Background: an optimization exercise with open tools, aiming at a short achievable clock period and few clock cycles. Do not read the settings as production practice. RTL that was checked went through simulation tests only; none was proved equivalent to the original. Not every run is shown, and edits may drop behaviour that the tests do not exercise. Function not checked in run 2: the RTL went through the layout flow alone.

### flow/run.sh
#!/bin/bash
# synth_recipe.tcl (not shown) runs the flow's synth.tcl, then flattens the netlist and writes it again
# the make line also repeats each setting of config.mk as NAME=value (left out here)
make -C /OpenROAD-flow-scripts/flow DESIGN_CONFIG=/design/flow/config.mk WORK_HOME=/design/flow/orfs CLKGATE_MAP_FILE= SYNTH_SCRIPT=/design/flow/synth_recipe.tcl finish
### flow/config.mk
export PLATFORM = sky130hd
export DESIGN_NAME = riscv
export DESIGN_NICKNAME = riscv
export VERILOG_FILES = /design/flow/design.v
export SDC_FILE = /design/flow/constraint.sdc
export NUM_CORES = 4
export LEC_CHECK = 0
export CAP_MARGIN = 20
export CORE_MARGIN = 2
export CORE_UTILIZATION = 40
export SLEW_MARGIN = 20
### flow/constraint.sdc
create_clock -name core_clock -period 10.0 [get_ports {clk}]
set_input_delay 2.0000 -clock core_clock [delete_from_list [all_inputs] [get_ports {clk}]]
set_output_delay 2.0000 -clock core_clock [all_outputs]
set_load 0.01 [all_outputs]
### flow/design.v
module flope #(
    parameter int Width = 1
)(
    input logic clk,
    input logic en,
    input logic[Width-1:0] d,
    output logic[Width-1:0] q
);
    always_ff @(posedge clk) begin
        if (en)
            q <= d; 
    end
endmodule
module floper #(
    parameter int Width = 1,
    parameter logic[Width-1:0] ResetValue = 0
)(
    input logic clk,
    input logic reset,
    input logic en,
    input logic[Width-1:0] d,
    output logic[Width-1:0] q
);
    always_ff @(posedge clk or posedge reset) begin
        if (reset)
            q <= ResetValue;
        else if (en)
            q <= d; 
    end
endmodule
module flopr #(
    parameter int Width = 1,
    parameter logic[Width-1:0] ResetValue = 0
)(
    input logic clk,
    input logic reset,
    input logic[Width-1:0] d,
    output logic[Width-1:0] q
);
    always_ff @(posedge clk or posedge reset) begin
        if (reset)
            q <= ResetValue;
        else
            q <= d; 
    end
endmodule
module mux2 #(
    parameter int Width = 1
)(
    input logic[Width-1:0] a0,
    input logic[Width-1:0] a1,
    input logic sel,
    output logic[Width-1:0] y
);
    assign y = sel ? a1 : a0;
endmodule
module mux4 #(
    parameter int Width = 1
)(
    input logic[Width-1:0] a0,
    input logic[Width-1:0] a1,
    input logic[Width-1:0] a2,
    input logic[Width-1:0] a3,
    input logic[1:0] sel,
    output logic[Width-1:0] y
);
    always_comb
        case (sel)
            2'h0: y = a0;
            2'h1: y = a1;
            2'h2: y = a2;
            2'h3: y = a3;
        endcase
endmodule
module controller(
    input logic[6:0] opcode,
    input logic[2:0] funct3,
    input logic funct75,
    output logic[1:0] rs_valid,
    output logic rd_valid,
    output logic[2:0] imm_sel,
    output logic[1:0] src_sel,
    output logic[3:0] alsu_func,
    output logic[1:0] exec_sel,
    output logic jump_d,
    output logic[2:0] flow_ctrl,
    output logic mem_write,
    output logic mem_read,
    output logic[2:0] mem_size,
    output logic system
);
    logic is_shift;
    logic[17:0] controls;
    assign is_shift = funct3[1:0] == 2'b01;
    assign mem_write = (opcode == 7'b01_000_11);
    assign mem_read = (opcode == 7'b00_000_11);
    assign mem_size = funct3;
    assign {rs_valid, rd_valid, imm_sel, src_sel, alsu_func, exec_sel, jump_d, flow_ctrl} = controls;
    always_comb begin
        system = 0;
        case (opcode)
            7'b00_100_11:
                if (is_shift) controls = {3'b01_1,  3'b000, 2'b10, {funct75, funct3},  2'b00, 4'b0000  };
                else          controls = {3'b01_1,  3'b000, 2'b10, {1'b0, funct3},   2'b00, 4'b0000  };
            7'b01_100_11:       controls = {3'b11_1, 3'b000, 2'b00, {funct75, funct3},  2'b00, 4'b0000  };
            7'b01_101_11:      controls = {3'b00_1,   3'b010, 2'b00,  4'b0000,    2'b01,  4'b0000  };
            7'b00_101_11:    controls = {3'b00_1,   3'b010, 2'b11, 4'b0000,  2'b00, 4'b0000  };
            7'b00_000_11:     controls = {3'b01_1,  3'b000, 2'b10, 4'b0000,  2'b00, 4'b0000  };
            7'b01_000_11:    controls = {3'b11_0,  3'b001, 2'b10, 4'b0000,  2'b00, 4'b0000  };
            7'b11_011_11:      controls = {3'b00_1,   3'b100, 2'b00,  4'b0000,    2'b10,  4'b1000 };
            7'b11_001_11:     controls = {3'b01_1,  3'b000, 2'b10, 4'b0000,  2'b10,  4'b0100 };
            7'b11_000_11:
                case (funct3)
                    3'b000:     controls = {3'b11_0,  3'b101, 2'b00, 4'b1000,  2'b00,    4'b0010 };
                    3'b001:     controls = {3'b11_0,  3'b101, 2'b00, 4'b1000,  2'b00,    4'b0011};
                    3'b100:     controls = {3'b11_0,  3'b101, 2'b00, 4'b0010,  2'b00,    4'b0011};
                    3'b101:     controls = {3'b11_0,  3'b101, 2'b00, 4'b0010,  2'b00,    4'b0010 };
                    3'b110:    controls = {3'b11_0,  3'b101, 2'b00, 4'b0011, 2'b00,    4'b0011};
                    3'b111:    controls = {3'b11_0,  3'b101, 2'b00, 4'b0011, 2'b00,    4'b0010 };
                    default:  controls = {3'b00_0,   3'b000, 2'b00,  4'b0000,    2'b00,    4'b0000  };
                endcase
            7'b00_011_11:     controls = {3'b00_0,   3'b000, 2'b00,  4'b0000,    2'b00,    4'b0000  };
            7'b11_100_11: begin
                system = 1;   controls = {3'b00_0,   3'b000, 2'b00,  4'b0000,    2'b00,    4'b0000  };
            end
            default: begin
                system = 1;   controls = {3'b00_0,   3'b000, 2'b00,  4'b0000,    2'b00,    4'b0000  };
            end
        endcase
    end
endmodule
module decode_stage(
    input logic clk,
    input logic halted,
    input logic[31:0] instr_d,
    input logic[31:0] pc_d,
    output logic[2:0] mem_size_d,
    output logic mem_write_d,
    output logic mem_read_d,
    output logic rd_valid_d,
    output logic[1:0] exec_sel_d,
    output logic[2:0] flow_ctrl_d,
    output logic[3:0] alsu_func_d,
    output logic[1:0] src_sel_d,
    output logic[3:0] fwd_sel_d,
    output logic[4:0] rd_d,
    output logic[31:0] reg_a_d,
    output logic[31:0] reg_b_d,
    output logic[31:0] imm_d,
    output logic[31:0] pc_imm_d,
    output logic jump_d,
    input logic[4:0] rd_w,
    input logic rd_valid_w,
    input logic[31:0] reg_d_w,
    input logic[4:0] rd_e,
    input logic rd_valid_e,
    input logic[4:0] rd_m,
    input logic rd_valid_m,
    input logic mem_read_e,
    output logic stall,
    input logic flush,
    output logic system
);
    logic[4:0] rs1;
    logic[4:0] rs2;
    logic[2:0] imm_sel;
    logic[1:0] rs_valid;
    logic mem_write_pre;
    logic mem_read_pre;
    logic rd_valid_pre;
    logic[2:0] flow_ctrl_pre;
    decomposer decomposer(instr_d, rd_d, rs1, rs2);
    reg_file reg_file(
        .clk(clk),
        .a1(rs1),
        .rd1(reg_a_d),
        .a2(rs2),
        .rd2(reg_b_d),
        .a3(rd_w),
        .wd3(reg_d_w),
        .we3(~halted & rd_valid_w)
    );
    imm_dec imm_dec(instr_d, imm_sel, imm_d);
    pc_imm_adder pc_imm_adder(pc_d, imm_d, pc_imm_d);
    logic system_pre;
    controller controller(
        .opcode(instr_d[6:0]),
        .funct3(instr_d[14:12]),
        .funct75(instr_d[30]),
        .rs_valid(rs_valid),
        .rd_valid(rd_valid_pre),
        .imm_sel(imm_sel),
        .src_sel(src_sel_d),
        .alsu_func(alsu_func_d),
        .exec_sel(exec_sel_d),
        .jump_d(jump_d),
        .flow_ctrl(flow_ctrl_pre),
        .mem_write(mem_write_pre),
        .mem_read(mem_read_pre),
        .mem_size(mem_size_d),
        .system(system_pre)
    );
    hazard_unit hazard_unit(
        .rs1(rs1),
        .rs2(rs2),
        .rs_valid(rs_valid),
        .rd_e(rd_e),
        .rd_valid_e(rd_valid_e),
        .rd_m(rd_m),
        .rd_valid_m(rd_valid_m),
        .mem_read_e(mem_read_e),
        .fwd_sel(fwd_sel_d),
        .stall(stall)
    );
    assign system = system_pre & ~flush;
    mux2 #(6) nop_mask(
        {mem_read_pre, mem_write_pre, rd_valid_pre, flow_ctrl_pre},
        6'd0,
        stall | flush,
        {mem_read_d, mem_write_d, rd_valid_d, flow_ctrl_d}
    );
endmodule
module decomposer(
    input logic[31:0] instr,
    output logic[4:0] rd,
    output logic[4:0] rs1,
    output logic[4:0] rs2
);
    assign rd = instr[11:7];
    assign rs1 = instr[19:15];
    assign rs2 = instr[24:20];
endmodule
module hazard_unit(
    input logic[4:0] rs1,
    input logic[4:0] rs2,
    input logic[1:0] rs_valid,
    input logic[4:0] rd_e,
    input logic rd_valid_e,
    input logic[4:0] rd_m,
    input logic rd_valid_m,
    input logic mem_read_e,
    output logic[3:0] fwd_sel,
    output logic stall
);
    always_comb begin
        fwd_sel = 4'b0000;
        stall = 1'b0;
        if (rd_valid_e & rd_e != 5'd0) begin
            fwd_sel[0] = rs_valid[0] & (rs1 == rd_e);
            fwd_sel[1] = rs_valid[1] & (rs2 == rd_e);
            stall = mem_read_e & (fwd_sel[0] | fwd_sel[1]);
        end
        if (rd_valid_m & rd_m != 5'd0) begin
            fwd_sel[2] = rs_valid[0] & (rs1 == rd_m);
            fwd_sel[3] = rs_valid[1] & (rs2 == rd_m);
        end
    end
endmodule
module imm_dec(
    input logic[31:0] instr,
    input logic[2:0] imm_sel,
    output logic[31:0] imm
);
    logic sign;
    assign sign = instr[31];
    always_comb
        case (imm_sel)
            3'b000: imm = { {20{sign}}, instr[31:20] };                                  
            3'b001: imm = { {20{sign}}, instr[31:25], instr[11:7] };                     
            3'b010: imm = { instr[31:12], 12'h0 };                                       
            3'b100: imm = { {12{sign}}, instr[19:12], instr[20], instr[30:21], 1'b0 };   
            3'b101: imm = { {20{sign}}, instr[7], instr[30:25], instr[11:8], 1'b0 };     
            default: imm = 32'h0;
        endcase
endmodule
module pc_imm_adder(
    input logic[31:0] pc,
    input logic[31:0] imm,
    output logic[31:0] pc_imm
);
    assign pc_imm = pc + imm;
endmodule
module reg_file(
    input logic clk,
    input logic[4:0] a1,
    output logic[31:0] rd1,
    input logic[4:0] a2,
    output logic[31:0] rd2,
    input logic[4:0] a3,
    input logic[31:0] wd3,
    input logic we3
);
    logic[31:0] regs[32];
    always_ff @(posedge clk) begin
        if (we3 && a3 != 5'h0)
            regs[a3] <= wd3;
    end
    assign rd1 = (a1 == 5'h0) ? 32'h0 : ((we3 && a1 == a3) ? wd3 : regs[a1]);
    assign rd2 = (a2 == 5'h0) ? 32'h0 : ((we3 && a2 == a3) ? wd3 : regs[a2]);
endmodule
module alsu(
    input logic[31:0] a,
    input logic[31:0] b,
    input logic[3:0] f,
    output logic[31:0] s,
    output logic zero
);
    logic sub_en;
    logic[31:0] bb, sum, xor_res, or_res, and_res, shift_res;
    logic an, bn, sn, slt;
    assign sub_en = f[3] | f[1];
    assign bb = {32{sub_en}} ^ b;
    assign sum = a + bb + sub_en;
    assign xor_res = a ^ b;
    assign or_res = a | b;
    assign and_res = a & b;
    assign an = a[31];
    assign bn = b[31];
    assign sn = sum[31];
    always_comb
        case ({an, bn})
            2'b00: slt = sn;
            2'b01: slt = f[0];
            2'b10: slt = ~f[0];
            2'b11: slt = sn;
        endcase
    shifter shifter(a, b[4:0], f[3:2], shift_res);    
    always_comb
        case (f[2:0])
            3'b000: s = sum;
            3'b001: s = shift_res;
            3'b010: s = {31'h0, slt};
            3'b011: s = {31'h0, slt};
            3'b100: s = xor_res;
            3'b101: s = shift_res;
            3'b110: s = or_res;
            3'b111: s = and_res;
        endcase
    assign zero = ~|s;
endmodule
module execute_stage(
    input logic[1:0] exec_sel_e,
    input logic[2:0] flow_ctrl_e,
    input logic[3:0] alsu_func_e,
    input logic[1:0] src_sel_e,
    input logic[3:0] fwd_sel_e,
    input logic[31:0] reg_a_e,
    input logic[31:0] reg_b_e,
    input logic[31:0] imm_e,
    input logic[31:0] pc_e,
    input logic[31:0] pc4_e,
    output logic[31:0] exec_res_e,
    output logic[31:0] fwd_b_e,
    output logic[1:0] pc_sel_e,
    output logic[31:0] alsu_res_e,
    input logic[31:0] exec_res_m,
    input logic[31:0] reg_d_w,
    output logic flush
);
    logic[31:0] fwd_a;
    logic[31:0] fwd_b;
    logic[31:0] src_a;
    logic[31:0] src_b;
    logic zero;
    fwd_mux fwd_mux(reg_a_e, reg_b_e, exec_res_m, reg_d_w, fwd_sel_e, fwd_a, fwd_b);
    src_mux src_mux(fwd_a, fwd_b, pc_e, imm_e, src_sel_e, src_a, src_b);
    assign fwd_b_e = fwd_b;
    alsu alsu(src_a, src_b, alsu_func_e, alsu_res_e, zero);
    flow_control flow_control(zero, flow_ctrl_e, pc_sel_e, flush);
    mux4 #(32) exec_mux(alsu_res_e, imm_e, pc4_e, pc4_e, exec_sel_e, exec_res_e);
endmodule
module flow_control(
    input logic zero,
    input logic[2:0] flow_ctrl,
    output logic[1:0] pc_sel_e,
    output logic flush
);
    logic branch_cond, branch_taken;
    assign branch_cond = zero ^ flow_ctrl[0];
    assign branch_taken = branch_cond & flow_ctrl[1];
    assign pc_sel_e = {flow_ctrl[2], branch_taken};
    assign flush = branch_taken | flow_ctrl[2];
endmodule
module fwd_mux(
    input logic[31:0] reg_a,
    input logic[31:0] reg_b,
    input logic[31:0] exec_res_m,
    input logic[31:0] reg_d_w,
    input logic[3:0] fwd_sel,
    output logic[31:0] fwd_a,
    output logic[31:0] fwd_b
);
    assign fwd_a = fwd_sel[0] ? exec_res_m : (fwd_sel[2] ? reg_d_w : reg_a);
    assign fwd_b = fwd_sel[1] ? exec_res_m : (fwd_sel[3] ? reg_d_w : reg_b);
endmodule
module shifter (
    input logic[31:0] a,
    input logic[4:0] shamt,
    input logic[1:0] f,
    output logic[31:0] y
);
    logic[63:0] bc;
    logic[4:0] k;
    logic[47:0] d4;
    logic[39:0] d3;
    logic[35:0] d2;
    logic[33:0] d1;
    logic[32:0] d0;
    always_comb
        case (f)
            2'b00: bc = {a, 32'h0};
            2'b01: bc = {32'h0, a};
            2'b10: bc = {a, 32'h0};
            2'b11: bc = {{32{a[31]}}, a};
        endcase
    assign k = {5{~f[0]}} ^ shamt;
    assign d4 = k[4] ? bc[63:16] : bc[47:0];
    assign d3 = k[3] ? d4[47:8] : d4[39:0];
    assign d2 = k[2] ? d3[39:4] : d3[35:0];
    assign d1 = k[1] ? d2[35:2] : d2[33:0];
    assign d0 = k[0] ? d1[33:1] : d1[32:0];
    assign y = f[0] ? d0[31:0] : d0[32:1];
endmodule
module src_mux(
    input logic[31:0] fwd_a,
    input logic[31:0] fwd_b,
    input logic[31:0] pc,
    input logic[31:0] imm,
    input logic[1:0] src_sel,
    output logic[31:0] src_a,
    output logic[31:0] src_b
);
    assign src_a = src_sel[0] ? pc : fwd_a;
    assign src_b = src_sel[1] ? imm : fwd_b;
endmodule
module fetch_stage #(
    parameter logic[31:0] BootVector = 32'h0000_0000
)(
    input logic clk,
    input logic reset,
    input logic halted,
    output logic[31:0] i_addr,
    input logic[31:0] i_data,
    output logic[31:0] instr_f,
    output logic[31:0] pc_f,
    output logic[31:0] pc4_f,
    input logic[31:0] pc_imm_d,
    input logic[31:0] pc_imm_e,
    input logic[31:0] alsu_res_e,
    input logic jump_d,
    input logic[1:0] pc_sel_e,
    input logic stall,
    input logic flush,
    output logic misaligned_pc
);
    logic[31:0] pc1;
    logic[31:0] pc2;
    logic[31:0] pc3;
    floper #(32, BootVector) pc_reg(clk, reset, ~halted & ~stall, pc1, pc_f);
    pc4_adder pc4_adder(pc_f, pc4_f);
    mux2 #(32) pc_mux_d(pc4_f, pc_imm_d, jump_d, pc3);
    mux4 #(32) pc_mux_e(pc3, pc_imm_e, alsu_res_e, alsu_res_e, pc_sel_e, pc2);
    pc_mask pc_mask(pc2, pc1, misaligned_pc);
    assign i_addr = pc_f;
    mux2 #(32) instr_mux(i_data, 32'b000000000000_00000_000_00000_0010011, flush | jump_d, instr_f);
endmodule
module pc4_adder(
    input logic[31:0] pc,
    output logic[31:0] pc4
);
    assign pc4 = pc + 4;
endmodule
module pc_mask(
    input logic[31:0] pc2,
    output logic[31:0] pc1,
    output logic misaligned_pc
);
    assign pc1 = {pc2[31:2], 2'b0};
    assign misaligned_pc = pc2[1];
endmodule
module halt_ctrl(
    input logic clk,
    input logic reset,
    input logic system,
    input logic misaligned_pc,
    input logic misaligned_addr,
    input logic unhalt,
    output logic halted
);
    logic halt_set;
    always_ff @(posedge clk or posedge reset) begin
        if (reset)
            halted <= 0;
        else begin
            if (unhalt)
                halted <= 0;
            else if (halt_set)
                halted <= 1;
        end
    end
    assign halt_set = system | misaligned_pc | misaligned_addr;
endmodule
module addr_dec(
    input logic[31:0] addr,
    output logic[1:0] byte_offset,
    output logic[31:0] word_addr
);
    assign byte_offset = addr[1:0];
    assign word_addr = {addr[31:2], 2'b00};
endmodule
module dmem_ctrl(
    input logic[31:0] a,
    input logic[31:0] wd,
    output logic[31:0] rd,
    input logic mem_write,
    input logic[2:0] mem_size,
    output logic[31:0] d_addr,
    output logic[31:0] d_wdata,
    output logic[3:0] d_wstrb,
    input logic[31:0] d_rdata,
    output logic misaligned_addr
);
    logic[1:0] byte_offset;
    logic[3:0] lanes;
    addr_dec addr_dec(a, byte_offset, d_addr);
    lane_dec lane_dec(byte_offset, mem_size, lanes);
    write_shifter write_shifter(wd, lanes, d_wdata);
    read_shifter read_shifter(d_rdata, lanes, mem_size[2], rd);
    assign d_wstrb = lanes & {4{mem_write}};
    assign misaligned_addr = (lanes == 4'h0);
endmodule
module lane_dec(
    input logic[1:0] byte_offset,
    input logic[2:0] mem_size,
    output logic[3:0] lanes
);
    always_comb begin
        case (mem_size[1:0])
            2'b00:
                case (byte_offset)
                    2'h0: lanes = 4'b0001;
                    2'h1: lanes = 4'b0010;
                    2'h2: lanes = 4'b0100;
                    2'h3: lanes = 4'b1000;
                endcase
            2'b01:
                case (byte_offset)
                    2'h0: lanes = 4'b0011;
                    2'h2: lanes = 4'b1100;
                    default: lanes = 4'b0000;
                endcase
            2'b10:
                lanes = (byte_offset == 2'h0) ? 4'b1111 : 4'b0000;
            default: lanes = 4'b0000;
        endcase
    end
endmodule
module memory_stage(
    input logic halted,
    output logic[31:0] d_addr,
    output logic[31:0] d_wdata,
    output logic[3:0] d_wstrb,
    input logic[31:0] d_rdata,
    input logic[2:0] mem_size_m,
    input logic mem_write_m,
    input logic mem_read_m,
    input logic[31:0] exec_res_m,
    input logic[31:0] fwd_b_m,
    output logic[31:0] reg_d_m,
    output logic misaligned_addr
);
    logic[31:0] mem_res;
    logic mem_op_m;
    logic misaligned_addr_pre;
    dmem_ctrl dmem_ctrl(
        .a(exec_res_m),
        .wd(fwd_b_m),
        .rd(mem_res),
        .mem_write(~halted & mem_write_m),
        .mem_size(mem_size_m),
        .d_addr(d_addr),
        .d_wdata(d_wdata),
        .d_wstrb(d_wstrb),
        .d_rdata(d_rdata),
        .misaligned_addr(misaligned_addr_pre)
    );
    mux2 #(32) mem_mux(exec_res_m, mem_res, mem_read_m, reg_d_m);
    assign mem_op_m = mem_read_m | mem_write_m;
    assign misaligned_addr = misaligned_addr_pre & mem_op_m;
endmodule
module read_shifter(
    input logic[31:0] rdata,
    input logic[3:0] lanes,
    input logic zeroext,
    output logic[31:0] rd
);
    always_comb
        case (lanes)
            4'b0001: rd = zeroext ? {24'h0, rdata[7:0]}   : {{24{rdata[7]}},  rdata[7:0]};
            4'b0010: rd = zeroext ? {24'h0, rdata[15:8]}  : {{24{rdata[15]}}, rdata[15:8]};
            4'b0100: rd = zeroext ? {24'h0, rdata[23:16]} : {{24{rdata[23]}}, rdata[23:16]};
            4'b1000: rd = zeroext ? {24'h0, rdata[31:24]} : {{24{rdata[31]}}, rdata[31:24]};
            4'b0011: rd = zeroext ? {16'h0, rdata[15:0]}  : {{16{rdata[15]}}, rdata[15:0]};
            4'b1100: rd = zeroext ? {16'h0, rdata[31:16]} : {{16{rdata[31]}}, rdata[31:16]};
            4'b1111: rd = rdata;
            default: rd = 32'h0;
        endcase
endmodule
module write_shifter(
    input logic[31:0] wd,
    input logic[3:0] lanes,
    output logic[31:0] wdata
);
    always_comb
        casez (lanes)
            4'b??10: wdata = { wd[31:16], wd[7:0], wd[7:0] };
            4'b?100: wdata = { wd[15:0], wd[15:0] };
            4'b1000: wdata = { wd[7:0], wd[23:0] };
            default: wdata = wd;
        endcase
endmodule
module de_reg(
    input logic clk,
    input logic reset,
    input logic halted,
    input logic[2:0] mem_size_d,
    input logic mem_write_d,
    input logic mem_read_d,
    input logic rd_valid_d,
    input logic[1:0] exec_sel_d,
    input logic[2:0] flow_ctrl_d,
    input logic[3:0] alsu_func_d,
    input logic[1:0] src_sel_d,
    input logic[3:0] fwd_sel_d,
    input logic[4:0] rd_d,
    input logic[31:0] reg_a_d,
    input logic[31:0] reg_b_d,
    input logic[31:0] imm_d,
    input logic[31:0] pc_imm_d,
    input logic[31:0] pc_d,
    input logic[31:0] pc4_d,
    output logic[2:0] mem_size_e,
    output logic mem_write_e,
    output logic mem_read_e,
    output logic rd_valid_e,
    output logic[1:0] exec_sel_e,
    output logic[2:0] flow_ctrl_e,
    output logic[3:0] alsu_func_e,
    output logic[1:0] src_sel_e,
    output logic[3:0] fwd_sel_e,
    output logic[4:0] rd_e,
    output logic[31:0] reg_a_e,
    output logic[31:0] reg_b_e,
    output logic[31:0] imm_e,
    output logic[31:0] pc_imm_e,
    output logic[31:0] pc_e,
    output logic[31:0] pc4_e
);
    floper #(6) floper(
        clk, reset, ~halted,
        {mem_read_d, mem_write_d, rd_valid_d, flow_ctrl_d},
        {mem_read_e, mem_write_e, rd_valid_e, flow_ctrl_e}
    );
    flope #(212) flope(
        clk, ~halted,
        {mem_size_d, exec_sel_d, alsu_func_d, src_sel_d, fwd_sel_d, rd_d, reg_a_d, reg_b_d, imm_d, pc_imm_d, pc_d, pc4_d},
        {mem_size_e, exec_sel_e, alsu_func_e, src_sel_e, fwd_sel_e, rd_e, reg_a_e, reg_b_e, imm_e, pc_imm_e, pc_e, pc4_e}
    );
endmodule
module em_reg(
    input logic clk,
    input logic reset,
    input logic halted,
    input logic[2:0] mem_size_e,
    input logic mem_write_e,
    input logic mem_read_e,
    input logic rd_valid_e,
    input logic[4:0] rd_e,
    input logic[31:0] exec_res_e,
    input logic[31:0] fwd_b_e,
    output logic[2:0] mem_size_m,
    output logic mem_write_m,
    output logic mem_read_m,
    output logic rd_valid_m,
    output logic[4:0] rd_m,
    output logic[31:0] exec_res_m,
    output logic[31:0] fwd_b_m
);
    floper #(3) floper(
        clk, reset, ~halted,
        {mem_read_e, mem_write_e, rd_valid_e},
        {mem_read_m, mem_write_m, rd_valid_m}
    );
    flope #(72) flope(
        clk, ~halted,
        {mem_size_e, rd_e, exec_res_e, fwd_b_e},
        {mem_size_m, rd_m, exec_res_m, fwd_b_m}
    );
endmodule
module fd_reg(
    input logic clk,
    input logic reset,
    input logic halted,
    input logic stall,
    input logic[31:0] instr_f,
    input logic[31:0] pc_f,
    input logic[31:0] pc4_f,
    output logic[31:0] instr_d,
    output logic[31:0] pc_d,
    output logic[31:0] pc4_d
);
    floper #(32,32'b000000000000_00000_000_00000_0010011) floper(
        clk, reset, ~halted & ~stall,
        instr_f,
        instr_d
    );
    flope #(64) flope(
        clk, ~halted & ~stall,
        {pc_f, pc4_f},
        {pc_d, pc4_d}
    );
endmodule
module mw_reg(
    input logic clk,
    input logic reset,
    input logic halted,
    input logic rd_valid_m,
    input logic[4:0] rd_m,
    input logic[31:0] reg_d_m,
    output logic rd_valid_w,
    output logic[4:0] rd_w,
    output logic[31:0] reg_d_w
);
    floper #(1) floper(
        clk, reset, ~halted,
        rd_valid_m,
        rd_valid_w
    );
    flope #(37) flope(
        clk, ~halted,
        {rd_m, reg_d_m},
        {rd_w, reg_d_w}
    );
endmodule
module riscv #(
    parameter logic[31:0] BootVector = 32'h0000_0000
)(
    input logic clk,
    input logic reset,
    output logic halted,
    input logic unhalt,
    output logic[31:0] i_addr,
    input logic[31:0] i_data,
    output logic[31:0] d_addr,
    output logic[31:0] d_wdata,
    output logic[3:0] d_wstrb,
    input logic[31:0] d_rdata
);
    logic[31:0] instr_f;
    logic[31:0] pc_f;
    logic[31:0] pc4_f;
    logic[31:0] instr_d;
    logic[31:0] pc_d;
    logic[31:0] pc4_d;
    logic[2:0] mem_size_d;
    logic mem_write_d;
    logic mem_read_d;
    logic rd_valid_d;
    logic[1:0] exec_sel_d;
    logic[2:0] flow_ctrl_d;
    logic[3:0] alsu_func_d;
    logic[1:0] src_sel_d;
    logic[3:0] fwd_sel_d;
    logic[4:0] rd_d;
    logic[31:0] reg_a_d;
    logic[31:0] reg_b_d;
    logic[31:0] imm_d;
    logic[31:0] pc_imm_d;
    logic jump_d;
    logic[2:0] mem_size_e;
    logic mem_write_e;
    logic mem_read_e;
    logic rd_valid_e;
    logic[1:0] exec_sel_e;
    logic[2:0] flow_ctrl_e;
    logic[3:0] alsu_func_e;
    logic[1:0] src_sel_e;
    logic[3:0] fwd_sel_e;
    logic[4:0] rd_e;
    logic[31:0] reg_a_e;
    logic[31:0] reg_b_e;
    logic[31:0] imm_e;
    logic[31:0] pc_imm_e;
    logic[31:0] pc_e;
    logic[31:0] pc4_e;
    logic[31:0] exec_res_e;
    logic[31:0] fwd_b_e;
    logic[1:0] pc_sel_e;
    logic[31:0] alsu_res_e;
    logic[2:0] mem_size_m;
    logic mem_write_m;
    logic mem_read_m;
    logic rd_valid_m;
    logic[4:0] rd_m;
    logic[31:0] exec_res_m;
    logic[31:0] fwd_b_m;
    logic[31:0] reg_d_m;
    logic rd_valid_w;
    logic[4:0] rd_w;
    logic[31:0] reg_d_w;
    logic stall;
    logic flush;
    logic system;
    logic misaligned_pc;
    logic misaligned_addr;
    fetch_stage fetch(.*);
    fd_reg fd_reg(.*);
    decode_stage decode(.*);
    de_reg de_reg(.*);
    execute_stage execute(.*);
    em_reg em_reg(.*);
    memory_stage memory(.*);
    mw_reg mw_reg(.*);
    halt_ctrl halt_ctrl(.*);
endmodule
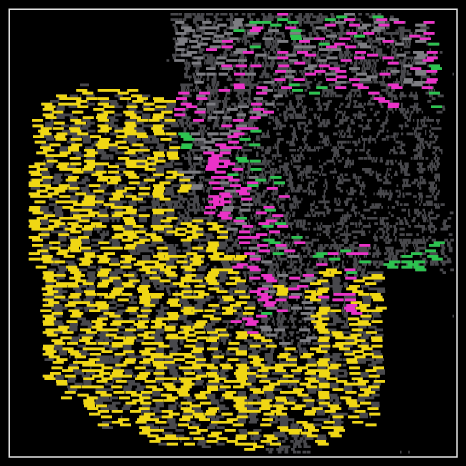
run_1/ff_map.png
(1 px per um)
legend:
  green:
    netlist_name: em_reg.flope.q
    flops: 72
  magenta:
    netlist_name: de_reg.flope.q
    flops: 206
  yellow:
    netlist_name: decode.reg_file.regs
    flops: 1,024
not colored: 170
fraction of area in registers: 49.82%
FF+latch area: 43,880 um^2

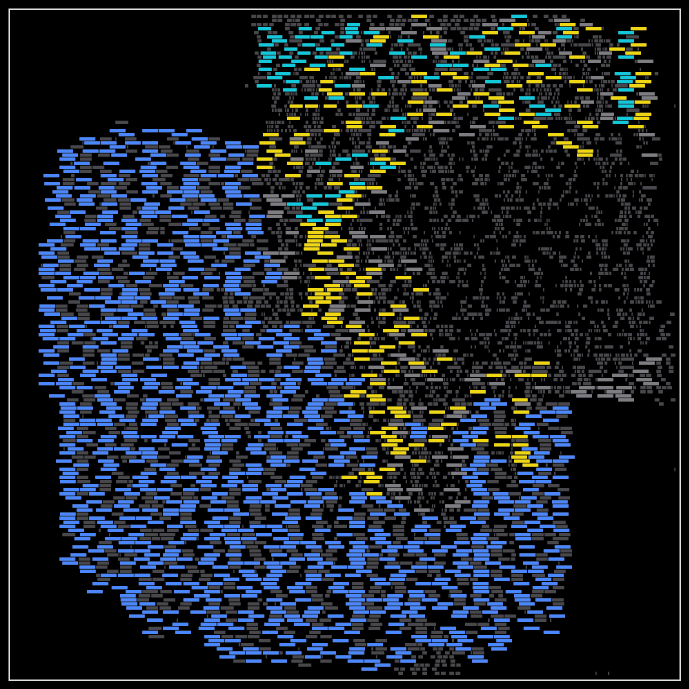
run_1/blocks.png
(1.5 px per um)
legend:
  blue:
    scope: decode
    flops: 1,024
  yellow:
    scope: de_reg
    flops: 212
  cyan:
    scope: fd_reg
    flops: 92
not colored: 144
Die ar.: 199,200 um^2
Finished Layout Cells: 8,017
Final Util: 45.27%

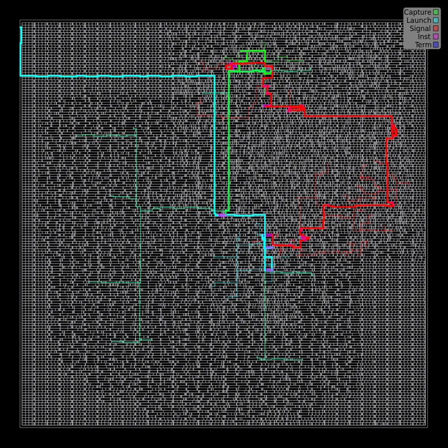
run_1/critical_path.png
worst setup margin: 2.042 ns
Fin Setup TNS: 0 ns
post-layout min period: 7.958 ns

==> impl_results.md, run 1 <==
* Outcome: timing/DRC/antenna clean
* Final hold violation count at 0
* Stages on worst setup path at 19
* Post-synth ARST share at 4.959%
* Clk buf depth at 3
* Vias per inst at 6.574
* Placed inst area at 82,740 um^2
* Crit path cell chain: buf_4 > or3b_1 > o211ai_4 > inv_2 > buf_4 > nor3_1 > nor3_1 > o32ai_1 > a21oi_1 > a221oi_1 > a21boi_0 > o32ai_1 > nor4b_1 > nand4_1 > nor4_4 > mux2i_1 > nor3_4 > mux2_2 > o221ai_1
* Number of setup violations in the final report at 0
* Pre-antenna DRT Iters at 9
* Unrepaired setup endpoints after global routing: no
* DRC at 0
* Fin crit share at 79.58%
* Post-route cell area at 88,080 um^2
* Worst Setup End Kind: register
* Fmax at 125.7 MHz
* Netlist cell types at 111
* Crit path from: de_reg.flope.q[198]$_SDFFCE_PN0N_
* Top Usage Layer GRT: met2
* DP Worst Slack at 2.316 ns
* Req. time, crit path at 10.69 ns
* Post-DP HPWL at 194.6 mm
* Max Cap Violations at 0
* H-tree depth at 4
* Sequential share of the synthesized area at 56.03%
* Tot GR Track Use at 29.27%
* Most frequent cells after synthesis: edfxtp_1, mux4_2, nor2_1
* Cts hold-fix bufs at 0
* Share of cells above drive strength 1 at 22.74%
* Clock sink total at 1,472
* Vias post-DR at 52,710
* Hold Crit Start: fd_reg.flope.q[29]$_DFFE_PP_
* Avg Inst Size Synth at 14.85 um^2
* Clock latency at the later pin of the worst-skew pair at 0.84 ns
* Critical path's slowest cell: a221oi_1
* Synth Instances at 5,268
* Initial DRC count at 7,832
* Hold endpoint: de_reg.flope.q[29]$_DFFE_PN_
* Post-synth EDFFs at 1,399
* CP bufs+invs at 3
* Fin. max-slew vios at 0
* Yosys top cell area share at 53.69%
* Hold depth at 0
* Actual slew at the worst max-slew pin at 1.176 ns
* Final hold slack at 0.3925 ns
* Initial antenna violation count at 9
* CTS tree: yes
* Reg2Reg Depth at 19
* Resize count post-CTS at 0
* Clk slew on worst S/H paths at 0.07 ns
* Met2 GRT Util at 45.36%
* Area grow syn2layout at 12.58%
* First-pass GRT wire length at 406.7 mm
* IO buf count at 163
* Syn. warnings at 20
* Dominant cell type by area after synthesis: edfxtp_1
* WL per Instance at 36.61 um
* Setup Skew at 0.05523 ns
* Nets at 5,540
* Num ports at 168
* Synth top area cells: edfxtp_1, mux4_2, dfrtp_1
* Total wire length at 293.5 mm
* Number of setup buffers added after CTS at 0
* Max Fanout on Critical Path at 65
* Crit path to: fetch.pc_reg.q[22]$_DFFE_PP0P_
* Fillers at 16,960
* Yosys reg bits at 1,472
* Mapped cell area at 78,240 um^2
* Vias in the first global route at 51,540
* RD Place Congestion at 1.062
* FF-to-FF End: fetch.pc_reg.q[22]$_DFFE_PP0P_
* Total gr overflow at 0
* Core Box Area at 194,600 um^2
* Die width at 446.3 um
* Critical Path Max Stage Delay at 1.02 ns
* Startpoint type of the worst setup path: register
* Global Route met3 Usage at 5.887%
* Largest net degree at the start of global routing at 100
* Critical R2R Launch: de_reg.flope.q[198]$_SDFFCE_PN0N_
* Die Y-Extent at 446.3 um
* CTS buffer count at 157
* # rows at 162
* Worst slew margin at 20.91%
Testbench counts for the RTL of run 1, summed over its fixed seeds: cycles 96,635.
## run 1: layer usage
| metal | share of wire [%] | vias up |
|---|---|---|
| met1 | 38 | 27270 |
| met3 | 9.8 | 707 |
| li1 | - | 21360 |
| met5 | 0.0085 | - |
| met2 | 46 | 3372 |
| met4 | 6.8 | 4 |
## run 1: layout make-up
cell class	count	area, um^2	area share [%]
inverters	139	541.8	0.6151
clock inverters	91	1028	1.168
multi-input cells	3235	32190	36.54
diodes	4	10.01	0.01136
clock buffers	194	4139	4.699
repair buffers	340	3117	3.538
well taps	2542	3181	3.611
flip-flops and latches	1472	43880	49.82
## run 1: through the flow
stage          cells
2_1_floorplan   5303
3_3_place_gp    7715
3_5_place_dp    7718
4_1_cts         8003
5_1_grt         8013
6_report        8017
## run 1: flip-flops by register name (all words and copies together) (netlist names), 3 cells and up
signal	cells
em_reg.floper.q	3
de_reg.floper.q	6
fd_reg.floper.q	32
em_reg.flope.q	72
fd_reg.flope.q	60
decode.reg_file.regs	1024
fetch.pc_reg.q	30
de_reg.flope.q	206
mw_reg.flope.q	37
## run 1: cell usage in the layout, fill, tap and decap left out, types with 44 or more instances in the layout
cell type           n
ha_1              126
clkdlybuf4s50_1   163
a211oi_1           89
inv_1             123
dfrtp_1            59
buf_4             160
nand2_1           243
a21oi_1           251
nand3_1            65
edfxtp_1         1399
xor2_1             44
mux2_2             62
xnor2_1            94
nand2b_1           57
nor2_1            364
nor3_1             73
clkbuf_16         158
o21ai_0           179
mux2i_1           174
mux4_2            642
## run 1: kinds of logic after synthesis
kind of cell             count (synthesis)  share of synthesized area (%)
XOR/XNOR                               142                          1.623
AND/OR/NAND/NOR                       1024                          6.104
adder cells (fa/ha/maj)                128                          2.066
multiplexers                           887                          21.75
flip-flops                            1472                          56.03
other                                    1                       0.004793
buffers and inverters                  596                          3.425
AO/OA/AOI/OAI                         1018                          8.995
==> run 2: a larger rewrite; changed files in full <==
removed: flow/run.sh
==> flow/design.v <==
module riscv #(
    parameter logic[31:0] BootVector = 32'h0000_0000
)(
    input logic clk,
    input logic reset,
    output logic halted,
    input logic unhalt,
    output logic[31:0] i_addr,
    input logic[31:0] i_data,
    output logic[31:0] d_addr,
    output logic[31:0] d_wdata,
    output logic[3:0] d_wstrb,
    input logic[31:0] d_rdata
);
    localparam int TagW = 8;
    logic adv;
    assign adv = ~halted;
    logic[31:0] pc_f;
    logic[31:0] pc4_f;
    logic hit_f, pred_f;
    logic[1:0] ctr_f;
    logic[29:0] ptgt_f;
    logic[31:0] npc_f;
    logic valid_d;
    logic[31:0] ir_d;
    logic[31:0] pc_d;
    logic hit_d, pred_d;
    logic[1:0] ctr_d;
    logic[29:0] ptgt_d;
    logic stall_d;
    logic valid_e;
    logic[31:0] a_e, b_e, s_e;
    logic fa1_e, fb1_e, fs1_e;
    logic sub_e;
    logic[8:0] rsel_e;
    logic[2:0] mf3_e;
    logic sra_e;
    logic[31:0] dres_e;
    logic[31:0] pc4_e, pc_imm_e;
    logic is_br_e, is_jal_e, is_jalr_e, is_ld_e, is_st_e, wr_e;
    logic[4:0] rd_e;
    logic pred_e, hit_e, dp_e, tok_e, exc_e;
    logic[1:0] ctr_e;
    logic[29:0] ptgt_e;
    logic[TagW+3:0] pcb_e;
    logic redir_e;
    logic[31:0] tgt_e;
    logic valid_m;
    logic[31:0] res_m, addr_m, wd_m;
    logic[3:0] wstrb_m;
    logic ld_m, wr_m, jalr_m, pred_m, hit_m, exc_m, ctrl_m, taken_m;
    logic[2:0] f3_m;
    logic[4:0] rd_m;
    logic[1:0] ctr_m;
    logic[29:0] ptgt_m, btgt_m;
    logic[TagW+3:0] pcb_m;
    logic redir_m;
    logic[31:0] tgt_m;
    logic wr_w;
    logic[4:0] rd_w;
    logic[31:0] res_w;
    logic kill_fd, redir_d;
    logic[31:0] pc_imm_d;
    assign kill_fd = redir_e | redir_m;
    logic[15:0] btb_v;
    logic[TagW-1:0] btb_tag[16];
    logic[29:0] btb_tgt[16];
    logic[1:0] btb_ctr[16];
    logic[15:0] oh_f;
    logic[31:0] pc_nx;
    logic[TagW-1:0] tag_sel;
    always_comb begin
        tag_sel = '0;
        ctr_f = '0;
        ptgt_f = '0;
        hit_f = 1'b0;
        for (int i = 0; i < 16; i++) begin
            tag_sel = tag_sel | (btb_tag[i] & {TagW{oh_f[i]}});
            ctr_f = ctr_f | (btb_ctr[i] & {2{oh_f[i]}});
            ptgt_f = ptgt_f | (btb_tgt[i] & {30{oh_f[i]}});
            hit_f = hit_f | (btb_v[i] & oh_f[i]);
        end
        hit_f = hit_f & (tag_sel == pc_f[TagW+5:6]);
    end
    assign pred_f = hit_f & ctr_f[1];
    assign pc4_f = pc_f + 32'd4;
    assign npc_f = pred_f ? {ptgt_f, 2'b00} : pc4_f;
    assign i_addr = pc_f;
    always_comb begin
        if (redir_m)
            pc_nx = tgt_m;
        else if (redir_e)
            pc_nx = tgt_e;
        else if (redir_d)
            pc_nx = pc_imm_d;
        else if (!stall_d)
            pc_nx = npc_f;
        else
            pc_nx = pc_f;
    end
    always_ff @(posedge clk or posedge reset) begin
        if (reset) begin
            pc_f <= BootVector;
            oh_f <= 16'h1 << BootVector[5:2];
        end else if (adv) begin
            pc_f <= pc_nx;
            oh_f <= 16'h1 << pc_nx[5:2];
        end
    end
    always_ff @(posedge clk or posedge reset) begin
        if (reset)
            valid_d <= 1'b0;
        else if (adv) begin
            if (kill_fd | redir_d)
                valid_d <= 1'b0;
            else if (!stall_d)
                valid_d <= 1'b1;
        end
    end
    always_ff @(posedge clk) begin
        if (adv && !stall_d) begin
            ir_d <= i_data;
            pc_d <= pc_f;
            hit_d <= hit_f;
            pred_d <= pred_f;
            ctr_d <= ctr_f;
            ptgt_d <= ptgt_f;
        end
    end
    logic[6:0] opc;
    logic[2:0] f3;
    logic[4:0] rd, rs1, rs2;
    logic is_lui, is_auipc, is_jal, is_jalr, is_br, is_ld, is_st, is_opimm, is_op, is_misc;
    logic illegal;
    logic use_rs1, use_rs2, b_imm, writes;
    logic[31:0] imm_i, imm_s, imm_b, imm_u, imm_j, imm_pc, pc4_d;
    logic[31:0] rv1, rv2;
    logic[31:0] ld_val, mres;
    assign mres = ld_m ? ld_val : res_m;
    assign opc = ir_d[6:0];
    assign f3 = ir_d[14:12];
    assign rd = ir_d[11:7];
    assign rs1 = ir_d[19:15];
    assign rs2 = ir_d[24:20];
    assign is_lui   = opc == 7'b0110111;
    assign is_auipc = opc == 7'b0010111;
    assign is_jal   = opc == 7'b1101111;
    assign is_jalr  = opc == 7'b1100111;
    assign is_br    = opc == 7'b1100011;
    assign is_ld    = opc == 7'b0000011;
    assign is_st    = opc == 7'b0100011;
    assign is_opimm = opc == 7'b0010011;
    assign is_op    = opc == 7'b0110011;
    assign is_misc  = opc == 7'b0001111;
    assign illegal = ~(is_lui | is_auipc | is_jal | is_jalr | is_br | is_ld | is_st |
                       is_opimm | is_op | is_misc);
    assign use_rs1 = is_jalr | is_br | is_ld | is_st | is_opimm | is_op;
    assign use_rs2 = is_br | is_st | is_op;
    assign b_imm = is_jalr | is_ld | is_st | is_opimm;
    assign writes = (is_lui | is_auipc | is_jal | is_jalr | is_ld | is_opimm | is_op) & (rd != 5'd0);
    assign imm_i = {{20{ir_d[31]}}, ir_d[31:20]};
    assign imm_s = {{20{ir_d[31]}}, ir_d[31:25], ir_d[11:7]};
    assign imm_b = {{20{ir_d[31]}}, ir_d[7], ir_d[30:25], ir_d[11:8], 1'b0};
    assign imm_u = {ir_d[31:12], 12'h000};
    assign imm_j = {{12{ir_d[31]}}, ir_d[19:12], ir_d[20], ir_d[30:21], 1'b0};
    assign imm_pc = is_br ? imm_b : (is_jal ? imm_j : imm_u);
    assign pc_imm_d = pc_d + imm_pc;
    assign pc4_d = pc_d + 32'd4;
    logic[31:0] regs[32];
    always_ff @(posedge clk) begin
        if (adv && wr_w)
            regs[rd_w] <= res_w;
    end
    assign rv1 = (rs1 == 5'd0) ? 32'h0 : ((wr_w && rd_w == rs1) ? res_w : regs[rs1]);
    assign rv2 = (rs2 == 5'd0) ? 32'h0 : ((wr_w && rd_w == rs2) ? res_w : regs[rs2]);
    logic wr_e_live;
    assign wr_e_live = valid_e & wr_e;
    logic m1e, m2e, m1m, m2m;
    assign m1e = wr_e_live && rd_e == rs1;
    assign m2e = wr_e_live && rd_e == rs2;
    assign m1m = wr_m && rd_m == rs1;
    assign m2m = wr_m && rd_m == rs2;
    assign stall_d = valid_d & is_ld_e & ((use_rs1 & m1e) | (use_rs2 & m2e));
    assign redir_d = valid_d & ~hit_d & (is_jal | (is_br & ir_d[31])) & ~stall_d;
    always_ff @(posedge clk or posedge reset) begin
        if (reset)
            valid_e <= 1'b0;
        else if (adv)
            valid_e <= valid_d & ~stall_d & ~kill_fd;
    end
    always_ff @(posedge clk) begin
        if (adv) begin
            a_e <= m1m ? mres : rv1;
            b_e <= b_imm ? (is_st ? imm_s : imm_i) : (m2m ? mres : rv2);
            s_e <= m2m ? mres : rv2;
            fa1_e <= m1e;
            fb1_e <= ~b_imm & m2e;
            fs1_e <= m2e;
            sub_e <= is_br | (is_op & ir_d[30] & f3 == 3'b000);
            rsel_e <= (is_lui | is_auipc | is_jal | is_jalr) ? 9'h100 :
                      ((is_op | is_opimm) ? {1'b0, 8'h01 << f3} : 9'h001);
            sra_e <= ir_d[30];
            dres_e <= is_lui ? imm_u : (is_auipc ? pc_imm_d : pc4_d);
            pc4_e <= pc4_d;
            pc_imm_e <= pc_imm_d;
            is_br_e <= is_br;
            is_jal_e <= is_jal;
            is_jalr_e <= is_jalr;
            is_ld_e <= is_ld;
            is_st_e <= is_st;
            wr_e <= writes;
            rd_e <= rd;
            mf3_e <= f3;
            pred_e <= pred_d | (~hit_d & (is_jal | (is_br & ir_d[31])));
            hit_e <= hit_d;
            ctr_e <= ctr_d;
            ptgt_e <= ptgt_d;
            dp_e <= ~hit_d;
            exc_e <= illegal;
            pcb_e <= pc_d[TagW+5:2];
        end
    end
    logic[31:0] fa, fb, fs;
    logic[31:0] sum, alu_res;
    logic eq, lts, ltu, cond, taken;
    assign fa = fa1_e ? res_m : a_e;
    assign fb = fb1_e ? res_m : b_e;
    assign fs = fs1_e ? res_m : s_e;
    assign sum = sub_e ? (fa - fb) : (fa + fb);
    assign eq = (fa == fb);
    assign ltu = (fa < fb);
    assign lts = ({~fa[31], fa[30:0]} < {~fb[31], fb[30:0]});
    logic[63:0] shr64;
    logic[31:0] shr;
    assign shr64 = {{32{sra_e & fa[31]}}, fa} >> fb[4:0];
    assign shr = shr64[31:0];
    logic[31:0] shl;
    assign shl = fa << fb[4:0];
    assign alu_res = ({32{rsel_e[0]}} & sum) |
                     ({32{rsel_e[1]}} & shl) |
                     {31'h0, rsel_e[2] & lts} |
                     {31'h0, rsel_e[3] & ltu} |
                     ({32{rsel_e[4]}} & (fa ^ fb)) |
                     ({32{rsel_e[5]}} & shr) |
                     ({32{rsel_e[6]}} & (fa | fb)) |
                     ({32{rsel_e[7]}} & (fa & fb)) |
                     ({32{rsel_e[8]}} & dres_e);
    always_comb
        case (mf3_e)
            3'b000: cond = eq;
            3'b001: cond = ~eq;
            3'b100: cond = lts;
            3'b101: cond = ~lts;
            3'b110: cond = ltu;
            3'b111: cond = ~ltu;
            default: cond = 1'b0;
        endcase
    assign taken = is_br_e & cond;
    logic ok_e, misp_e;
    assign tok_e = dp_e | ((pc_imm_e[31:2] == ptgt_e) & ~pc_imm_e[1]);
    assign ok_e = pred_e & tok_e;
    always_comb begin
        if (is_br_e)
            misp_e = cond ? ~ok_e : pred_e;
        else if (is_jal_e)
            misp_e = ~ok_e;
        else if (is_jalr_e)
            misp_e = 1'b0;
        else
            misp_e = pred_e;
    end
    assign redir_e = valid_e & misp_e;
    assign tgt_e = (is_jal_e | taken) ? pc_imm_e : pc4_e;
    logic[3:0] lanes;
    logic mis_mem;
    always_comb begin
        lanes = 4'b0000;
        mis_mem = 1'b0;
        case (mf3_e[1:0])
            2'b00: lanes = 4'b0001 << sum[1:0];
            2'b01: begin
                lanes = sum[1] ? 4'b1100 : 4'b0011;
                mis_mem = sum[0];
            end
            2'b10: begin
                lanes = 4'b1111;
                mis_mem = sum[1] | sum[0];
            end
            default: mis_mem = 1'b1;
        endcase
    end
    logic go_m;
    assign go_m = valid_e & ~redir_m;
    always_ff @(posedge clk or posedge reset) begin
        if (reset) begin
            valid_m <= 1'b0;
            wr_m <= 1'b0;
            wstrb_m <= 4'h0;
        end else if (adv) begin
            valid_m <= go_m;
            wr_m <= go_m & wr_e;
            wstrb_m <= (go_m & is_st_e & ~mis_mem) ? lanes : 4'h0;
        end
    end
    always_ff @(posedge clk) begin
        if (adv) begin
            res_m <= alu_res;
            addr_m <= sum;
            case (mf3_e[1:0])
                2'b00: wd_m <= {4{fs[7:0]}};
                2'b01: wd_m <= {2{fs[15:0]}};
                default: wd_m <= fs;
            endcase
            ld_m <= is_ld_e;
            f3_m <= mf3_e;
            rd_m <= rd_e;
            jalr_m <= is_jalr_e;
            pred_m <= pred_e;
            hit_m <= hit_e;
            ctr_m <= ctr_e;
            ptgt_m <= ptgt_e;
            pcb_m <= pcb_e;
            ctrl_m <= is_br_e | is_jal_e | is_jalr_e;
            taken_m <= taken | is_jal_e | is_jalr_e;
            btgt_m <= is_jalr_e ? sum[31:2] : pc_imm_e[31:2];
            exc_m <= exc_e | ((is_ld_e | is_st_e) & mis_mem) |
                     ((taken | is_jal_e) & pc_imm_e[1]) | (is_jalr_e & sum[1]);
        end
    end
    assign d_addr = {addr_m[31:2], 2'b00};
    assign d_wdata = wd_m;
    assign d_wstrb = wstrb_m & {4{adv}};
    assign redir_m = valid_m & jalr_m & ~(pred_m & (addr_m[31:2] == ptgt_m) & ~addr_m[1]);
    assign tgt_m = {addr_m[31:1], 1'b0};
    logic[31:0] sh;
    assign sh = d_rdata >> {addr_m[1:0], 3'b000};
    always_comb
        case (f3_m)
            3'b000: ld_val = {{24{sh[7]}}, sh[7:0]};
            3'b001: ld_val = {{16{sh[15]}}, sh[15:0]};
            3'b100: ld_val = {24'h0, sh[7:0]};
            3'b101: ld_val = {16'h0, sh[15:0]};
            default: ld_val = d_rdata;
        endcase
    always_ff @(posedge clk or posedge reset) begin
        if (reset)
            wr_w <= 1'b0;
        else if (adv)
            wr_w <= wr_m;
    end
    always_ff @(posedge clk) begin
        if (adv) begin
            res_w <= mres;
            rd_w <= rd_m;
        end
    end
    logic[3:0] idx_m;
    assign idx_m = pcb_m[3:0];
    always_ff @(posedge clk or posedge reset) begin
        if (reset)
            btb_v <= 16'h0;
        else if (adv && valid_m) begin
            if (ctrl_m) begin
                if (taken_m)
                    btb_v[idx_m] <= 1'b1;
            end else if (hit_m)
                btb_v[idx_m] <= 1'b0;
        end
    end
    always_ff @(posedge clk) begin
        if (adv && valid_m && ctrl_m) begin
            if (taken_m) begin
                btb_tag[idx_m] <= pcb_m[TagW+3:4];
                btb_tgt[idx_m] <= btgt_m;
                btb_ctr[idx_m] <= hit_m ? (ctr_m == 2'b11 ? 2'b11 : ctr_m + 2'b01) : 2'b10;
            end else if (hit_m)
                btb_ctr[idx_m] <= (ctr_m == 2'b00) ? 2'b00 : ctr_m - 2'b01;
        end
    end
    always_ff @(posedge clk or posedge reset) begin
        if (reset)
            halted <= 1'b0;
        else if (unhalt)
            halted <= 1'b0;
        else if (valid_m & exc_m)
            halted <= 1'b1;
    end
endmodule
==> flow/flow/run.sh <==
#!/bin/bash
set -euo pipefail
MARGIN=${MARGIN:-6.5}
bash standard.sh synth > synth.log 2>&1
bash standard.sh floorplan SETUP_SLACK_MARGIN=$MARGIN > floorplan.log 2>&1
bash standard.sh place SETUP_SLACK_MARGIN=$MARGIN > place.log 2>&1
bash standard.sh cts SETUP_SLACK_MARGIN=$MARGIN > cts.log 2>&1
bash standard.sh route SETUP_SLACK_MARGIN=$MARGIN > route.log 2>&1
bash standard.sh finish SETUP_SLACK_MARGIN=$MARGIN > finish.log 2>&1
==> flow/standard.sh <==
#!/bin/bash
# synth_recipe.tcl (not shown) runs the flow's synth.tcl, then flattens the netlist and writes it again
# the make line also repeats each setting of config.mk as NAME=value (left out here)
make -C /OpenROAD-flow-scripts/flow DESIGN_CONFIG=/design/flow/config.mk WORK_HOME=/design/flow/orfs CLKGATE_MAP_FILE= SYNTH_SCRIPT=/design/flow/synth_recipe.tcl "${@:-finish}"
==> flow/config.mk <==
export PLATFORM = sky130hd
export DESIGN_NAME = riscv
export DESIGN_NICKNAME = riscv
export VERILOG_FILES = /design/flow/design.v
export SDC_FILE = /design/flow/constraint.sdc
export NUM_CORES = 4
export LEC_CHECK = 0
export ABC_CLOCK_PERIOD_IN_PS = 3000
export CAP_MARGIN = 20
export CORE_MARGIN = 2
export CORE_UTILIZATION = 40
export SLEW_MARGIN = 20
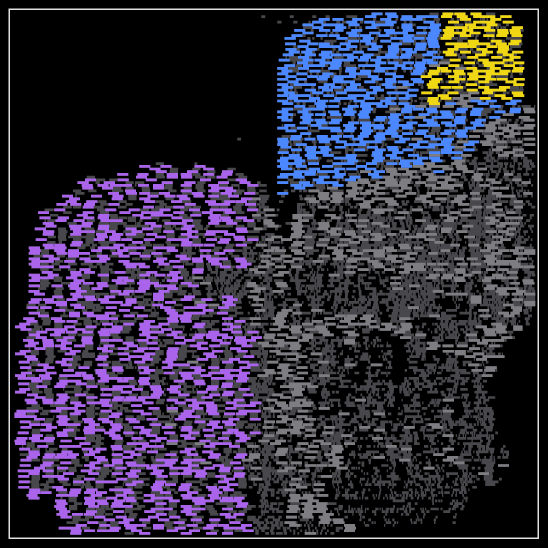
run_2/ff_map.png
(1 px per um)
legend:
  yellow:
    netlist_name: btb_tag
    flops: 128
    where: upper right
  blue:
    netlist_name: btb_tgt
    flops: 480
  purple:
    netlist_name: regs
    flops: 1,024
not colored: 703
FF+latch area: 69,750 um^2
Final Util: 48.90%

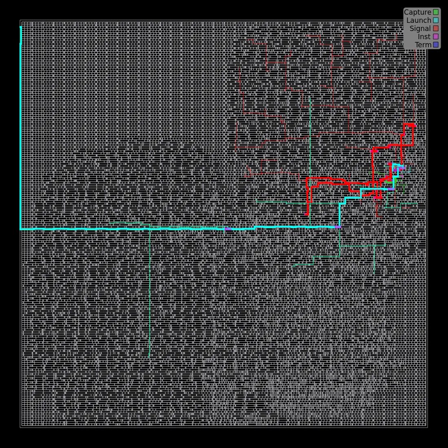
run_2/critical_path.png
post-layout min period: 4.829 ns
Finished Layout Cells: 11,340
worst setup margin: 5.171 ns

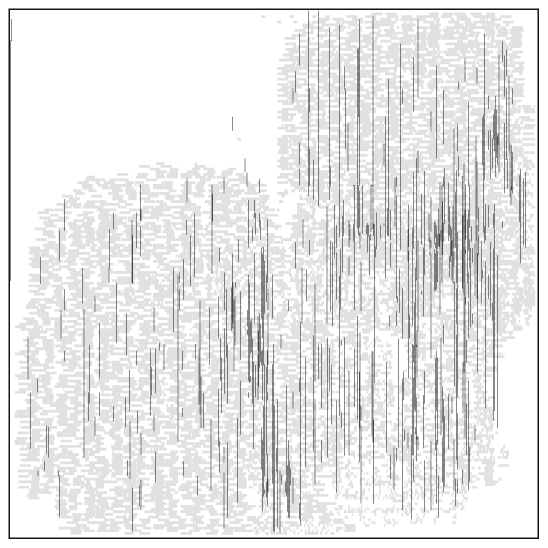
run_2/m4.png
(1 px per um) Cells faint in the background.
wire length on this layer: 23.4 mm
nets with wire on the layer: 329
vias post-DR: 73,250
total wire length: 410.4 mm

==> run 2 against run 1 <==
Against the previous run:
- area after synthesis is 40% higher
- register-to-register slack better by 3.1 ns
- cell count is 41% higher
- sequential share of layout area is 2.4 points higher
- routed wire length is 40% higher
- clock skew is 0.0040 ns lower
- cell area is 52% higher
- critical endpoint is now oh_f[5]$_DFFE_PP0N_
==> impl_results.md, run 2 <==
* Outcome: timing/DRC/antenna clean (unchanged)
* Crit path to: oh_f[5]$_DFFE_PP0N_ (was fetch.pc_reg.q[22]$_DFFE_PP0P_)
* Sequential share of the synthesized area at 63.52% (was 56.03%)
* Die width at 527.6 um (was 446.3 um)
* CTS tree: yes (unchanged)
* Number of setup buffers added after CTS at 268 (was 0)
* Startpoint type of the worst setup path: register (unchanged)
* Clk buf depth at 4 (was 3)
* Fin crit share at 48.29% (was 79.58%)
* Most common cell after layout, fill and taps aside: edfxtp_1 (unchanged)
* Largest regs: regs x1024, btb_tgt x480, btb_tag x128 (was decode.reg_file.regs x1024, de_reg.flope.q x206, em_reg.flope.q x72)
* Dominant cell type by area after synthesis: edfxtp_1 (unchanged)
* Vias per inst at 6.460 (was 6.574)
* Post-synth EDFFs at 2,251 (was 1,399)
* First-pass GRT wire length at 560.4 mm (was 406.7 mm)
* Setup Skew at 0.05124 ns (was 0.05523 ns)
* Num ports at 168 (unchanged)
* Initial DRC count at 10,310 (was 7,832)
* Area taken by multi-input logic gates at 41,880 um^2 (was 32,190 um^2)
* Mapped cell area at 109,600 um^2 (was 78,240 um^2)
* Crit path from: oh_f[1]$_DFFE_PP0N_ (was de_reg.flope.q[198]$_SDFFCE_PN0N_)
* Tot GR Track Use at 28.53% (was 29.27%)
* Max Fanout on Critical Path at 33 (was 65)
* Clock sink total at 2,335 (was 1,472)
* Most frequent cells after synthesis: edfxtp_1, mux4_2, nor2_1 (unchanged)
* Largest net degree at the start of global routing at 167 (was 100)
* Fillers at 22,590 (was 16,960)
* DP Worst Slack at 3.828 ns (was 2.316 ns)
* Die Y-Extent at 527.6 um (was 446.3 um)
* Clk slew on worst S/H paths at 0.06 ns (was 0.07 ns)
* Max reg flops at 1,024 (unchanged)
* Die ar. at 278,300 um^2 (was 199,200 um^2)
* Reg2Reg Depth at 13 (was 19)
* Area grow syn2layout at 21.81% (was 12.58%)
* Vias in the first global route at 70,810 (was 51,540)
* Final hold slack at 0.4011 ns (was 0.3925 ns)
* Total gr overflow at 0 (unchanged)
* Post-synth ARST share at 3.169% (was 4.959%)
* Fmax at 207.1 MHz (was 125.7 MHz)
* Placed Cells incl. Taps at 10,440 (was 7,718)
* Fin Setup TNS at 0 ns (unchanged)
* Commonest cells after routing, fill and taps aside: edfxtp_1, mux4_2, nor2_1 (unchanged)
* FF-to-FF End: oh_f[5]$_DFFE_PP0N_ (was fetch.pc_reg.q[22]$_DFFE_PP0P_)
* Number of setup violations in the final report at 0 (unchanged)
* Core Box Area at 273,100 um^2 (was 194,600 um^2)
* Synth top area cells: edfxtp_1, mux4_2, mux2i_1 (was edfxtp_1, mux4_2, dfrtp_1)
* Pre-antenna DRT Iters at 8 (was 9)
* Worst Setup End Kind: register (unchanged)
* Initial antenna violation count at 22 (was 9)
* Resize count post-CTS at 1,200 (was 0)
* Avg Inst Size Synth at 15.60 um^2 (was 14.85 um^2)
* Yosys reg bits at 2,335 (was 1,472)
* DRC at 0 (unchanged)
* Final hold violation count at 0 (unchanged)
* Critical R2R Launch: oh_f[1]$_DFFE_PP0N_ (was de_reg.flope.q[198]$_SDFFCE_PN0N_)
* Hold Crit Start: ptgt_d[9]$_DFFE_PP_ (was fd_reg.flope.q[29]$_DFFE_PP_)
* Syn. warnings at 1 (was 20)
* Placed inst area at 115,600 um^2 (was 82,740 um^2)
* CTS buffer count at 264 (was 157)
* Req. time, crit path at 10.75 ns (was 10.69 ns)
* Nets at 7,740 (was 5,540)
* WL per Instance at 36.19 um (was 36.61 um)
* Fin. max-slew vios at 0 (unchanged)
* H-tree depth at 5 (was 4)
* Clock latency at the later pin of the worst-skew pair at 0.89 ns (was 0.84 ns)
* Max Cap Violations at 0 (unchanged)
* Post-route cell area at 133,600 um^2 (was 88,080 um^2)
* Synth Instances at 7,028 (was 5,268)
* RD Place Congestion at 0.9729 (was 1.062)
* Actual slew at the worst max-slew pin at 1.184 ns (was 1.176 ns)
* Cts hold-fix bufs at 0 (unchanged)
* Unrepaired setup endpoints after global routing: yes (was no)
* Netlist cell types at 94 (was 111)
* Post-DP HPWL at 246.1 mm (was 194.6 mm)
* IO buf count at 165 (was 163)
-- run 2: cell types whose count changed after synthesis, moves of 55 or more --
cell | before | now
a21oi_1 | 252 | 333
a221oi_1 | 27 | 144
a22o_1 | 37 | 142
a22oi_1 | 41 | 108
clkbuf_1 | 249 | 338
edfxtp_1 | 1399 | 2251
mux2_2 | 62 | 121
mux2i_1 | 174 | 236
nand2_1 | 244 | 355
nand4_1 | 22 | 77
o21ai_0 | 180 | 254
-- run 2: worst min-delay path by stage --
stage,to,cells past startpoint
detailed placement,ctr_e[1]$_DFFE_PN_,0
global route,ptgt_e[9]$_DFFE_PN_,0
floorplan,ctr_e[0]$_DFFE_PN_,0
global placement,ctr_e[1]$_DFFE_PN_,0
finish,ptgt_e[9]$_DFFE_PN_,0
CTS,ptgt_e[9]$_DFFE_PN_,0
-- run 2: cells by family after synthesis --
family,after synthesis,share of synthesized area [%]
AOI/OAI and AO/OA,1443,9.004
xor gates and xnor gates,210,1.677
adders and majority gates,137,1.584
buffers and inverters,684,2.498
DFF,2335,63.52
muxes,998,16.56
other,1,0.003420
and+or+nand+nor,1220,5.151
-- run 2: critical path, cell delays in order, from the launching register on --
cell and delay (ns):
dfrtp_2 0.62, buf_4 0.67, a221oi_1 0.21, nand4_1 0.34, inv_1 0.10, nor3_2 0.42
nand3_2 0.11, buf_4 0.30, inv_4 0.25, mux2_2 0.40, a2111oi_4 0.41, a311o_1 0.27
o211ai_1 0.22, o41ai_2 0.32
-- run 2: cell type report --
type                       instances  share of cell area [%]
inverter                         174                  0.5452
timing repair buffer             745                   6.061
timing repair inverter             1                 0.01218
tap                             3589                   3.362
sequential                      2335                   52.22
clock inverter                   141                   1.124
clock buffer                     327                   5.297
antenna                           12                 0.02248
multi-input combinational       4015                   31.35
-- run 2: metal layers --
| metal | track usage, % | part of all wire, % |
|---|---|---|
| met5 | 0 | 0.010 |
| met4 | 13.60 | 5.7 |
| met3 | 5.522 | 9.8 |
| met2 | 45.84 | 47 |
| met1 | 37.31 | 37 |
--- run 3 (changed files replaced; the others as in run 2) ---
removed: flow/flow/run.sh
removed: flow/standard.sh
==> flow/design.v <==
module riscv #(
    parameter logic[31:0] BootVector = 32'h0000_0000
)(
    input logic clk,
    input logic reset,
    output logic halted,
    input logic unhalt,
    output logic[31:0] i_addr,
    input logic[31:0] i_data,
    output logic[31:0] d_addr,
    output logic[31:0] d_wdata,
    output logic[3:0] d_wstrb,
    input logic[31:0] d_rdata
);
    localparam int TagW = 8;
    logic adv;
    assign adv = ~halted;
    logic[31:0] pc_f;
    logic[31:0] pc4_f;
    logic[3:0] idx_f;
    logic hit_f, pred_f;
    logic[1:0] ctr_f;
    logic[29:0] ptgt_f;
    logic[31:0] npc_f;
    logic valid_d;
    logic[31:0] ir_d;
    logic[31:0] pc_d;
    logic hit_d, pred_d;
    logic[1:0] ctr_d;
    logic[29:0] ptgt_d;
    logic stall_d;
    logic valid_e;
    logic[31:0] a_e, b_e, s_e;
    logic fa1_e, fa2_e, fb1_e, fb2_e, fs1_e, fs2_e;
    logic sub_e;
    logic[2:0] f3_e;
    logic[2:0] mf3_e;
    logic sra_e;
    logic use_dres_e;
    logic[31:0] dres_e;
    logic[31:0] pc4_e, pc_imm_e;
    logic is_br_e, is_jal_e, is_jalr_e, is_ld_e, is_st_e, wr_e;
    logic[4:0] rd_e;
    logic pred_e, hit_e, tok_e, exc_e;
    logic[1:0] ctr_e;
    logic[29:0] ptgt_e;
    logic[TagW+3:0] pcb_e;
    logic redir_e;
    logic[31:0] tgt_e;
    logic valid_m;
    logic[31:0] res_m, addr_m, wd_m;
    logic[3:0] wstrb_m;
    logic ld_m, wr_m, jalr_m, pred_m, hit_m, exc_m, ctrl_m, taken_m;
    logic[2:0] f3_m;
    logic[4:0] rd_m;
    logic[1:0] ctr_m;
    logic[29:0] ptgt_m, btgt_m;
    logic[TagW+3:0] pcb_m;
    logic redir_m;
    logic[31:0] tgt_m;
    logic wr_w;
    logic[4:0] rd_w;
    logic[31:0] res_w;
    logic kill_fd;
    assign kill_fd = redir_e | redir_m;
    logic[15:0] btb_v;
    logic[TagW-1:0] btb_tag[16];
    logic[29:0] btb_tgt[16];
    logic[1:0] btb_ctr[16];
    assign idx_f = pc_f[5:2];
    assign hit_f = btb_v[idx_f] && (btb_tag[idx_f] == pc_f[TagW+5:6]);
    assign ctr_f = btb_ctr[idx_f];
    assign pred_f = hit_f & ctr_f[1];
    assign ptgt_f = btb_tgt[idx_f];
    assign pc4_f = pc_f + 32'd4;
    assign npc_f = pred_f ? {ptgt_f, 2'b00} : pc4_f;
    assign i_addr = pc_f;
    always_ff @(posedge clk or posedge reset) begin
        if (reset)
            pc_f <= BootVector;
        else if (adv) begin
            if (redir_m)
                pc_f <= tgt_m;
            else if (redir_e)
                pc_f <= tgt_e;
            else if (!stall_d)
                pc_f <= npc_f;
        end
    end
    always_ff @(posedge clk or posedge reset) begin
        if (reset)
            valid_d <= 1'b0;
        else if (adv) begin
            if (kill_fd)
                valid_d <= 1'b0;
            else if (!stall_d)
                valid_d <= 1'b1;
        end
    end
    always_ff @(posedge clk) begin
        if (adv && !stall_d) begin
            ir_d <= i_data;
            pc_d <= pc_f;
            hit_d <= hit_f;
            pred_d <= pred_f;
            ctr_d <= ctr_f;
            ptgt_d <= ptgt_f;
        end
    end
    logic[6:0] opc;
    logic[2:0] f3;
    logic[4:0] rd, rs1, rs2;
    logic is_lui, is_auipc, is_jal, is_jalr, is_br, is_ld, is_st, is_opimm, is_op, is_misc;
    logic illegal;
    logic use_rs1, use_rs2, b_imm, writes;
    logic[31:0] imm_i, imm_s, imm_b, imm_u, imm_j, imm_pc, pc_imm_d, pc4_d;
    logic[31:0] rv1, rv2;
    assign opc = ir_d[6:0];
    assign f3 = ir_d[14:12];
    assign rd = ir_d[11:7];
    assign rs1 = ir_d[19:15];
    assign rs2 = ir_d[24:20];
    assign is_lui   = opc == 7'b0110111;
    assign is_auipc = opc == 7'b0010111;
    assign is_jal   = opc == 7'b1101111;
    assign is_jalr  = opc == 7'b1100111;
    assign is_br    = opc == 7'b1100011;
    assign is_ld    = opc == 7'b0000011;
    assign is_st    = opc == 7'b0100011;
    assign is_opimm = opc == 7'b0010011;
    assign is_op    = opc == 7'b0110011;
    assign is_misc  = opc == 7'b0001111;
    assign illegal = ~(is_lui | is_auipc | is_jal | is_jalr | is_br | is_ld | is_st |
                       is_opimm | is_op | is_misc);
    assign use_rs1 = is_jalr | is_br | is_ld | is_st | is_opimm | is_op;
    assign use_rs2 = is_br | is_st | is_op;
    assign b_imm = is_jalr | is_ld | is_st | is_opimm;
    assign writes = (is_lui | is_auipc | is_jal | is_jalr | is_ld | is_opimm | is_op) & (rd != 5'd0);
    assign imm_i = {{20{ir_d[31]}}, ir_d[31:20]};
    assign imm_s = {{20{ir_d[31]}}, ir_d[31:25], ir_d[11:7]};
    assign imm_b = {{20{ir_d[31]}}, ir_d[7], ir_d[30:25], ir_d[11:8], 1'b0};
    assign imm_u = {ir_d[31:12], 12'h000};
    assign imm_j = {{12{ir_d[31]}}, ir_d[19:12], ir_d[20], ir_d[30:21], 1'b0};
    assign imm_pc = is_br ? imm_b : (is_jal ? imm_j : imm_u);
    assign pc_imm_d = pc_d + imm_pc;
    assign pc4_d = pc_d + 32'd4;
    logic[31:0] regs[32];
    always_ff @(posedge clk) begin
        if (adv && wr_w)
            regs[rd_w] <= res_w;
    end
    assign rv1 = (rs1 == 5'd0) ? 32'h0 : ((wr_w && rd_w == rs1) ? res_w : regs[rs1]);
    assign rv2 = (rs2 == 5'd0) ? 32'h0 : ((wr_w && rd_w == rs2) ? res_w : regs[rs2]);
    logic wr_e_live;
    assign wr_e_live = valid_e & wr_e;
    logic m1e, m2e, m1m, m2m;
    assign m1e = wr_e_live && rd_e == rs1;
    assign m2e = wr_e_live && rd_e == rs2;
    assign m1m = wr_m && rd_m == rs1;
    assign m2m = wr_m && rd_m == rs2;
    assign stall_d = valid_d & is_ld_e & ((use_rs1 & m1e) | (use_rs2 & m2e));
    always_ff @(posedge clk or posedge reset) begin
        if (reset)
            valid_e <= 1'b0;
        else if (adv)
            valid_e <= valid_d & ~stall_d & ~kill_fd;
    end
    always_ff @(posedge clk) begin
        if (adv) begin
            a_e <= rv1;
            b_e <= b_imm ? (is_st ? imm_s : imm_i) : rv2;
            s_e <= rv2;
            fa1_e <= m1e;
            fa2_e <= ~m1e & m1m;
            fb1_e <= ~b_imm & m2e;
            fb2_e <= ~b_imm & ~m2e & m2m;
            fs1_e <= m2e;
            fs2_e <= ~m2e & m2m;
            sub_e <= is_br | (is_op & ir_d[30] & f3 == 3'b000);
            f3_e <= (is_op | is_opimm) ? f3 : 3'b000;
            sra_e <= ir_d[30];
            use_dres_e <= is_lui | is_auipc | is_jal | is_jalr;
            dres_e <= is_lui ? imm_u : (is_auipc ? pc_imm_d : pc4_d);
            pc4_e <= pc4_d;
            pc_imm_e <= pc_imm_d;
            is_br_e <= is_br;
            is_jal_e <= is_jal;
            is_jalr_e <= is_jalr;
            is_ld_e <= is_ld;
            is_st_e <= is_st;
            wr_e <= writes;
            rd_e <= rd;
            mf3_e <= f3;
            pred_e <= pred_d;
            hit_e <= hit_d;
            ctr_e <= ctr_d;
            ptgt_e <= ptgt_d;
            tok_e <= (pc_imm_d[31:2] == ptgt_d) & ~pc_imm_d[1];
            exc_e <= illegal;
            pcb_e <= pc_d[TagW+5:2];
        end
    end
    logic[31:0] fa, fb, fs;
    logic[31:0] sum, alu_res;
    logic eq, lts, ltu, cond, taken;
    assign fa = fa1_e ? res_m : (fa2_e ? res_w : a_e);
    assign fb = fb1_e ? res_m : (fb2_e ? res_w : b_e);
    assign fs = fs1_e ? res_m : (fs2_e ? res_w : s_e);
    assign sum = sub_e ? (fa - fb) : (fa + fb);
    assign eq = (fa == fb);
    assign ltu = (fa < fb);
    assign lts = ({~fa[31], fa[30:0]} < {~fb[31], fb[30:0]});
    logic[63:0] shr64;
    logic[31:0] shr;
    assign shr64 = {{32{sra_e & fa[31]}}, fa} >> fb[4:0];
    assign shr = shr64[31:0];
    always_comb
        case (f3_e)
            3'b000: alu_res = sum;
            3'b001: alu_res = fa << fb[4:0];
            3'b010: alu_res = {31'h0, lts};
            3'b011: alu_res = {31'h0, ltu};
            3'b100: alu_res = fa ^ fb;
            3'b101: alu_res = shr;
            3'b110: alu_res = fa | fb;
            3'b111: alu_res = fa & fb;
        endcase
    always_comb
        case (mf3_e)
            3'b000: cond = eq;
            3'b001: cond = ~eq;
            3'b100: cond = lts;
            3'b101: cond = ~lts;
            3'b110: cond = ltu;
            3'b111: cond = ~ltu;
            default: cond = 1'b0;
        endcase
    assign taken = is_br_e & cond;
    logic ok_e, misp_e;
    assign ok_e = pred_e & tok_e;
    always_comb begin
        if (is_br_e)
            misp_e = cond ? ~ok_e : pred_e;
        else if (is_jal_e)
            misp_e = ~ok_e;
        else if (is_jalr_e)
            misp_e = 1'b0;
        else
            misp_e = pred_e;
    end
    assign redir_e = valid_e & misp_e;
    assign tgt_e = (is_jal_e | taken) ? pc_imm_e : pc4_e;
    logic[3:0] lanes;
    logic mis_mem;
    always_comb begin
        lanes = 4'b0000;
        mis_mem = 1'b0;
        case (mf3_e[1:0])
            2'b00: lanes = 4'b0001 << sum[1:0];
            2'b01: begin
                lanes = sum[1] ? 4'b1100 : 4'b0011;
                mis_mem = sum[0];
            end
            2'b10: begin
                lanes = 4'b1111;
                mis_mem = sum[1] | sum[0];
            end
            default: mis_mem = 1'b1;
        endcase
    end
    logic go_m;
    assign go_m = valid_e & ~redir_m;
    always_ff @(posedge clk or posedge reset) begin
        if (reset) begin
            valid_m <= 1'b0;
            wr_m <= 1'b0;
            wstrb_m <= 4'h0;
        end else if (adv) begin
            valid_m <= go_m;
            wr_m <= go_m & wr_e;
            wstrb_m <= (go_m & is_st_e & ~mis_mem) ? lanes : 4'h0;
        end
    end
    always_ff @(posedge clk) begin
        if (adv) begin
            res_m <= use_dres_e ? dres_e : alu_res;
            addr_m <= sum;
            case (mf3_e[1:0])
                2'b00: wd_m <= {4{fs[7:0]}};
                2'b01: wd_m <= {2{fs[15:0]}};
                default: wd_m <= fs;
            endcase
            ld_m <= is_ld_e;
            f3_m <= mf3_e;
            rd_m <= rd_e;
            jalr_m <= is_jalr_e;
            pred_m <= pred_e;
            hit_m <= hit_e;
            ctr_m <= ctr_e;
            ptgt_m <= ptgt_e;
            pcb_m <= pcb_e;
            ctrl_m <= is_br_e | is_jal_e | is_jalr_e;
            taken_m <= taken | is_jal_e | is_jalr_e;
            btgt_m <= is_jalr_e ? sum[31:2] : pc_imm_e[31:2];
            exc_m <= exc_e | ((is_ld_e | is_st_e) & mis_mem) |
                     ((taken | is_jal_e) & pc_imm_e[1]) | (is_jalr_e & sum[1]);
        end
    end
    assign d_addr = {addr_m[31:2], 2'b00};
    assign d_wdata = wd_m;
    assign d_wstrb = wstrb_m & {4{adv}};
    assign redir_m = valid_m & jalr_m & ~(pred_m & (addr_m[31:2] == ptgt_m) & ~addr_m[1]);
    assign tgt_m = {addr_m[31:1], 1'b0};
    logic[31:0] sh;
    logic[31:0] ld_val;
    assign sh = d_rdata >> {addr_m[1:0], 3'b000};
    always_comb
        case (f3_m)
            3'b000: ld_val = {{24{sh[7]}}, sh[7:0]};
            3'b001: ld_val = {{16{sh[15]}}, sh[15:0]};
            3'b100: ld_val = {24'h0, sh[7:0]};
            3'b101: ld_val = {16'h0, sh[15:0]};
            default: ld_val = d_rdata;
        endcase
    always_ff @(posedge clk or posedge reset) begin
        if (reset)
            wr_w <= 1'b0;
        else if (adv)
            wr_w <= wr_m;
    end
    always_ff @(posedge clk) begin
        if (adv) begin
            res_w <= ld_m ? ld_val : res_m;
            rd_w <= rd_m;
        end
    end
    logic[3:0] idx_m;
    assign idx_m = pcb_m[3:0];
    always_ff @(posedge clk or posedge reset) begin
        if (reset)
            btb_v <= 16'h0;
        else if (adv && valid_m) begin
            if (ctrl_m) begin
                if (taken_m)
                    btb_v[idx_m] <= 1'b1;
            end else if (hit_m)
                btb_v[idx_m] <= 1'b0;
        end
    end
    always_ff @(posedge clk) begin
        if (adv && valid_m && ctrl_m) begin
            if (taken_m) begin
                btb_tag[idx_m] <= pcb_m[TagW+3:4];
                btb_tgt[idx_m] <= btgt_m;
                btb_ctr[idx_m] <= hit_m ? (ctr_m == 2'b11 ? 2'b11 : ctr_m + 2'b01) : 2'b10;
            end else if (hit_m)
                btb_ctr[idx_m] <= (ctr_m == 2'b00) ? 2'b00 : ctr_m - 2'b01;
        end
    end
    always_ff @(posedge clk or posedge reset) begin
        if (reset)
            halted <= 1'b0;
        else if (unhalt)
            halted <= 1'b0;
        else if (valid_m & exc_m)
            halted <= 1'b1;
    end
endmodule
==> flow/run.sh <==
#!/bin/bash
# synth_recipe.tcl (not shown) runs the flow's synth.tcl, then flattens the netlist and writes it again
# the make line also repeats each setting of config.mk as NAME=value (left out here)
make -C /OpenROAD-flow-scripts/flow DESIGN_CONFIG=/design/flow/config.mk WORK_HOME=/design/flow/orfs CLKGATE_MAP_FILE= SYNTH_SCRIPT=/design/flow/synth_recipe.tcl finish
==> flow/config.mk <==
export PLATFORM = sky130hd
export DESIGN_NAME = riscv
export DESIGN_NICKNAME = riscv
export VERILOG_FILES = /design/flow/design.v
export SDC_FILE = /design/flow/constraint.sdc
export NUM_CORES = 4
export LEC_CHECK = 0
export ABC_CLOCK_PERIOD_IN_PS = 3000
export CAP_MARGIN = 20
export CORE_MARGIN = 2
export CORE_UTILIZATION = 40
export SETUP_SLACK_MARGIN = 5
export SLEW_MARGIN = 20
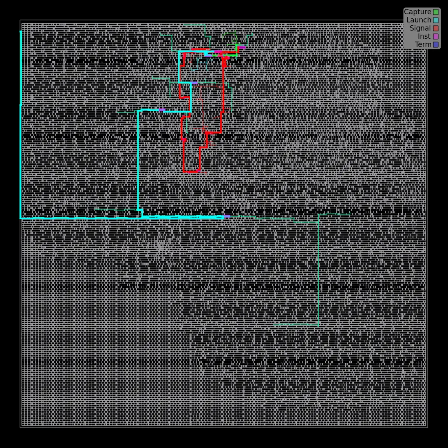
run_3/critical_path.png
Finished Layout Cells: 11,070
Final Util: 46.19%
worst setup margin: 4.983 ns
post-layout min period: 5.017 ns

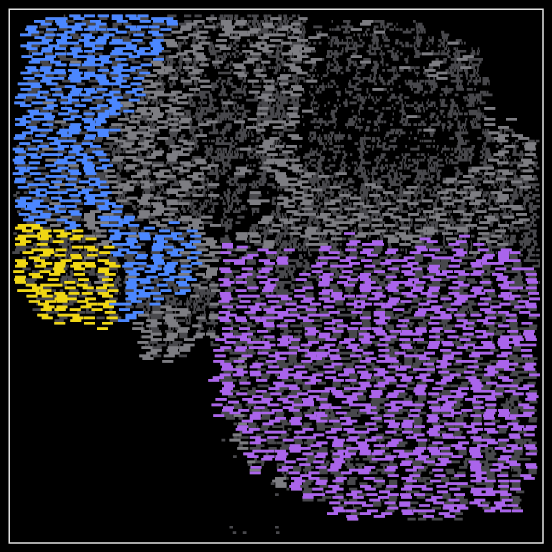
run_3/ff_map.png
(1 px per um)
fraction of area in registers: 54.02%

==> run 3 against run 2 <==
Against the previous run:
- register-to-register slack got worse by 0.19 ns
- die area increased by 1.8%
- non-clock buffer count decreased by 293
- synthesized cell count decreased by 1.2%
- sequential share of layout area increased by 1.8 points
- largest cell class unchanged
==> impl_results.md, run 3 <==
* Die ar. at 283,200 um^2 (was 278,300 um^2)
* H-tree depth at 4 (was 5)
* Fin. max-slew vios at 0 (unchanged)
* Clk buf depth at 4 (unchanged)
* Actual slew at the worst max-slew pin at 1.333 ns (was 1.184 ns)
* Largest net degree at the start of global routing at 156 (was 167)
* Hold Crit Start: ptgt_e[8]$_DFFE_PN_ (was ptgt_d[9]$_DFFE_PP_)
* Post-synth EDFFs at 2,249 (was 2,251)
* Post-route cell area at 127,900 um^2 (was 133,600 um^2)
* Worst Setup End Kind: register (unchanged)
* Clock latency at the later pin of the worst-skew pair at 0.94 ns (was 0.89 ns)
* Cell family with most CP delay: simple AND/OR/NAND/NOR gates (was compound AO/OA/AOI/OAI gates)
* Cts hold-fix bufs at 0 (unchanged)
* Post-synthesis xor/xnor area fraction at 1.682% (was 1.677%)
* Synth top area cells: edfxtp_1, mux4_2, mux2i_1 (unchanged)
* Placed inst area at 117,900 um^2 (was 115,600 um^2)
* Yosys top cell area share at 60.51% (was 61.65%)
* CTS buffer count at 247 (was 264)
* Max Fanout on Critical Path at 14 (was 33)
* DP Worst Slack at 3.493 ns (was 3.828 ns)
* Dominant cell type by area after synthesis: edfxtp_1 (unchanged)
* Clk slew on worst S/H paths at 0.06 ns (about the same)
* Reg2Reg Depth at 18 (was 13)
* CTS tree: yes (unchanged)
* Synth Area in Simple Gates at 5.092% (was 5.151%)
* Area grow syn2layout at 14.64% (was 21.81%)
* Mapped cell area at 111,600 um^2 (was 109,600 um^2)
* Max Cap Violations at 0 (unchanged)
* Core Box Area at 277,000 um^2 (was 273,100 um^2)
* Adder-Cell Fraction of Synth Area at 1.556% (was 1.584%)
* Yosys reg bits at 2,312 (was 2,335)
* FF+latch area at 69,120 um^2 (was 69,750 um^2)
* Critical R2R Launch: ir_d[5]$_DFFE_PP_ (was oh_f[1]$_DFFE_PP0N_)
* Die Y-Extent at 532.2 um (was 527.6 um)
* Commonest cells after routing, fill and taps aside: edfxtp_1, mux4_2, nor2_1 (unchanged)
* Clock sink total at 2,312 (was 2,335)
* Synth Instances at 6,945 (was 7,028)
* Most frequent cells after synthesis: edfxtp_1, mux4_2, nor2_1 (unchanged)
* Die width at 532.2 um (was 527.6 um)
* Main combinational cell family by area after synthesis: multiplexers (unchanged)
* DRC at 0 (unchanged)
* Fmax at 199.3 MHz (was 207.1 MHz)
* IO buf count at 165 (unchanged)
* Most flop-heavy register: regs (unchanged)
* # rows at 193 (was 192)
* Crit path cell chain: buf_12 > nor2b_2 > nand3_1 > or3_4 > clkinv_2 > and2_2 > a21o_1 > ha_1 > and3_1 > and3_1 > a221o_1 > o21ai_0 > a21oi_1 > or3_1 > a21oi_1 > xnor2_1 > mux2i_1 > a21oi_1 (was buf_4 > a221oi_1 > nand4_1 > inv_1 > nor3_2 > nand3_2 > buf_4 > inv_4 > mux2_2 > a2111oi_4 > a311o_1 > o211ai_1 > o41ai_2)
* First-pass GRT wire length at 523.7 mm (was 560.4 mm)
* FF-to-FF End: dres_e[28]$_DFFE_PN_ (was oh_f[5]$_DFFE_PP0N_)
* Pre-antenna DRT Iters at 6 (was 8)
* Setup Skew at 0.1236 ns (was 0.05124 ns)
* Post-synthesis compound-gate area fraction at 5.884% (was 9.004%)
* Worst slew margin at 11.12% (was 21.07%)
* Startpoint type of the worst setup path: register (unchanged)
* Final hold slack at 0.3434 ns (was 0.4011 ns)
* Most common cell after layout, fill and taps aside: edfxtp_1 (unchanged)
* Syn. warnings at 1 (unchanged)
* Unrepaired setup endpoints after global routing: yes (unchanged)
* Critical Path Max Stage Delay at 0.46 ns (was 0.67 ns)
* Initial antenna violation count at 20 (was 22)
* Largest regs: regs x1024, btb_tgt x480, btb_tag x128 (unchanged)
* Primary FF master, synth: edfxtp_1 (unchanged)
* WL per Instance at 34.06 um (was 36.19 um)
* Nets at 7,346 (was 7,740)
* Fin crit share at 50.17% (was 48.29%)
* RD Place Congestion at 0.9625 (was 0.9729)
* Post-DP HPWL at 234.4 mm (was 246.1 mm)
* Sequential share of the synthesized area at 61.90% (was 63.52%)
* Placed Cells incl. Taps at 10,510 (was 10,440)
* Tot GR Track Use at 25.88% (was 28.53%)
* Num ports at 168 (unchanged)
* Post-synthesis mux area share at 21.44% (was 16.56%)
* Outcome: timing/DRC/antenna clean (unchanged)
* Vias per inst at 6.260 (was 6.460)
* Vias in the first global route at 67,830 (was 70,810)
* Most frequent CP cell: a21oi_1 (was buf_4)
* Max reg flops at 1,024 (unchanged)
* Netlist cell types at 95 (was 94)
* Total gr overflow at 0 (unchanged)
* Req. time, crit path at 10.66 ns (was 10.75 ns)
* Post-synth ARST share at 2.509% (was 3.169%)
* Fillers at 23,840 (was 22,590)
* Number of setup violations in the final report at 0 (unchanged)
* Avg Inst Size Synth at 16.07 um^2 (was 15.60 um^2)
* Final hold violation count at 0 (unchanged)
* Hold depth at 0 (unchanged)
* Fin Setup TNS at 0 ns (unchanged)
* Share of cells above drive strength 1 at 24.14% (was 32.54%)
Testbench counts for the RTL of run 3, summed over its fixed seeds: cycles 74,945.
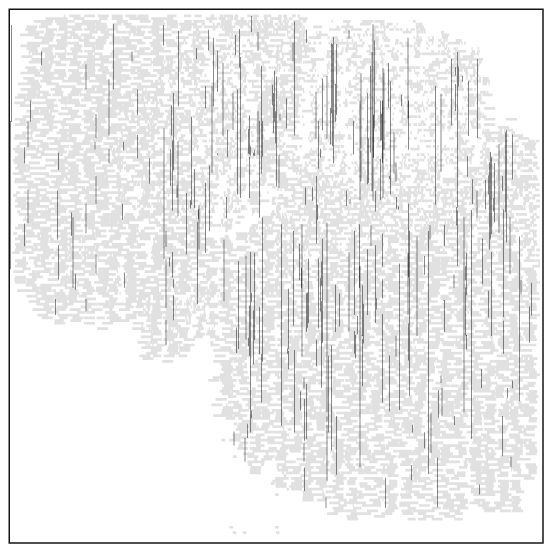
run_3/m4.png
(1 px per um) Cells faint in the background.
longest straight run: 243 um
main direction: vertical
wire length on this layer: 13,900 um
total wire length: 376.9 mm
vias post-DR: 69,270

## run 3: changes by cell type in the layout (fill, tap and decap cells not counted), moves of 49 or more
| cell | previous run | this run |
|---|---|---|
| clkdlybuf4s50_1 | 62 | 165 |
| mux4_2 | 641 | 828 |
| buf_4 | 348 | 228 |
| buf_2 | 55 | 0 |
| a22oi_1 | 108 | 18 |
| a21oi_1 | 248 | 297 |
| a221oi_1 | 128 | 22 |
| buf_6 | 141 | 25 |
| a21oi_2 | 67 | 6 |
| a22o_1 | 137 | 8 |
| mux2i_1 | 166 | 426 |
| nor2_1 | 354 | 485 |
## run 3: per-layer routing
layer / global-route usage (%) / up-vias / wire length [um] / part of all wire [%]
met5: 0 / - / 59 / 0.016
met4: 8.355 / 8 / 13930 / 3.7
met3: 5.265 / 624 / 36310 / 9.6
met2: 41.01 / 3764 / 176400 / 47
met1: 35.77 / 36650 / 150200 / 40
li1: - / 28230 / - / -
## run 3: worst max path at each step
stage                                   from                   end  slack [ns]  depth (start not counted)
after global placement       fa2_e$_DFFE_PN_   pc_f[1]$_DFFE_PP0P_        3.67                         15
after global routing       ir_d[5]$_DFFE_PP_       tok_e$_DFFE_PN_        4.89                         19
after detailed placement  res_w[0]$_DFFE_PN_   pc_f[0]$_DFFE_PP0P_        3.49                         17
after floorplan           res_w[0]$_DFFE_PN_  pc_f[24]$_DFFE_PP0P_        5.01                         21
after CTS                  ir_d[5]$_DFFE_PP_       tok_e$_DFFE_PN_        5.01                         19
final                      ir_d[5]$_DFFE_PP_  dres_e[28]$_DFFE_PN_        4.98                         18
## run 3: what timing repair did
item / 4_1_cts / 5_1_grt
setup endpoints to repair: 127 / 89
buffers inserted: 33 / 43
cloned: 0 / 8
resized for setup: 91 / 89
pin swaps: 5 / 21
## run 3: layout make-up
type	instances	area share, %
Antenna cell	13	0.02543
Clock buffer	300	5.080
Clock inverter	155	1.433
Inverter	161	0.4851
Multi-Input combinational cell	3968	31.94
Sequential cell	2312	54.02
Tap cell	3705	3.623
Timing Repair Buffer	452	3.389
==> run 4: a larger rewrite; changed files in full <==
removed: flow/run.sh
==> flow/design.v <==
module ksadd #(
    parameter int W = 32
)(
    input logic[W-1:0] a,
    input logic[W-1:0] b,
    input logic cin,
    output logic[W-1:0] s,
    output logic cout
);
    localparam int L = 5;   
    logic[W-1:0] g[L+1];
    logic[W-1:0] p[L+1];
    logic[W-1:0] x;
    assign x = a ^ b;
    assign g[0] = {a[W-1:1] & b[W-1:1], (a[0] & b[0]) | (x[0] & cin)};
    assign p[0] = x;
    for (genvar k = 0; k < L; k++) begin : level
        for (genvar i = 0; i < W; i++) begin : bit_
            if (i >= (1 << k)) begin : op
                assign g[k+1][i] = g[k][i] | (p[k][i] & g[k][i - (1 << k)]);
                assign p[k+1][i] = p[k][i] & p[k][i - (1 << k)];
            end else begin : pass
                assign g[k+1][i] = g[k][i];
                assign p[k+1][i] = p[k][i];
            end
        end
    end
    assign s = x ^ {g[L][W-2:0], cin};
    assign cout = g[L][W-1];
endmodule
module riscv #(
    parameter logic[31:0] BootVector = 32'h0000_0000
)(
    input logic clk,
    input logic reset,
    output logic halted,
    input logic unhalt,
    output logic[31:0] i_addr,
    input logic[31:0] i_data,
    output logic[31:0] d_addr,
    output logic[31:0] d_wdata,
    output logic[3:0] d_wstrb,
    input logic[31:0] d_rdata
);
    localparam int TagW = 8;
    logic[31:0] pc_f;
    logic[15:0] oh_f;
    logic hit_f, pred_f;
    logic[1:0] ctr_f;
    logic[29:0] ptgt_f;
    logic valid_d;
    logic[31:0] ir_d;
    logic[31:0] pc_d;
    logic hit_d, pred_d;
    logic[1:0] ctr_d;
    logic[29:0] ptgt_d;
    logic lui_d, auipc_d, jal_d, jalr_d, br_d, ld_d, st_d, opimm_d, op_d, ill_d;
    logic[31:0] immpc_d, immalu_d;
    logic stall_d, redir_d;
    logic[31:0] pc_imm_d, pc4_d;
    logic valid_e;
    logic[31:0] a_e, b_e, s_e;
    logic fa1_e, fb1_e, fs1_e;
    logic[3:0] cs_e;
    logic[4:0] ss_e, rs_e;
    logic sub_e, sgn_e, breq_e, brinv_e;
    logic[8:0] rsel_e;
    logic[2:0] mf3_e;
    logic sra_e;
    logic[31:0] dres_e;
    logic[31:0] pc4_e, pc_imm_e;
    logic is_br_e, is_jal_e, is_jalr_e, is_ld_e, is_st_e, wr_e;
    logic[4:0] rd_e;
    logic pred_e, hit_e, dp_e, exc_e;
    logic[1:0] ctr_e;
    logic[29:0] ptgt_e;
    logic[TagW+3:0] pcb_e;
    logic redir_e;
    logic valid_m;
    logic[31:0] res_m, addr_m, wd_m;
    logic[3:0] wstrb_m;
    logic ld_m, wr_m, jalr_m, pred_m, hit_m, exc_m, ctrl_m, taken_m;
    logic[2:0] f3_m;
    logic[4:0] rd_m;
    logic[1:0] ctr_m;
    logic[29:0] ptgt_m, pcimm_m;
    logic[TagW+3:0] pcb_m;
    logic redir_m;
    logic[31:0] tgt_m;
    logic wr_w;
    logic[4:0] rd_w;
    logic[31:0] res_w;
    logic[15:0] btb_v;
    logic[TagW-1:0] btb_tag[16];
    logic[29:0] btb_tgt[16];
    logic[1:0] btb_ctr[16];
    logic[TagW-1:0] tag_sel;
    always_comb begin
        tag_sel = '0;
        ctr_f = '0;
        ptgt_f = '0;
        hit_f = 1'b0;
        for (int i = 0; i < 16; i++) begin
            tag_sel = tag_sel | (btb_tag[i] & {TagW{oh_f[i]}});
            ctr_f = ctr_f | (btb_ctr[i] & {2{oh_f[i]}});
            ptgt_f = ptgt_f | (btb_tgt[i] & {30{oh_f[i]}});
            hit_f = hit_f | (btb_v[i] & oh_f[i]);
        end
        hit_f = hit_f & (tag_sel == pc_f[TagW+5:6]);
    end
    assign pred_f = hit_f & ctr_f[1];
    logic[31:0] pc4_f, npc_f;
    logic[15:0] ohnpc_f;
    assign pc4_f = {pc_f[31:2] + 30'd1, pc_f[1:0]};
    assign npc_f = pred_f ? {ptgt_f, 2'b00} : pc4_f;
    assign ohnpc_f = pred_f ? (16'h1 << ptgt_f[3:0]) : {oh_f[14:0], oh_f[15]};
    logic[31:0] ia_n;
    logic[29:0] da_n;
    assign i_addr = ~ia_n;
    logic[31:0] pc_ct, pc_t1, pc_t0, pc_nx;
    logic[15:0] oh_ct, oh_t1, oh_t0, oh_nx;
    logic misp1, misp0, cond;
    logic[31:0] tgt1, tgt0;
    assign pc_ct = redir_d ? dtgt : (stall_d ? pc_f : npc_f);
    assign oh_ct = redir_d ? (16'h1 << dtgt[5:2]) : (stall_d ? oh_f : ohnpc_f);
    logic tok_e, ok_e;
    assign tok_e = dp_e | ((pc_imm_e[31:2] == ptgt_e) & ~pc_imm_e[1]);
    assign ok_e = pred_e & tok_e;
    always_comb begin
        if (is_br_e) begin
            misp1 = ~ok_e;
            misp0 = pred_e;
        end else if (is_jal_e) begin
            misp1 = ~ok_e;
            misp0 = ~ok_e;
        end else if (is_jalr_e) begin
            misp1 = 1'b0;
            misp0 = 1'b0;
        end else begin
            misp1 = pred_e | exc_e;
            misp0 = pred_e | exc_e;
        end
        misp1 = misp1 & valid_e;
        misp0 = misp0 & valid_e;
    end
    assign tgt1 = (is_br_e | is_jal_e) ? pc_imm_e : pc4_e;
    assign tgt0 = is_jal_e ? pc_imm_e : pc4_e;
    assign pc_t1 = redir_m ? tgt_m : (misp1 ? tgt1 : pc_ct);
    assign pc_t0 = redir_m ? tgt_m : (misp0 ? tgt0 : pc_ct);
    assign oh_t1 = redir_m ? (16'h1 << tgt_m[5:2]) : (misp1 ? (16'h1 << tgt1[5:2]) : oh_ct);
    assign oh_t0 = redir_m ? (16'h1 << tgt_m[5:2]) : (misp0 ? (16'h1 << tgt0[5:2]) : oh_ct);
    assign pc_nx = cond ? pc_t1 : pc_t0;
    assign oh_nx = cond ? oh_t1 : oh_t0;
    assign redir_e = cond ? misp1 : misp0;
    logic kill_fd;
    assign kill_fd = redir_e | redir_m;
    always_ff @(posedge clk or posedge reset) begin
        if (reset) begin
            pc_f <= BootVector;
            ia_n <= ~BootVector;
            oh_f <= 16'h1 << BootVector[5:2];
        end else if (!halted) begin
            pc_f <= pc_nx;
            ia_n <= ~pc_nx;
            oh_f <= oh_nx;
        end
    end
    always_ff @(posedge clk or posedge reset) begin
        if (reset)
            valid_d <= 1'b0;
        else if (halted | kill_fd | redir_d)
            valid_d <= 1'b0;
        else if (!stall_d)
            valid_d <= 1'b1;
    end
    logic[6:0] opc_f;
    logic lui_f, auipc_f, jal_f, jalr_f, br_f, ld_f, st_f, opimm_f, op_f, misc_f;
    assign opc_f = i_data[6:0];
    assign lui_f   = opc_f == 7'b0110111;
    assign auipc_f = opc_f == 7'b0010111;
    assign jal_f   = opc_f == 7'b1101111;
    assign jalr_f  = opc_f == 7'b1100111;
    assign br_f    = opc_f == 7'b1100011;
    assign ld_f    = opc_f == 7'b0000011;
    assign st_f    = opc_f == 7'b0100011;
    assign opimm_f = opc_f == 7'b0010011;
    assign op_f    = opc_f == 7'b0110011;
    assign misc_f  = opc_f == 7'b0001111;
    always_ff @(posedge clk) begin
        if (!stall_d) begin
            ir_d <= i_data;
            pc_d <= pc_f;
            hit_d <= hit_f;
            pred_d <= pred_f;
            ctr_d <= ctr_f;
            ptgt_d <= ptgt_f;
            lui_d <= lui_f;
            auipc_d <= auipc_f;
            jal_d <= jal_f;
            jalr_d <= jalr_f;
            br_d <= br_f;
            ld_d <= ld_f;
            st_d <= st_f;
            opimm_d <= opimm_f;
            op_d <= op_f;
            ill_d <= ~(lui_f | auipc_f | jal_f | jalr_f | br_f | ld_f | st_f | opimm_f | op_f | misc_f);
            immpc_d <= br_f ? {{20{i_data[31]}}, i_data[7], i_data[30:25], i_data[11:8], 1'b0} :
                       (jal_f ? {{12{i_data[31]}}, i_data[19:12], i_data[20], i_data[30:21], 1'b0} :
                        {i_data[31:12], 12'h000});
            immalu_d <= st_f ? {{20{i_data[31]}}, i_data[31:25], i_data[11:7]} :
                        {{20{i_data[31]}}, i_data[31:20]};
        end
    end
    logic[2:0] f3;
    logic[4:0] rd, rs1, rs2;
    logic use_rs1, use_rs2, b_imm, writes;
    logic[31:0] rv1, rv2;
    assign f3 = ir_d[14:12];
    assign rd = ir_d[11:7];
    assign rs1 = ir_d[19:15];
    assign rs2 = ir_d[24:20];
    assign use_rs1 = jalr_d | br_d | ld_d | st_d | opimm_d | op_d;
    assign use_rs2 = br_d | st_d | op_d;
    assign b_imm = jalr_d | ld_d | st_d | opimm_d;
    assign writes = (lui_d | auipc_d | jal_d | jalr_d | ld_d | opimm_d | op_d) & (rd != 5'd0);
    ksadd #(32) pc_imm_add(.a(pc_d), .b(immpc_d), .cin(1'b0), .s(pc_imm_d), .cout());
    assign pc4_d = {pc_d[31:2] + 30'd1, pc_d[1:0]};
    logic[31:0] regs[32];
    always_ff @(posedge clk) begin
        if (wr_w)
            regs[rd_w] <= res_w;
    end
    assign rv1 = (rs1 == 5'd0) ? 32'h0 : ((wr_w && rd_w == rs1) ? res_w : regs[rs1]);
    assign rv2 = (rs2 == 5'd0) ? 32'h0 : ((wr_w && rd_w == rs2) ? res_w : regs[rs2]);
    logic[31:0] ld_val, mres;
    assign mres = ld_m ? ld_val : res_m;
    logic wr_e_live;
    assign wr_e_live = valid_e & wr_e;
    logic m1e, m2e, m1m, m2m;
    assign m1e = wr_e_live && rd_e == rs1;
    assign m2e = wr_e_live && rd_e == rs2;
    assign m1m = wr_m && rd_m == rs1;
    assign m2m = wr_m && rd_m == rs2;
    assign stall_d = valid_d & is_ld_e & ((use_rs1 & m1e) | (use_rs2 & m2e));
    logic sub_d, fb1_d;
    logic[4:0] ssel;
    assign ssel = {m1e & fb1_d & ~sub_d, ~m1e & fb1_d & sub_d, ~m1e & fb1_d & ~sub_d,
                   m1e & ~fb1_d, ~m1e & ~fb1_d};
    assign sub_d = br_d | ((op_d | opimm_d) & f3[2:1] == 2'b01) | (op_d & ir_d[30] & f3 == 3'b000);
    assign fb1_d = ~b_imm & m2e;
    logic auipc_e, fuse;
    logic[31:0] jt, dtgt;
    ksadd #(32) jt_add(.a(dres_e), .b(immalu_d), .cin(1'b0), .s(jt), .cout());
    assign fuse = jalr_d & auipc_e & m1e;
    assign dtgt = fuse ? {jt[31:1], 1'b0} : pc_imm_d;
    logic dpred;
    assign dpred = ~hit_d & (jal_d | (br_d & ir_d[31]) | fuse);
    assign redir_d = valid_d & dpred & ~stall_d;
    always_ff @(posedge clk or posedge reset) begin
        if (reset)
            valid_e <= 1'b0;
        else
            valid_e <= valid_d & ~stall_d & ~kill_fd;
    end
    always_ff @(posedge clk) begin
        begin
            a_e <= m1m ? mres : rv1;
            b_e <= (b_imm ? immalu_d : (m2m ? mres : rv2)) ^ {32{sub_d}};
            s_e <= m2m ? mres : rv2;
            fa1_e <= m1e;
            fb1_e <= fb1_d;
            fs1_e <= m2e;
            sub_e <= sub_d;
            cs_e <= {m1e & fb1_d, ~m1e & fb1_d, m1e & ~fb1_d, ~m1e & ~fb1_d};
            ss_e <= ssel;
            rs_e <= ssel & {5{~(lui_d | auipc_d | jal_d | jalr_d) & ~((op_d | opimm_d) & f3 != 3'b000)}};
            sgn_e <= br_d ? ~f3[1] : ~f3[0];
            breq_e <= ~f3[2];
            brinv_e <= f3[0];
            rsel_e <= (lui_d | auipc_d | jal_d | jalr_d) ? 9'h100 :
                      ((op_d | opimm_d) ? {1'b0, 8'h01 << f3} : 9'h001);
            sra_e <= ir_d[30];
            dres_e <= lui_d ? immpc_d : (auipc_d ? pc_imm_d : pc4_d);
            pc4_e <= pc4_d;
            pc_imm_e <= pc_imm_d;
            is_br_e <= br_d & (f3[2:1] != 2'b01);
            is_jal_e <= jal_d;
            is_jalr_e <= jalr_d;
            is_ld_e <= ld_d;
            is_st_e <= st_d;
            wr_e <= writes;
            rd_e <= rd;
            mf3_e <= f3;
            pred_e <= pred_d | dpred;
            hit_e <= hit_d;
            dp_e <= ~hit_d;
            ctr_e <= ctr_d;
            ptgt_e <= (~hit_d & fuse) ? jt[31:2] : ptgt_d;
            auipc_e <= auipc_d;
            exc_e <= ill_d;
            pcb_e <= pc_d[TagW+5:2];
        end
    end
    logic[31:0] s00, s10, s01a, s01s;
    logic c01s;
    ksadd #(32) add00(.a(a_e), .b(b_e), .cin(sub_e), .s(s00), .cout());
    ksadd #(32) add10(.a(res_m), .b(b_e), .cin(sub_e), .s(s10), .cout());
    ksadd #(32) add01a(.a(a_e), .b(res_m), .cin(1'b0), .s(s01a), .cout());
    ksadd #(32) add01s(.a(a_e), .b(~res_m), .cin(1'b1), .s(s01s), .cout(c01s));
    logic k00, k10;
    ksadd #(32) cmp00(.a(a_e), .b(b_e), .cin(1'b1), .s(), .cout(k00));
    ksadd #(32) cmp10(.a(res_m), .b(b_e), .cin(1'b1), .s(), .cout(k10));
    logic lt00, lt10, lt01;
    assign lt00 = (sgn_e & (a_e[31] ^ ~b_e[31])) ? a_e[31] : ~k00;
    assign lt10 = (sgn_e & (res_m[31] ^ ~b_e[31])) ? res_m[31] : ~k10;
    assign lt01 = (sgn_e & (a_e[31] ^ res_m[31])) ? a_e[31] : ~c01s;
    logic eq00, eq10, eq01;
    assign eq00 = &(a_e ^ b_e);
    assign eq10 = &(res_m ^ b_e);
    assign eq01 = (a_e == res_m);
    logic cd00, cd10, cd01, cd11;
    assign cd00 = (breq_e ? eq00 : lt00) ^ brinv_e;
    assign cd10 = (breq_e ? eq10 : lt10) ^ brinv_e;
    assign cd01 = (breq_e ? eq01 : lt01) ^ brinv_e;
    assign cd11 = breq_e ^ brinv_e;
    assign cond = (cs_e[0] & cd00) | (cs_e[1] & cd10) | (cs_e[2] & cd01) | (cs_e[3] & cd11);
    logic[31:0] sum;
    logic lt;
    assign sum = ({32{ss_e[0]}} & s00) | ({32{ss_e[1]}} & s10) | ({32{ss_e[2]}} & s01a) |
                 ({32{ss_e[3]}} & s01s) | ({32{ss_e[4]}} & {res_m[30:0], 1'b0});
    assign lt = (cs_e[0] & lt00) | (cs_e[1] & lt10) | (cs_e[2] & lt01);
    logic[31:0] fa, fb, fs;
    assign fa = fa1_e ? res_m : a_e;
    assign fb = fb1_e ? res_m : b_e;
    assign fs = fs1_e ? res_m : s_e;
    logic[63:0] shr64;
    logic[31:0] shr, shl;
    assign shr64 = {{32{sra_e & fa[31]}}, fa} >> fb[4:0];
    assign shr = shr64[31:0];
    assign shl = fa << fb[4:0];
    logic[31:0] alu_res;
    assign alu_res = ({32{rs_e[0]}} & s00) | ({32{rs_e[1]}} & s10) | ({32{rs_e[2]}} & s01a) |
                     ({32{rs_e[3]}} & s01s) | ({32{rs_e[4]}} & {res_m[30:0], 1'b0}) |
                     ({32{rsel_e[1]}} & shl) |
                     {31'h0, (rsel_e[2] | rsel_e[3]) & lt} |
                     ({32{rsel_e[4]}} & (fa ^ fb)) |
                     ({32{rsel_e[5]}} & shr) |
                     ({32{rsel_e[6]}} & (fa | fb)) |
                     ({32{rsel_e[7]}} & (fa & fb)) |
                     ({32{rsel_e[8]}} & dres_e);
    logic taken;
    assign taken = is_br_e & cond;
    logic[3:0] lanes;
    logic mis_mem;
    always_comb begin
        lanes = 4'b0000;
        mis_mem = 1'b0;
        case (mf3_e[1:0])
            2'b00: lanes = 4'b0001 << sum[1:0];
            2'b01: begin
                lanes = sum[1] ? 4'b1100 : 4'b0011;
                mis_mem = sum[0];
            end
            2'b10: begin
                lanes = 4'b1111;
                mis_mem = sum[1] | sum[0];
            end
            default: mis_mem = 1'b1;
        endcase
    end
    logic go_m;
    assign go_m = valid_e & ~redir_m;
    always_ff @(posedge clk or posedge reset) begin
        if (reset) begin
            valid_m <= 1'b0;
            wr_m <= 1'b0;
            wstrb_m <= 4'h0;
        end else begin
            valid_m <= go_m;
            wr_m <= go_m & wr_e;
            wstrb_m <= (go_m & is_st_e & ~mis_mem) ? lanes : 4'h0;
        end
    end
    always_ff @(posedge clk) begin
        begin
            res_m <= alu_res;
            addr_m <= sum;
            da_n <= ~sum[31:2];
            case (mf3_e[1:0])
                2'b00: wd_m <= {4{fs[7:0]}};
                2'b01: wd_m <= {2{fs[15:0]}};
                default: wd_m <= fs;
            endcase
            ld_m <= is_ld_e;
            f3_m <= mf3_e;
            rd_m <= rd_e;
            jalr_m <= is_jalr_e;
            pred_m <= pred_e;
            hit_m <= hit_e;
            ctr_m <= ctr_e;
            ptgt_m <= ptgt_e;
            pcb_m <= pcb_e;
            pcimm_m <= pc_imm_e[31:2];
            ctrl_m <= is_br_e | is_jal_e | is_jalr_e;
            taken_m <= taken | is_jal_e | is_jalr_e;
            exc_m <= ((is_ld_e | is_st_e) & mis_mem) |
                     ((taken | is_jal_e) & pc_imm_e[1]) | (is_jalr_e & sum[1]);
        end
    end
    assign d_addr = {~da_n, 2'b00};
    assign d_wdata = wd_m;
    assign d_wstrb = wstrb_m;
    assign redir_m = valid_m & (exc_m | (jalr_m & ~(pred_m & (addr_m[31:2] == ptgt_m) & ~addr_m[1])));
    assign tgt_m = {addr_m[31:1], 1'b0};
    logic[31:0] sh;
    assign sh = d_rdata >> {addr_m[1:0], 3'b000};
    always_comb
        case (f3_m)
            3'b000: ld_val = {{24{sh[7]}}, sh[7:0]};
            3'b001: ld_val = {{16{sh[15]}}, sh[15:0]};
            3'b100: ld_val = {24'h0, sh[7:0]};
            3'b101: ld_val = {16'h0, sh[15:0]};
            default: ld_val = d_rdata;
        endcase
    always_ff @(posedge clk or posedge reset) begin
        if (reset)
            wr_w <= 1'b0;
        else
            wr_w <= wr_m & ~exc_m;
    end
    always_ff @(posedge clk) begin
        begin
            res_w <= mres;
            rd_w <= rd_m;
        end
    end
    logic[3:0] idx_m;
    logic[29:0] btgt_m;
    assign idx_m = pcb_m[3:0];
    assign btgt_m = jalr_m ? addr_m[31:2] : pcimm_m;
    always_ff @(posedge clk or posedge reset) begin
        if (reset)
            btb_v <= 16'h0;
        else if (valid_m) begin
            if (ctrl_m) begin
                if (taken_m)
                    btb_v[idx_m] <= 1'b1;
            end else if (hit_m)
                btb_v[idx_m] <= 1'b0;
        end
    end
    always_ff @(posedge clk) begin
        if (valid_m && ctrl_m) begin
            if (taken_m) begin
                btb_tag[idx_m] <= pcb_m[TagW+3:4];
                btb_tgt[idx_m] <= btgt_m;
                btb_ctr[idx_m] <= hit_m ? (ctr_m == 2'b11 ? 2'b11 : ctr_m + 2'b01) : 2'b10;
            end else if (hit_m)
                btb_ctr[idx_m] <= (ctr_m == 2'b00) ? 2'b00 : ctr_m - 2'b01;
        end
    end
    logic halt_set;
    assign halt_set = (valid_e & exc_e & ~redir_m) | (valid_m & exc_m);
    always_ff @(posedge clk or posedge reset) begin
        if (reset)
            halted <= 1'b0;
        else if (unhalt)
            halted <= 1'b0;
        else if (halt_set)
            halted <= 1'b1;
    end
endmodule
==> flow/flow/run.sh <==
#!/bin/bash
set -euo pipefail
MARGIN=${MARGIN:-6.5}
EXTRA=(SETUP_SLACK_MARGIN=$MARGIN "BUFFER_PORTS_ARGS=-buffer_cell sky130_fd_sc_hd__buf_6")
bash standard.sh synth > synth.log 2>&1
bash standard.sh floorplan "${EXTRA[@]}" > floorplan.log 2>&1
bash standard.sh place "${EXTRA[@]}" > place.log 2>&1
bash standard.sh cts "${EXTRA[@]}" > cts.log 2>&1
bash standard.sh route "${EXTRA[@]}" > route.log 2>&1
bash standard.sh finish "${EXTRA[@]}" > finish.log 2>&1
==> flow/standard.sh <==
#!/bin/bash
# synth_recipe.tcl (not shown) runs the flow's synth.tcl, then flattens the netlist and writes it again
# the make line also repeats each setting of config.mk as NAME=value (left out here)
make -C /OpenROAD-flow-scripts/flow DESIGN_CONFIG=/design/flow/config.mk WORK_HOME=/design/flow/orfs CLKGATE_MAP_FILE= SYNTH_SCRIPT=/design/flow/synth_recipe.tcl "${@:-finish}"
==> flow/config.mk <==
export PLATFORM = sky130hd
export DESIGN_NAME = riscv
export DESIGN_NICKNAME = riscv
export VERILOG_FILES = /design/flow/design.v
export SDC_FILE = /design/flow/constraint.sdc
export NUM_CORES = 4
export LEC_CHECK = 0
export ABC_CLOCK_PERIOD_IN_PS = 3000
export CAP_MARGIN = 20
export CORE_MARGIN = 2
export CORE_UTILIZATION = 40
export SLEW_MARGIN = 20
==> run 4 against run 3 <==
Against the previous run:
- first-iteration DRC count increased by 44%
- synthesized cell count is 29% higher
- clock-buffer cell count is 62 higher
- cell count rose by 23%
- global-route usage increased by 5.0 points
- routed wire length increased by 30%
- critical path depth decreased by 4
- critical path type unchanged
==> impl_results.md, run 4 <==
* Yosys top cell area share at 45.11% (was 60.51%)
* Number of setup violations in the final report at 0 (unchanged)
* Post-synthesis mux area share at 16.12% (was 21.44%)
* Outcome: timing/DRC/antenna clean (unchanged)
* Post-synth ARST share at 4.328% (was 2.509%)
* First-pass GRT wire length at 665.9 mm (was 523.7 mm)
* CP Class: reg2reg (unchanged)
* Max Fanout on Critical Path at 24 (was 14)
* Fmax at 255.8 MHz (was 199.3 MHz)
* Die ar. at 303,900 um^2 (was 283,200 um^2)
* Hold Crit Class: reg2reg (unchanged)
* Critical R2R Launch: pc_imm_e[15]$_DFF_P_ (was ir_d[5]$_DFFE_PP_)
* Crit path cell chain: xnor2_1 > nand4_1 > nor4_1 > a41oi_4 > o2111a_1 > buf_4 > nand2_2 > nor4_4 > buf_4 > buf_6 > buf_6 > a221oi_2 > o31ai_4 > a21boi_2 (was buf_12 > nor2b_2 > nand3_1 > or3_4 > clkinv_2 > and2_2 > a21o_1 > ha_1 > and3_1 > and3_1 > a221o_1 > o21ai_0 > a21oi_1 > or3_1 > a21oi_1 > xnor2_1 > mux2i_1 > a21oi_1)
* DRC at 0 (unchanged)
* Main combinational cell family by area after synthesis: multiplexers (unchanged)
* Share of cells above drive strength 1 at 29.60% (was 24.14%)
* Post-synth EDFFs at 1,800 (was 2,249)
* Worst slew margin at 18.69% (was 11.12%)
* Syn. warnings at 4 (was 1)
* Max reg flops at 1,024 (unchanged)
* Post-DP HPWL at 309.5 mm (was 234.4 mm)
* Synth Instances at 8,940 (was 6,945)
* CTS buffer count at 274 (was 247)
* Initial antenna violation count at 60 (was 20)
* Startpoint type of the worst setup path: register (unchanged)
* Most flop-heavy register: regs (unchanged)
* Commonest cells after routing, fill and taps aside: edfxtp_1, mux4_2, nand2_1 (was edfxtp_1, mux4_2, nor2_1)
* Mapped cell area at 119,800 um^2 (was 111,600 um^2)
* Critical Path AT at 4.70 ns (was 5.68 ns)
* Critical Path Max Stage Delay at 0.54 ns (was 0.46 ns)
* Avg Inst Size Synth at 13.40 um^2 (was 16.07 um^2)
* Clk slew on worst S/H paths at 0.06 ns (about the same)
* Total gr overflow at 0 (unchanged)
* Starting Density at 40.27% (was 40.29%)
* Final hold violation count at 0 (unchanged)
* Fillers at 25,190 (was 23,840)
* Synth top area cells: edfxtp_1, mux4_2, dfxtp_1 (was edfxtp_1, mux4_2, mux2i_1)
* Die width at 551.3 um (was 532.2 um)
* Initial DRC count at 13,650 (was 9,498)
* Tot GR Track Use at 30.92% (was 25.88%)
* Antenna Violating Nets Remaining at 0 (unchanged)
* Yosys reg bits at 2,449 (was 2,312)
* Post-synthesis compound-gate area fraction at 11.77% (was 5.884%)
* Largest regs: regs x1024, btb_tgt x480, btb_tag x128 (unchanged)
* Setup Skew at 0.08128 ns (was 0.1236 ns)
* Die Y-Extent at 551.3 um (was 532.2 um)
* Pre-antenna DRT Iters at 10 (was 6)
* IO buf count at 165 (unchanged)
* Most common cell in the netlist: edfxtp_1 (unchanged)
* Largest net degree at the start of global routing at 66 (was 156)
* Fin crit share at 39.09% (was 50.17%)
* Clock latency at the later pin of the worst-skew pair at 0.91 ns (was 0.94 ns)
* CTS root buf: clkbuf_16 (unchanged)
* Crit path from: pc_imm_e[15]$_DFF_P_ (was ir_d[5]$_DFFE_PP_)
* Req. time, crit path at 10.79 ns (was 10.66 ns)
* CTS tree: yes (unchanged)
* Most common cell after layout, fill and taps aside: edfxtp_1 (unchanged)
* Primary FF master, synth: edfxtp_1 (unchanged)
* Fin. max-slew vios at 0 (unchanged)
* RD Place Congestion at 1.016 (was 0.9625)
* Synth Area in Simple Gates at 7.394% (was 5.092%)
* Netlist cell types at 124 (was 95)
* Sequential share of the synthesized area at 56.43% (was 61.90%)
* Vias per inst at 6.574 (was 6.260)
* Num ports at 168 (unchanged)
* Clock sink total at 2,449 (was 2,312)
* Core Box Area at 297,500 um^2 (was 277,000 um^2)
* Clk buf depth at 4 (unchanged)
* Nets at 9,780 (was 7,346)
* Most frequent cells after synthesis: edfxtp_1, mux4_2, nand2_1 (was edfxtp_1, mux4_2, nor2_1)
* # rows at 200 (was 193)
* CP bufs+invs at 4 (was 2)
* Hold Crit Start: hit_e$_DFF_P_ (was ptgt_e[8]$_DFFE_PN_)
* Adder-Cell Fraction of Synth Area at 2.836% (was 1.556%)
* Placed Cells incl. Taps at 12,670 (was 10,510)
* Fin Setup TNS at 0 ns (unchanged)
* Critical path's slowest cell: dfxtp_1 (was or3_4)
* Max Cap Violations at 0 (unchanged)
* Worst Setup End Kind: register (unchanged)
* Unrepaired setup endpoints after global routing: yes (unchanged)
* Area grow syn2layout at 21.29% (was 14.64%)
* Post-synthesis xor/xnor area fraction at 2.405% (was 1.682%)
* H-tree depth at 5 (was 4)
* Vias in the first global route at 85,090 (was 67,830)
* Dominant cell type by area after synthesis: edfxtp_1 (unchanged)
* Cell family with most CP delay: compound AO/OA/AOI/OAI gates (was simple AND/OR/NAND/NOR gates)
* Actual slew at the worst max-slew pin at 1.215 ns (was 1.333 ns)
* WL per Instance at 35.78 um (was 34.06 um)
Testbench counts for the RTL of run 4, summed over its fixed seeds: cycles 73,438.
==> run 4: cell type report <==
cell class	count	area, um^2	area share (%)
clock inverter	136	1485	1.022
clock buffer	362	7550	5.195
timing repair buffer	806	8663	5.962
multi-input combinational	5571	53290	36.67
tap	3939	4928	3.392
inverter	345	1361	0.9368
antenna	37	92.59	0.06372
sequential	2449	67950	46.76
==> run 4: cell families after synthesis <==
group | Yosys count
buf+inv | 924
simple gates | 1862
other cells | 1
flops | 2449
compound gates | 1997
xor+xnor | 329
mux | 1111
fa+ha+maj | 267
==> run 4: through the flow <==
stage          util, %  worst slack (ns)  instance area [um^2]  hold WS, ns
3_3_place_gp     42.51             4.312                126500       0.3144
2_1_floorplan        -             6.357                119900       0.3096
5_1_grt          48.82             6.062                145300       0.3326
6_report         48.84             6.091                145300       0.3261
4_1_cts          47.60             6.122                141600       0.3261
3_5_place_dp     42.52             4.215                126500       0.3128
==> run 4: worst paths after layout <==
| path | to | slack (ns) | cells past startpoint |
|---|---|---|---|
| setup / recovery | ia_n[20]$_DFFE_PP1N_ | 6.09 | 14 |
| hold / removal | hit_m$_DFF_P_ | 0.33 | 0 |
| setup reg to reg | ia_n[20]$_DFFE_PP1N_ | 6.09 | 14 |
| hold reg to reg | hit_m$_DFF_P_ | 0.33 | 0 |
| max in group asynchronous | wstrb_m[0]$_DFF_PP0_ | 7.07 | 4 |
| min in group asynchronous | pc_f[28]$_DFFE_PP0N_ | 1.34 | 3 |
==> run 4: routing by layer <==
layer / vias up / global-route usage [%] / share of wire [%]
met5: - / 0 / 0.026
met4: 18 / 16.47 / 6.4
met3: 1276 / 6.266 / 11
met2: 6032 / 46.38 / 44
met1: 46080 / 42.35 / 39
li1: 36290 / - / -
==> run 4: repair_timing <==
item,4_1_cts,5_1_grt
endpoints found under the setup margin,373,220
gates cloned,19,10
gates resized for setup,744,431
pin swaps,173,165
setup buffers,252,157
hold buffers,0,0
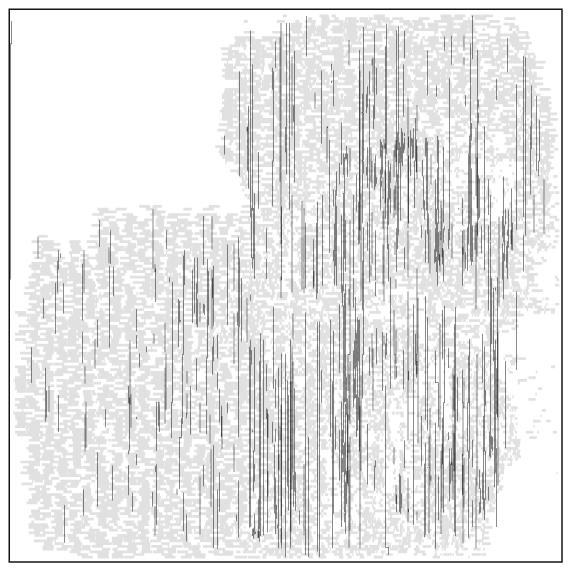
run_4/m4.png
(1 px per um) Cells faint in the background.
total wire length: 488.2 mm
vias post-DR: 89,700

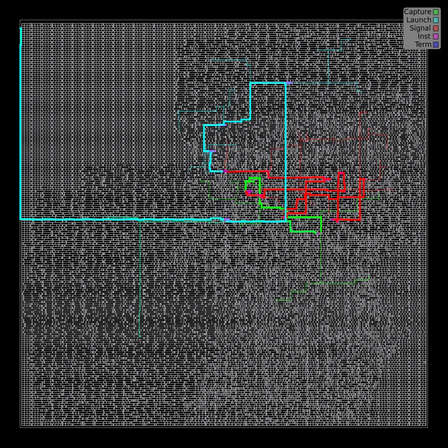
run_4/critical_path.png
worst setup margin: 6.091 ns
Final Util: 48.84%
post-layout min period: 3.909 ns
Finished Layout Cells: 13,650

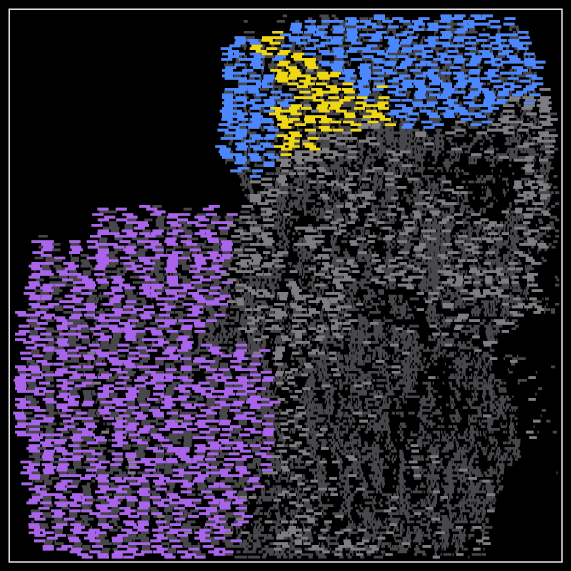
run_4/ff_map.png
(1 px per um)
FF+latch area: 67,950 um^2
fraction of area in registers: 46.76%

--- run 5: outline of the changes from run 4 ---
flow/design.v: 472 -> 486 lines; modules unchanged: 1
  riscv: edited, 442 -> 456 lines
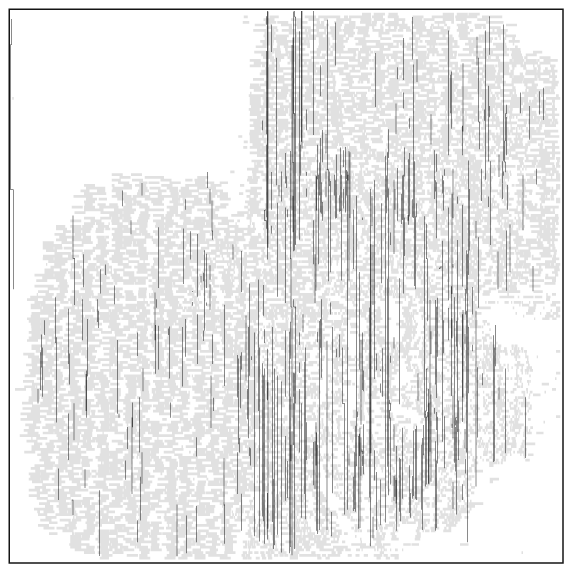
run_5/m4.png
(1 px per um) Cells faint in the background.
total wire length: 454.3 mm
vias post-DR: 84,640

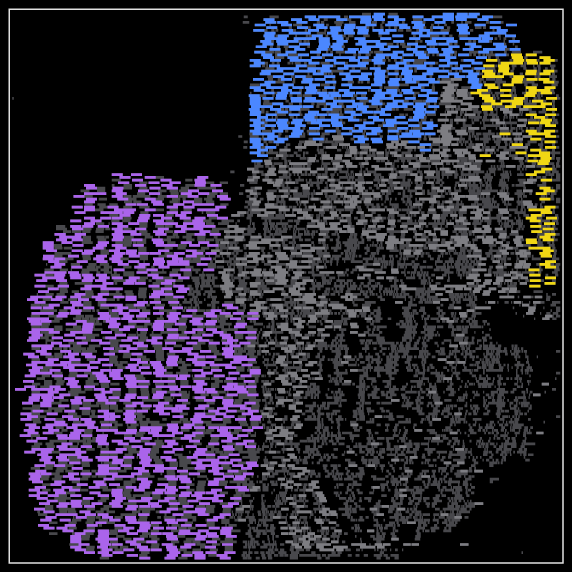
run_5/ff_map.png
(1 px per um)
legend:
  purple:
    netlist_name: regs
    flops: 1,024
  yellow:
    netlist_name: btb_tag
    flops: 128
    where: upper right
  blue:
    netlist_name: btb_tgt
    flops: 480
not colored: 890
FF+latch area: 69,180 um^2
Final Util: 47.03%

==> run 5 against run 4 <==
Against the previous run:
- still clean
- routed wire length decreased by 7.0%
- non-clock buffer count is 235 lower
- die area up 0.33%
- utilization decreased by 1.8 points
- critical path depth shrank 12
- critical endpoint is now i_addr[12]
- highest routed layer unchanged
==> impl_results.md, run 5 <==
* Hold Crit Class: reg2reg (unchanged)
* Max Fanout on Critical Path at 3 (was 24)
* IO buf count at 165 (unchanged)
* Primary FF master, synth: edfxtp_1 (unchanged)
* Actual slew at the worst max-slew pin at 1.146 ns (was 1.215 ns)
* Critical path's slowest cell: dfrtp_2 (was dfxtp_1)
* Area grow syn2layout at 17.19% (was 21.29%)
* DR WL met2 at 209.4 mm (was 213.8 mm)
* Final hold violation count at 0 (unchanged)
* Most frequent cells after synthesis: edfxtp_1, dfxtp_1, mux4_2 (was edfxtp_1, mux4_2, nand2_1)
* Worst Setup End Kind: primary output (was register)
* Placed Cells incl. Taps at 12,670 (about the same)
* Max Cap Violations at 0 (unchanged)
* Synth Instances at 8,916 (was 8,940)
* Fin. max-slew vios at 0 (unchanged)
* Mapped cell area at 120,200 um^2 (was 119,800 um^2)
* Commonest cells after routing, fill and taps aside: edfxtp_1, mux4_2, nand2_1 (unchanged)
* Final hold slack at 0.3226 ns (was 0.3261 ns)
* Cell family with most CP delay: flip-flops (was compound AO/OA/AOI/OAI gates)
* Unrepaired setup endpoints after global routing: yes (unchanged)
* Synth top area cells: edfxtp_1, mux4_2, dfxtp_1 (unchanged)
* DP Worst Slack at 5.161 ns (was 4.215 ns)
* Outcome: timing/DRC/antenna clean (unchanged)
* Clk buf depth at 4 (unchanged)
* RD Place Congestion at 1.014 (was 1.016)
* Die width at 552.2 um (was 551.3 um)
* Initial DRC count at 11,440 (was 13,650)
* Req. time, crit path at 8.00 ns (was 10.79 ns)
* Vias in the first global route at 81,680 (was 85,090)
* H-tree depth at 5 (unchanged)
* Max reg flops at 1,024 (unchanged)
* Crit path from: pc_f[12]$_DFFE_PP0P_ (was pc_imm_e[15]$_DFF_P_)
* Hold depth at 0 (unchanged)
* Antenna Violating Nets Remaining at 0 (unchanged)
* Num ports at 168 (unchanged)
* Fin crit share at 36.32% (was 39.09%)
* Pre-antenna DRT Iters at 10 (unchanged)
* # rows at 201 (was 200)
* CTS tree: yes (unchanged)
* Yosys top cell area share at 45.07% (was 45.11%)
* Top layer in use: met5 (unchanged)
* Critical R2R Launch: fa1_e$_DFF_P_ (was pc_imm_e[15]$_DFF_P_)
* Netlist cell types at 103 (was 124)
* Clock latency at the later pin of the worst-skew pair at 0.90 ns (was 0.91 ns)
* Initial antenna violation count at 21 (was 60)
* Clock sink total at 2,522 (was 2,449)
* Core Box Area at 299,500 um^2 (was 297,500 um^2)
* Critical Path AT at 1.63 ns (was 4.70 ns)
* Total gr overflow at 0 (unchanged)
* Hold Crit Start: ctr_e[1]$_DFF_P_ (was hit_e$_DFF_P_)
* Tot GR Track Use at 28.65% (was 30.92%)
* Starting Density at 40.13% (was 40.27%)
* DRC at 0 (unchanged)
* Placed inst area at 126,800 um^2 (was 126,500 um^2)
* WL met3 at 44.36 mm (was 53.91 mm)
* Die ar. at 304,900 um^2 (was 303,900 um^2)
* Largest net degree at the start of global routing at 83 (was 66)
* Post-DP HPWL at 293.4 mm (was 309.5 mm)
* Most flop-heavy register: regs (unchanged)
* Share of cells above drive strength 1 at 25.30% (was 29.60%)
* CP bufs+invs at 2 (was 4)
* CTS buffer count at 279 (was 274)
* First-pass GRT wire length at 625.5 mm (was 665.9 mm)
* Clk slew on worst S/H paths at 0.06 ns (about the same)
* Largest regs: regs x1024, btb_tgt x480, btb_tag x128 (unchanged)
* Stages on worst setup path at 2 (was 14)
* Post-route cell area at 140,900 um^2 (was 145,300 um^2)
* Avg Inst Size Synth at 13.48 um^2 (was 13.40 um^2)
* Startpoint type of the worst setup path: register (unchanged)
* Most common cell after layout, fill and taps aside: edfxtp_1 (unchanged)
* CTS root buf: clkbuf_16 (unchanged)
* WL per Instance at 33.88 um (was 35.78 um)
* Fin Setup TNS at 0 ns (unchanged)
* Dominant cell type by area after synthesis: edfxtp_1 (unchanged)
* Post-synth ARST share at 2.974% (was 4.328%)
* Vias per inst at 6.313 (was 6.574)
* Post-synth EDFFs at 1,804 (was 1,800)
* Nets at 9,541 (was 9,780)
* Fmax at 275.4 MHz (was 255.8 MHz)
* Worst slew margin at 23.51% (was 18.69%)
* Syn. warnings at 4 (unchanged)
* Critical Path Max Stage Delay at 0.47 ns (was 0.54 ns)
* Setup Skew at 0.07993 ns (was 0.08128 ns)
* Number of setup violations in the final report at 0 (unchanged)
* Sequential share of the synthesized area at 57.34% (was 56.43%)
* Cts hold-fix bufs at 0 (unchanged)
Testbench counts for the RTL of run 5, summed over its fixed seeds: cycles 74,527.
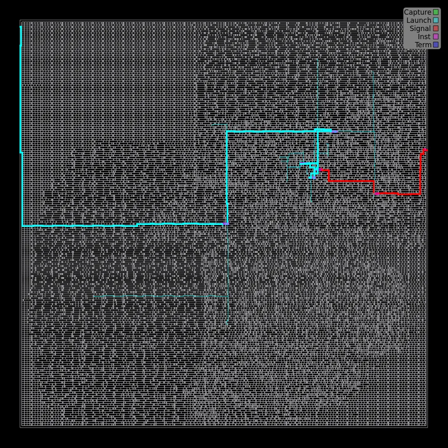
run_5/critical_path.png
post-layout min period: 3.632 ns
worst setup margin: 6.368 ns
Finished Layout Cells: 13,410

-- run 5: cell count changes after synthesis, moves of 27 or more --
cell,delta
a22o_1,-56
xnor2_1,+91
o22ai_1,-45
inv_1,-30
dfstp_2,-32
nand2_1,+27
mux2i_1,-44
a221oi_1,-44
dfxtp_1,+100
nor2_1,+98
buf_1,-46
xor2_1,+48
mux2_2,+51
-- run 5: cells by family (layout without fill, tap and decap cells) --
| group | count (synthesis) | after routing | synth area share [%] |
|---|---|---|---|
| adders and majority gates | 266 | 266 | 2.819 |
| buffers and inverters | 877 | 1391 | 2.911 |
| muxes | 1118 | 1118 | 16.17 |
| other | 1 | 20 | 0.003120 |
| and+or+nand+nor | 1889 | 1890 | 7.189 |
| xor gates and xnor gates | 468 | 468 | 3.410 |
| AOI/OAI and AO/OA | 1775 | 1775 | 10.16 |
| DFF | 2522 | 2522 | 57.34 |
-- run 5: routing by layer --
| layer | global-route usage (%) | vias to the layer above |
|---|---|---|
| li1 | - | 35140 |
| met4 | 13.66 | 8 |
| met1 | 38.21 | 43450 |
| met2 | 45.30 | 5121 |
| met5 | 0 | - |
| met3 | 5.153 | 927 |
-- run 5: what timing repair did --
item | 4_1_cts | 5_1_grt
buffers inserted | 122 | 77
gates cloned | 13 | 7
hold endpoints to repair | 0 | 0
resized for setup | 401 | 269
pin swaps | 44 | 88
setup endpoints to repair | 789 | 186
-- run 5: layout make-up --
| cell class | count | area (um^2) |
|---|---|---|
| flip-flops and latches | 2522 | 69180 |
| inverters | 314 | 1227 |
| fillers | 26020 | 158700 |
| diodes | 18 | 45.04 |
| clock buffers | 360 | 7629 |
| repair inverters | 1 | 8.758 |
| multi-input cells | 5519 | 50300 |
| repair buffers | 571 | 6023 |
| clock inverters | 145 | 1506 |
| well taps | 3958 | 4952 |
-- run 5: path summary, 6_finish.rpt --
kind | endpoint | slack [ns]
setup / recovery | i_addr[12] | 6.37
hold / removal | ctr_m[1]$_DFF_P_ | 0.32
setup reg to reg | res_m[0]$_DFF_P_ | 6.37
hold reg to reg | ctr_m[1]$_DFF_P_ | 0.32
max in group asynchronous | pc_f[29]$_DFFE_PP0P_ | 7.40
min in group asynchronous | oh_f[8]$_DFFE_PP0P_ | 1.22

-- what the ideal ports hide --
The results above use ideal ports. As a check the final layouts listed here were re-extracted and re-timed, cells and wires unchanged.
Step 1, drivers: a clkbuf_16 drives clk and a buf_2 each remaining input, both assumed.
Step 2, shift: input delay + t, output delay - t, t = (earliest + latest rising clock arrival at the registers) / 2. This alone moves slack from input paths to output paths.
a / b / c = ideal / step 1 / step 2; a / b = the first two.
run | t (ns) | setup slack, ns | worst hold slack (ns) | clock arrival spread, ns | worst data-port slew with drivers (ns)
run 1 | 0.900 | 2.042 / 2.042 / 2.042 | 0.393 / 0.393 / 0.393 | 0.058 / 0.058 | 0.06
run 2 | 0.964 | 5.171 / 5.171 / 5.171 | 0.401 / 0.401 / 0.401 | 0.052 / 0.053 | 0.19
run 3 | 0.972 | 4.983 / 4.983 / 4.983 | 0.343 / 0.343 / 0.343 | 0.125 / 0.125 | 0.10
run 4 | 0.970 | 6.091 / 6.063 / 5.671 | 0.326 / 0.326 / 0.326 | 0.097 / 0.097 | 0.24
run 5 | 0.969 | 6.368 / 6.269 / 5.581 | 0.323 / 0.323 / 0.323 | 0.098 / 0.098 | 0.27
After both steps every run listed still meets setup and hold. For run 5, which loses most, drivers alone change the setup slack by -0.099 ns; drivers and shift together by -0.787 ns.
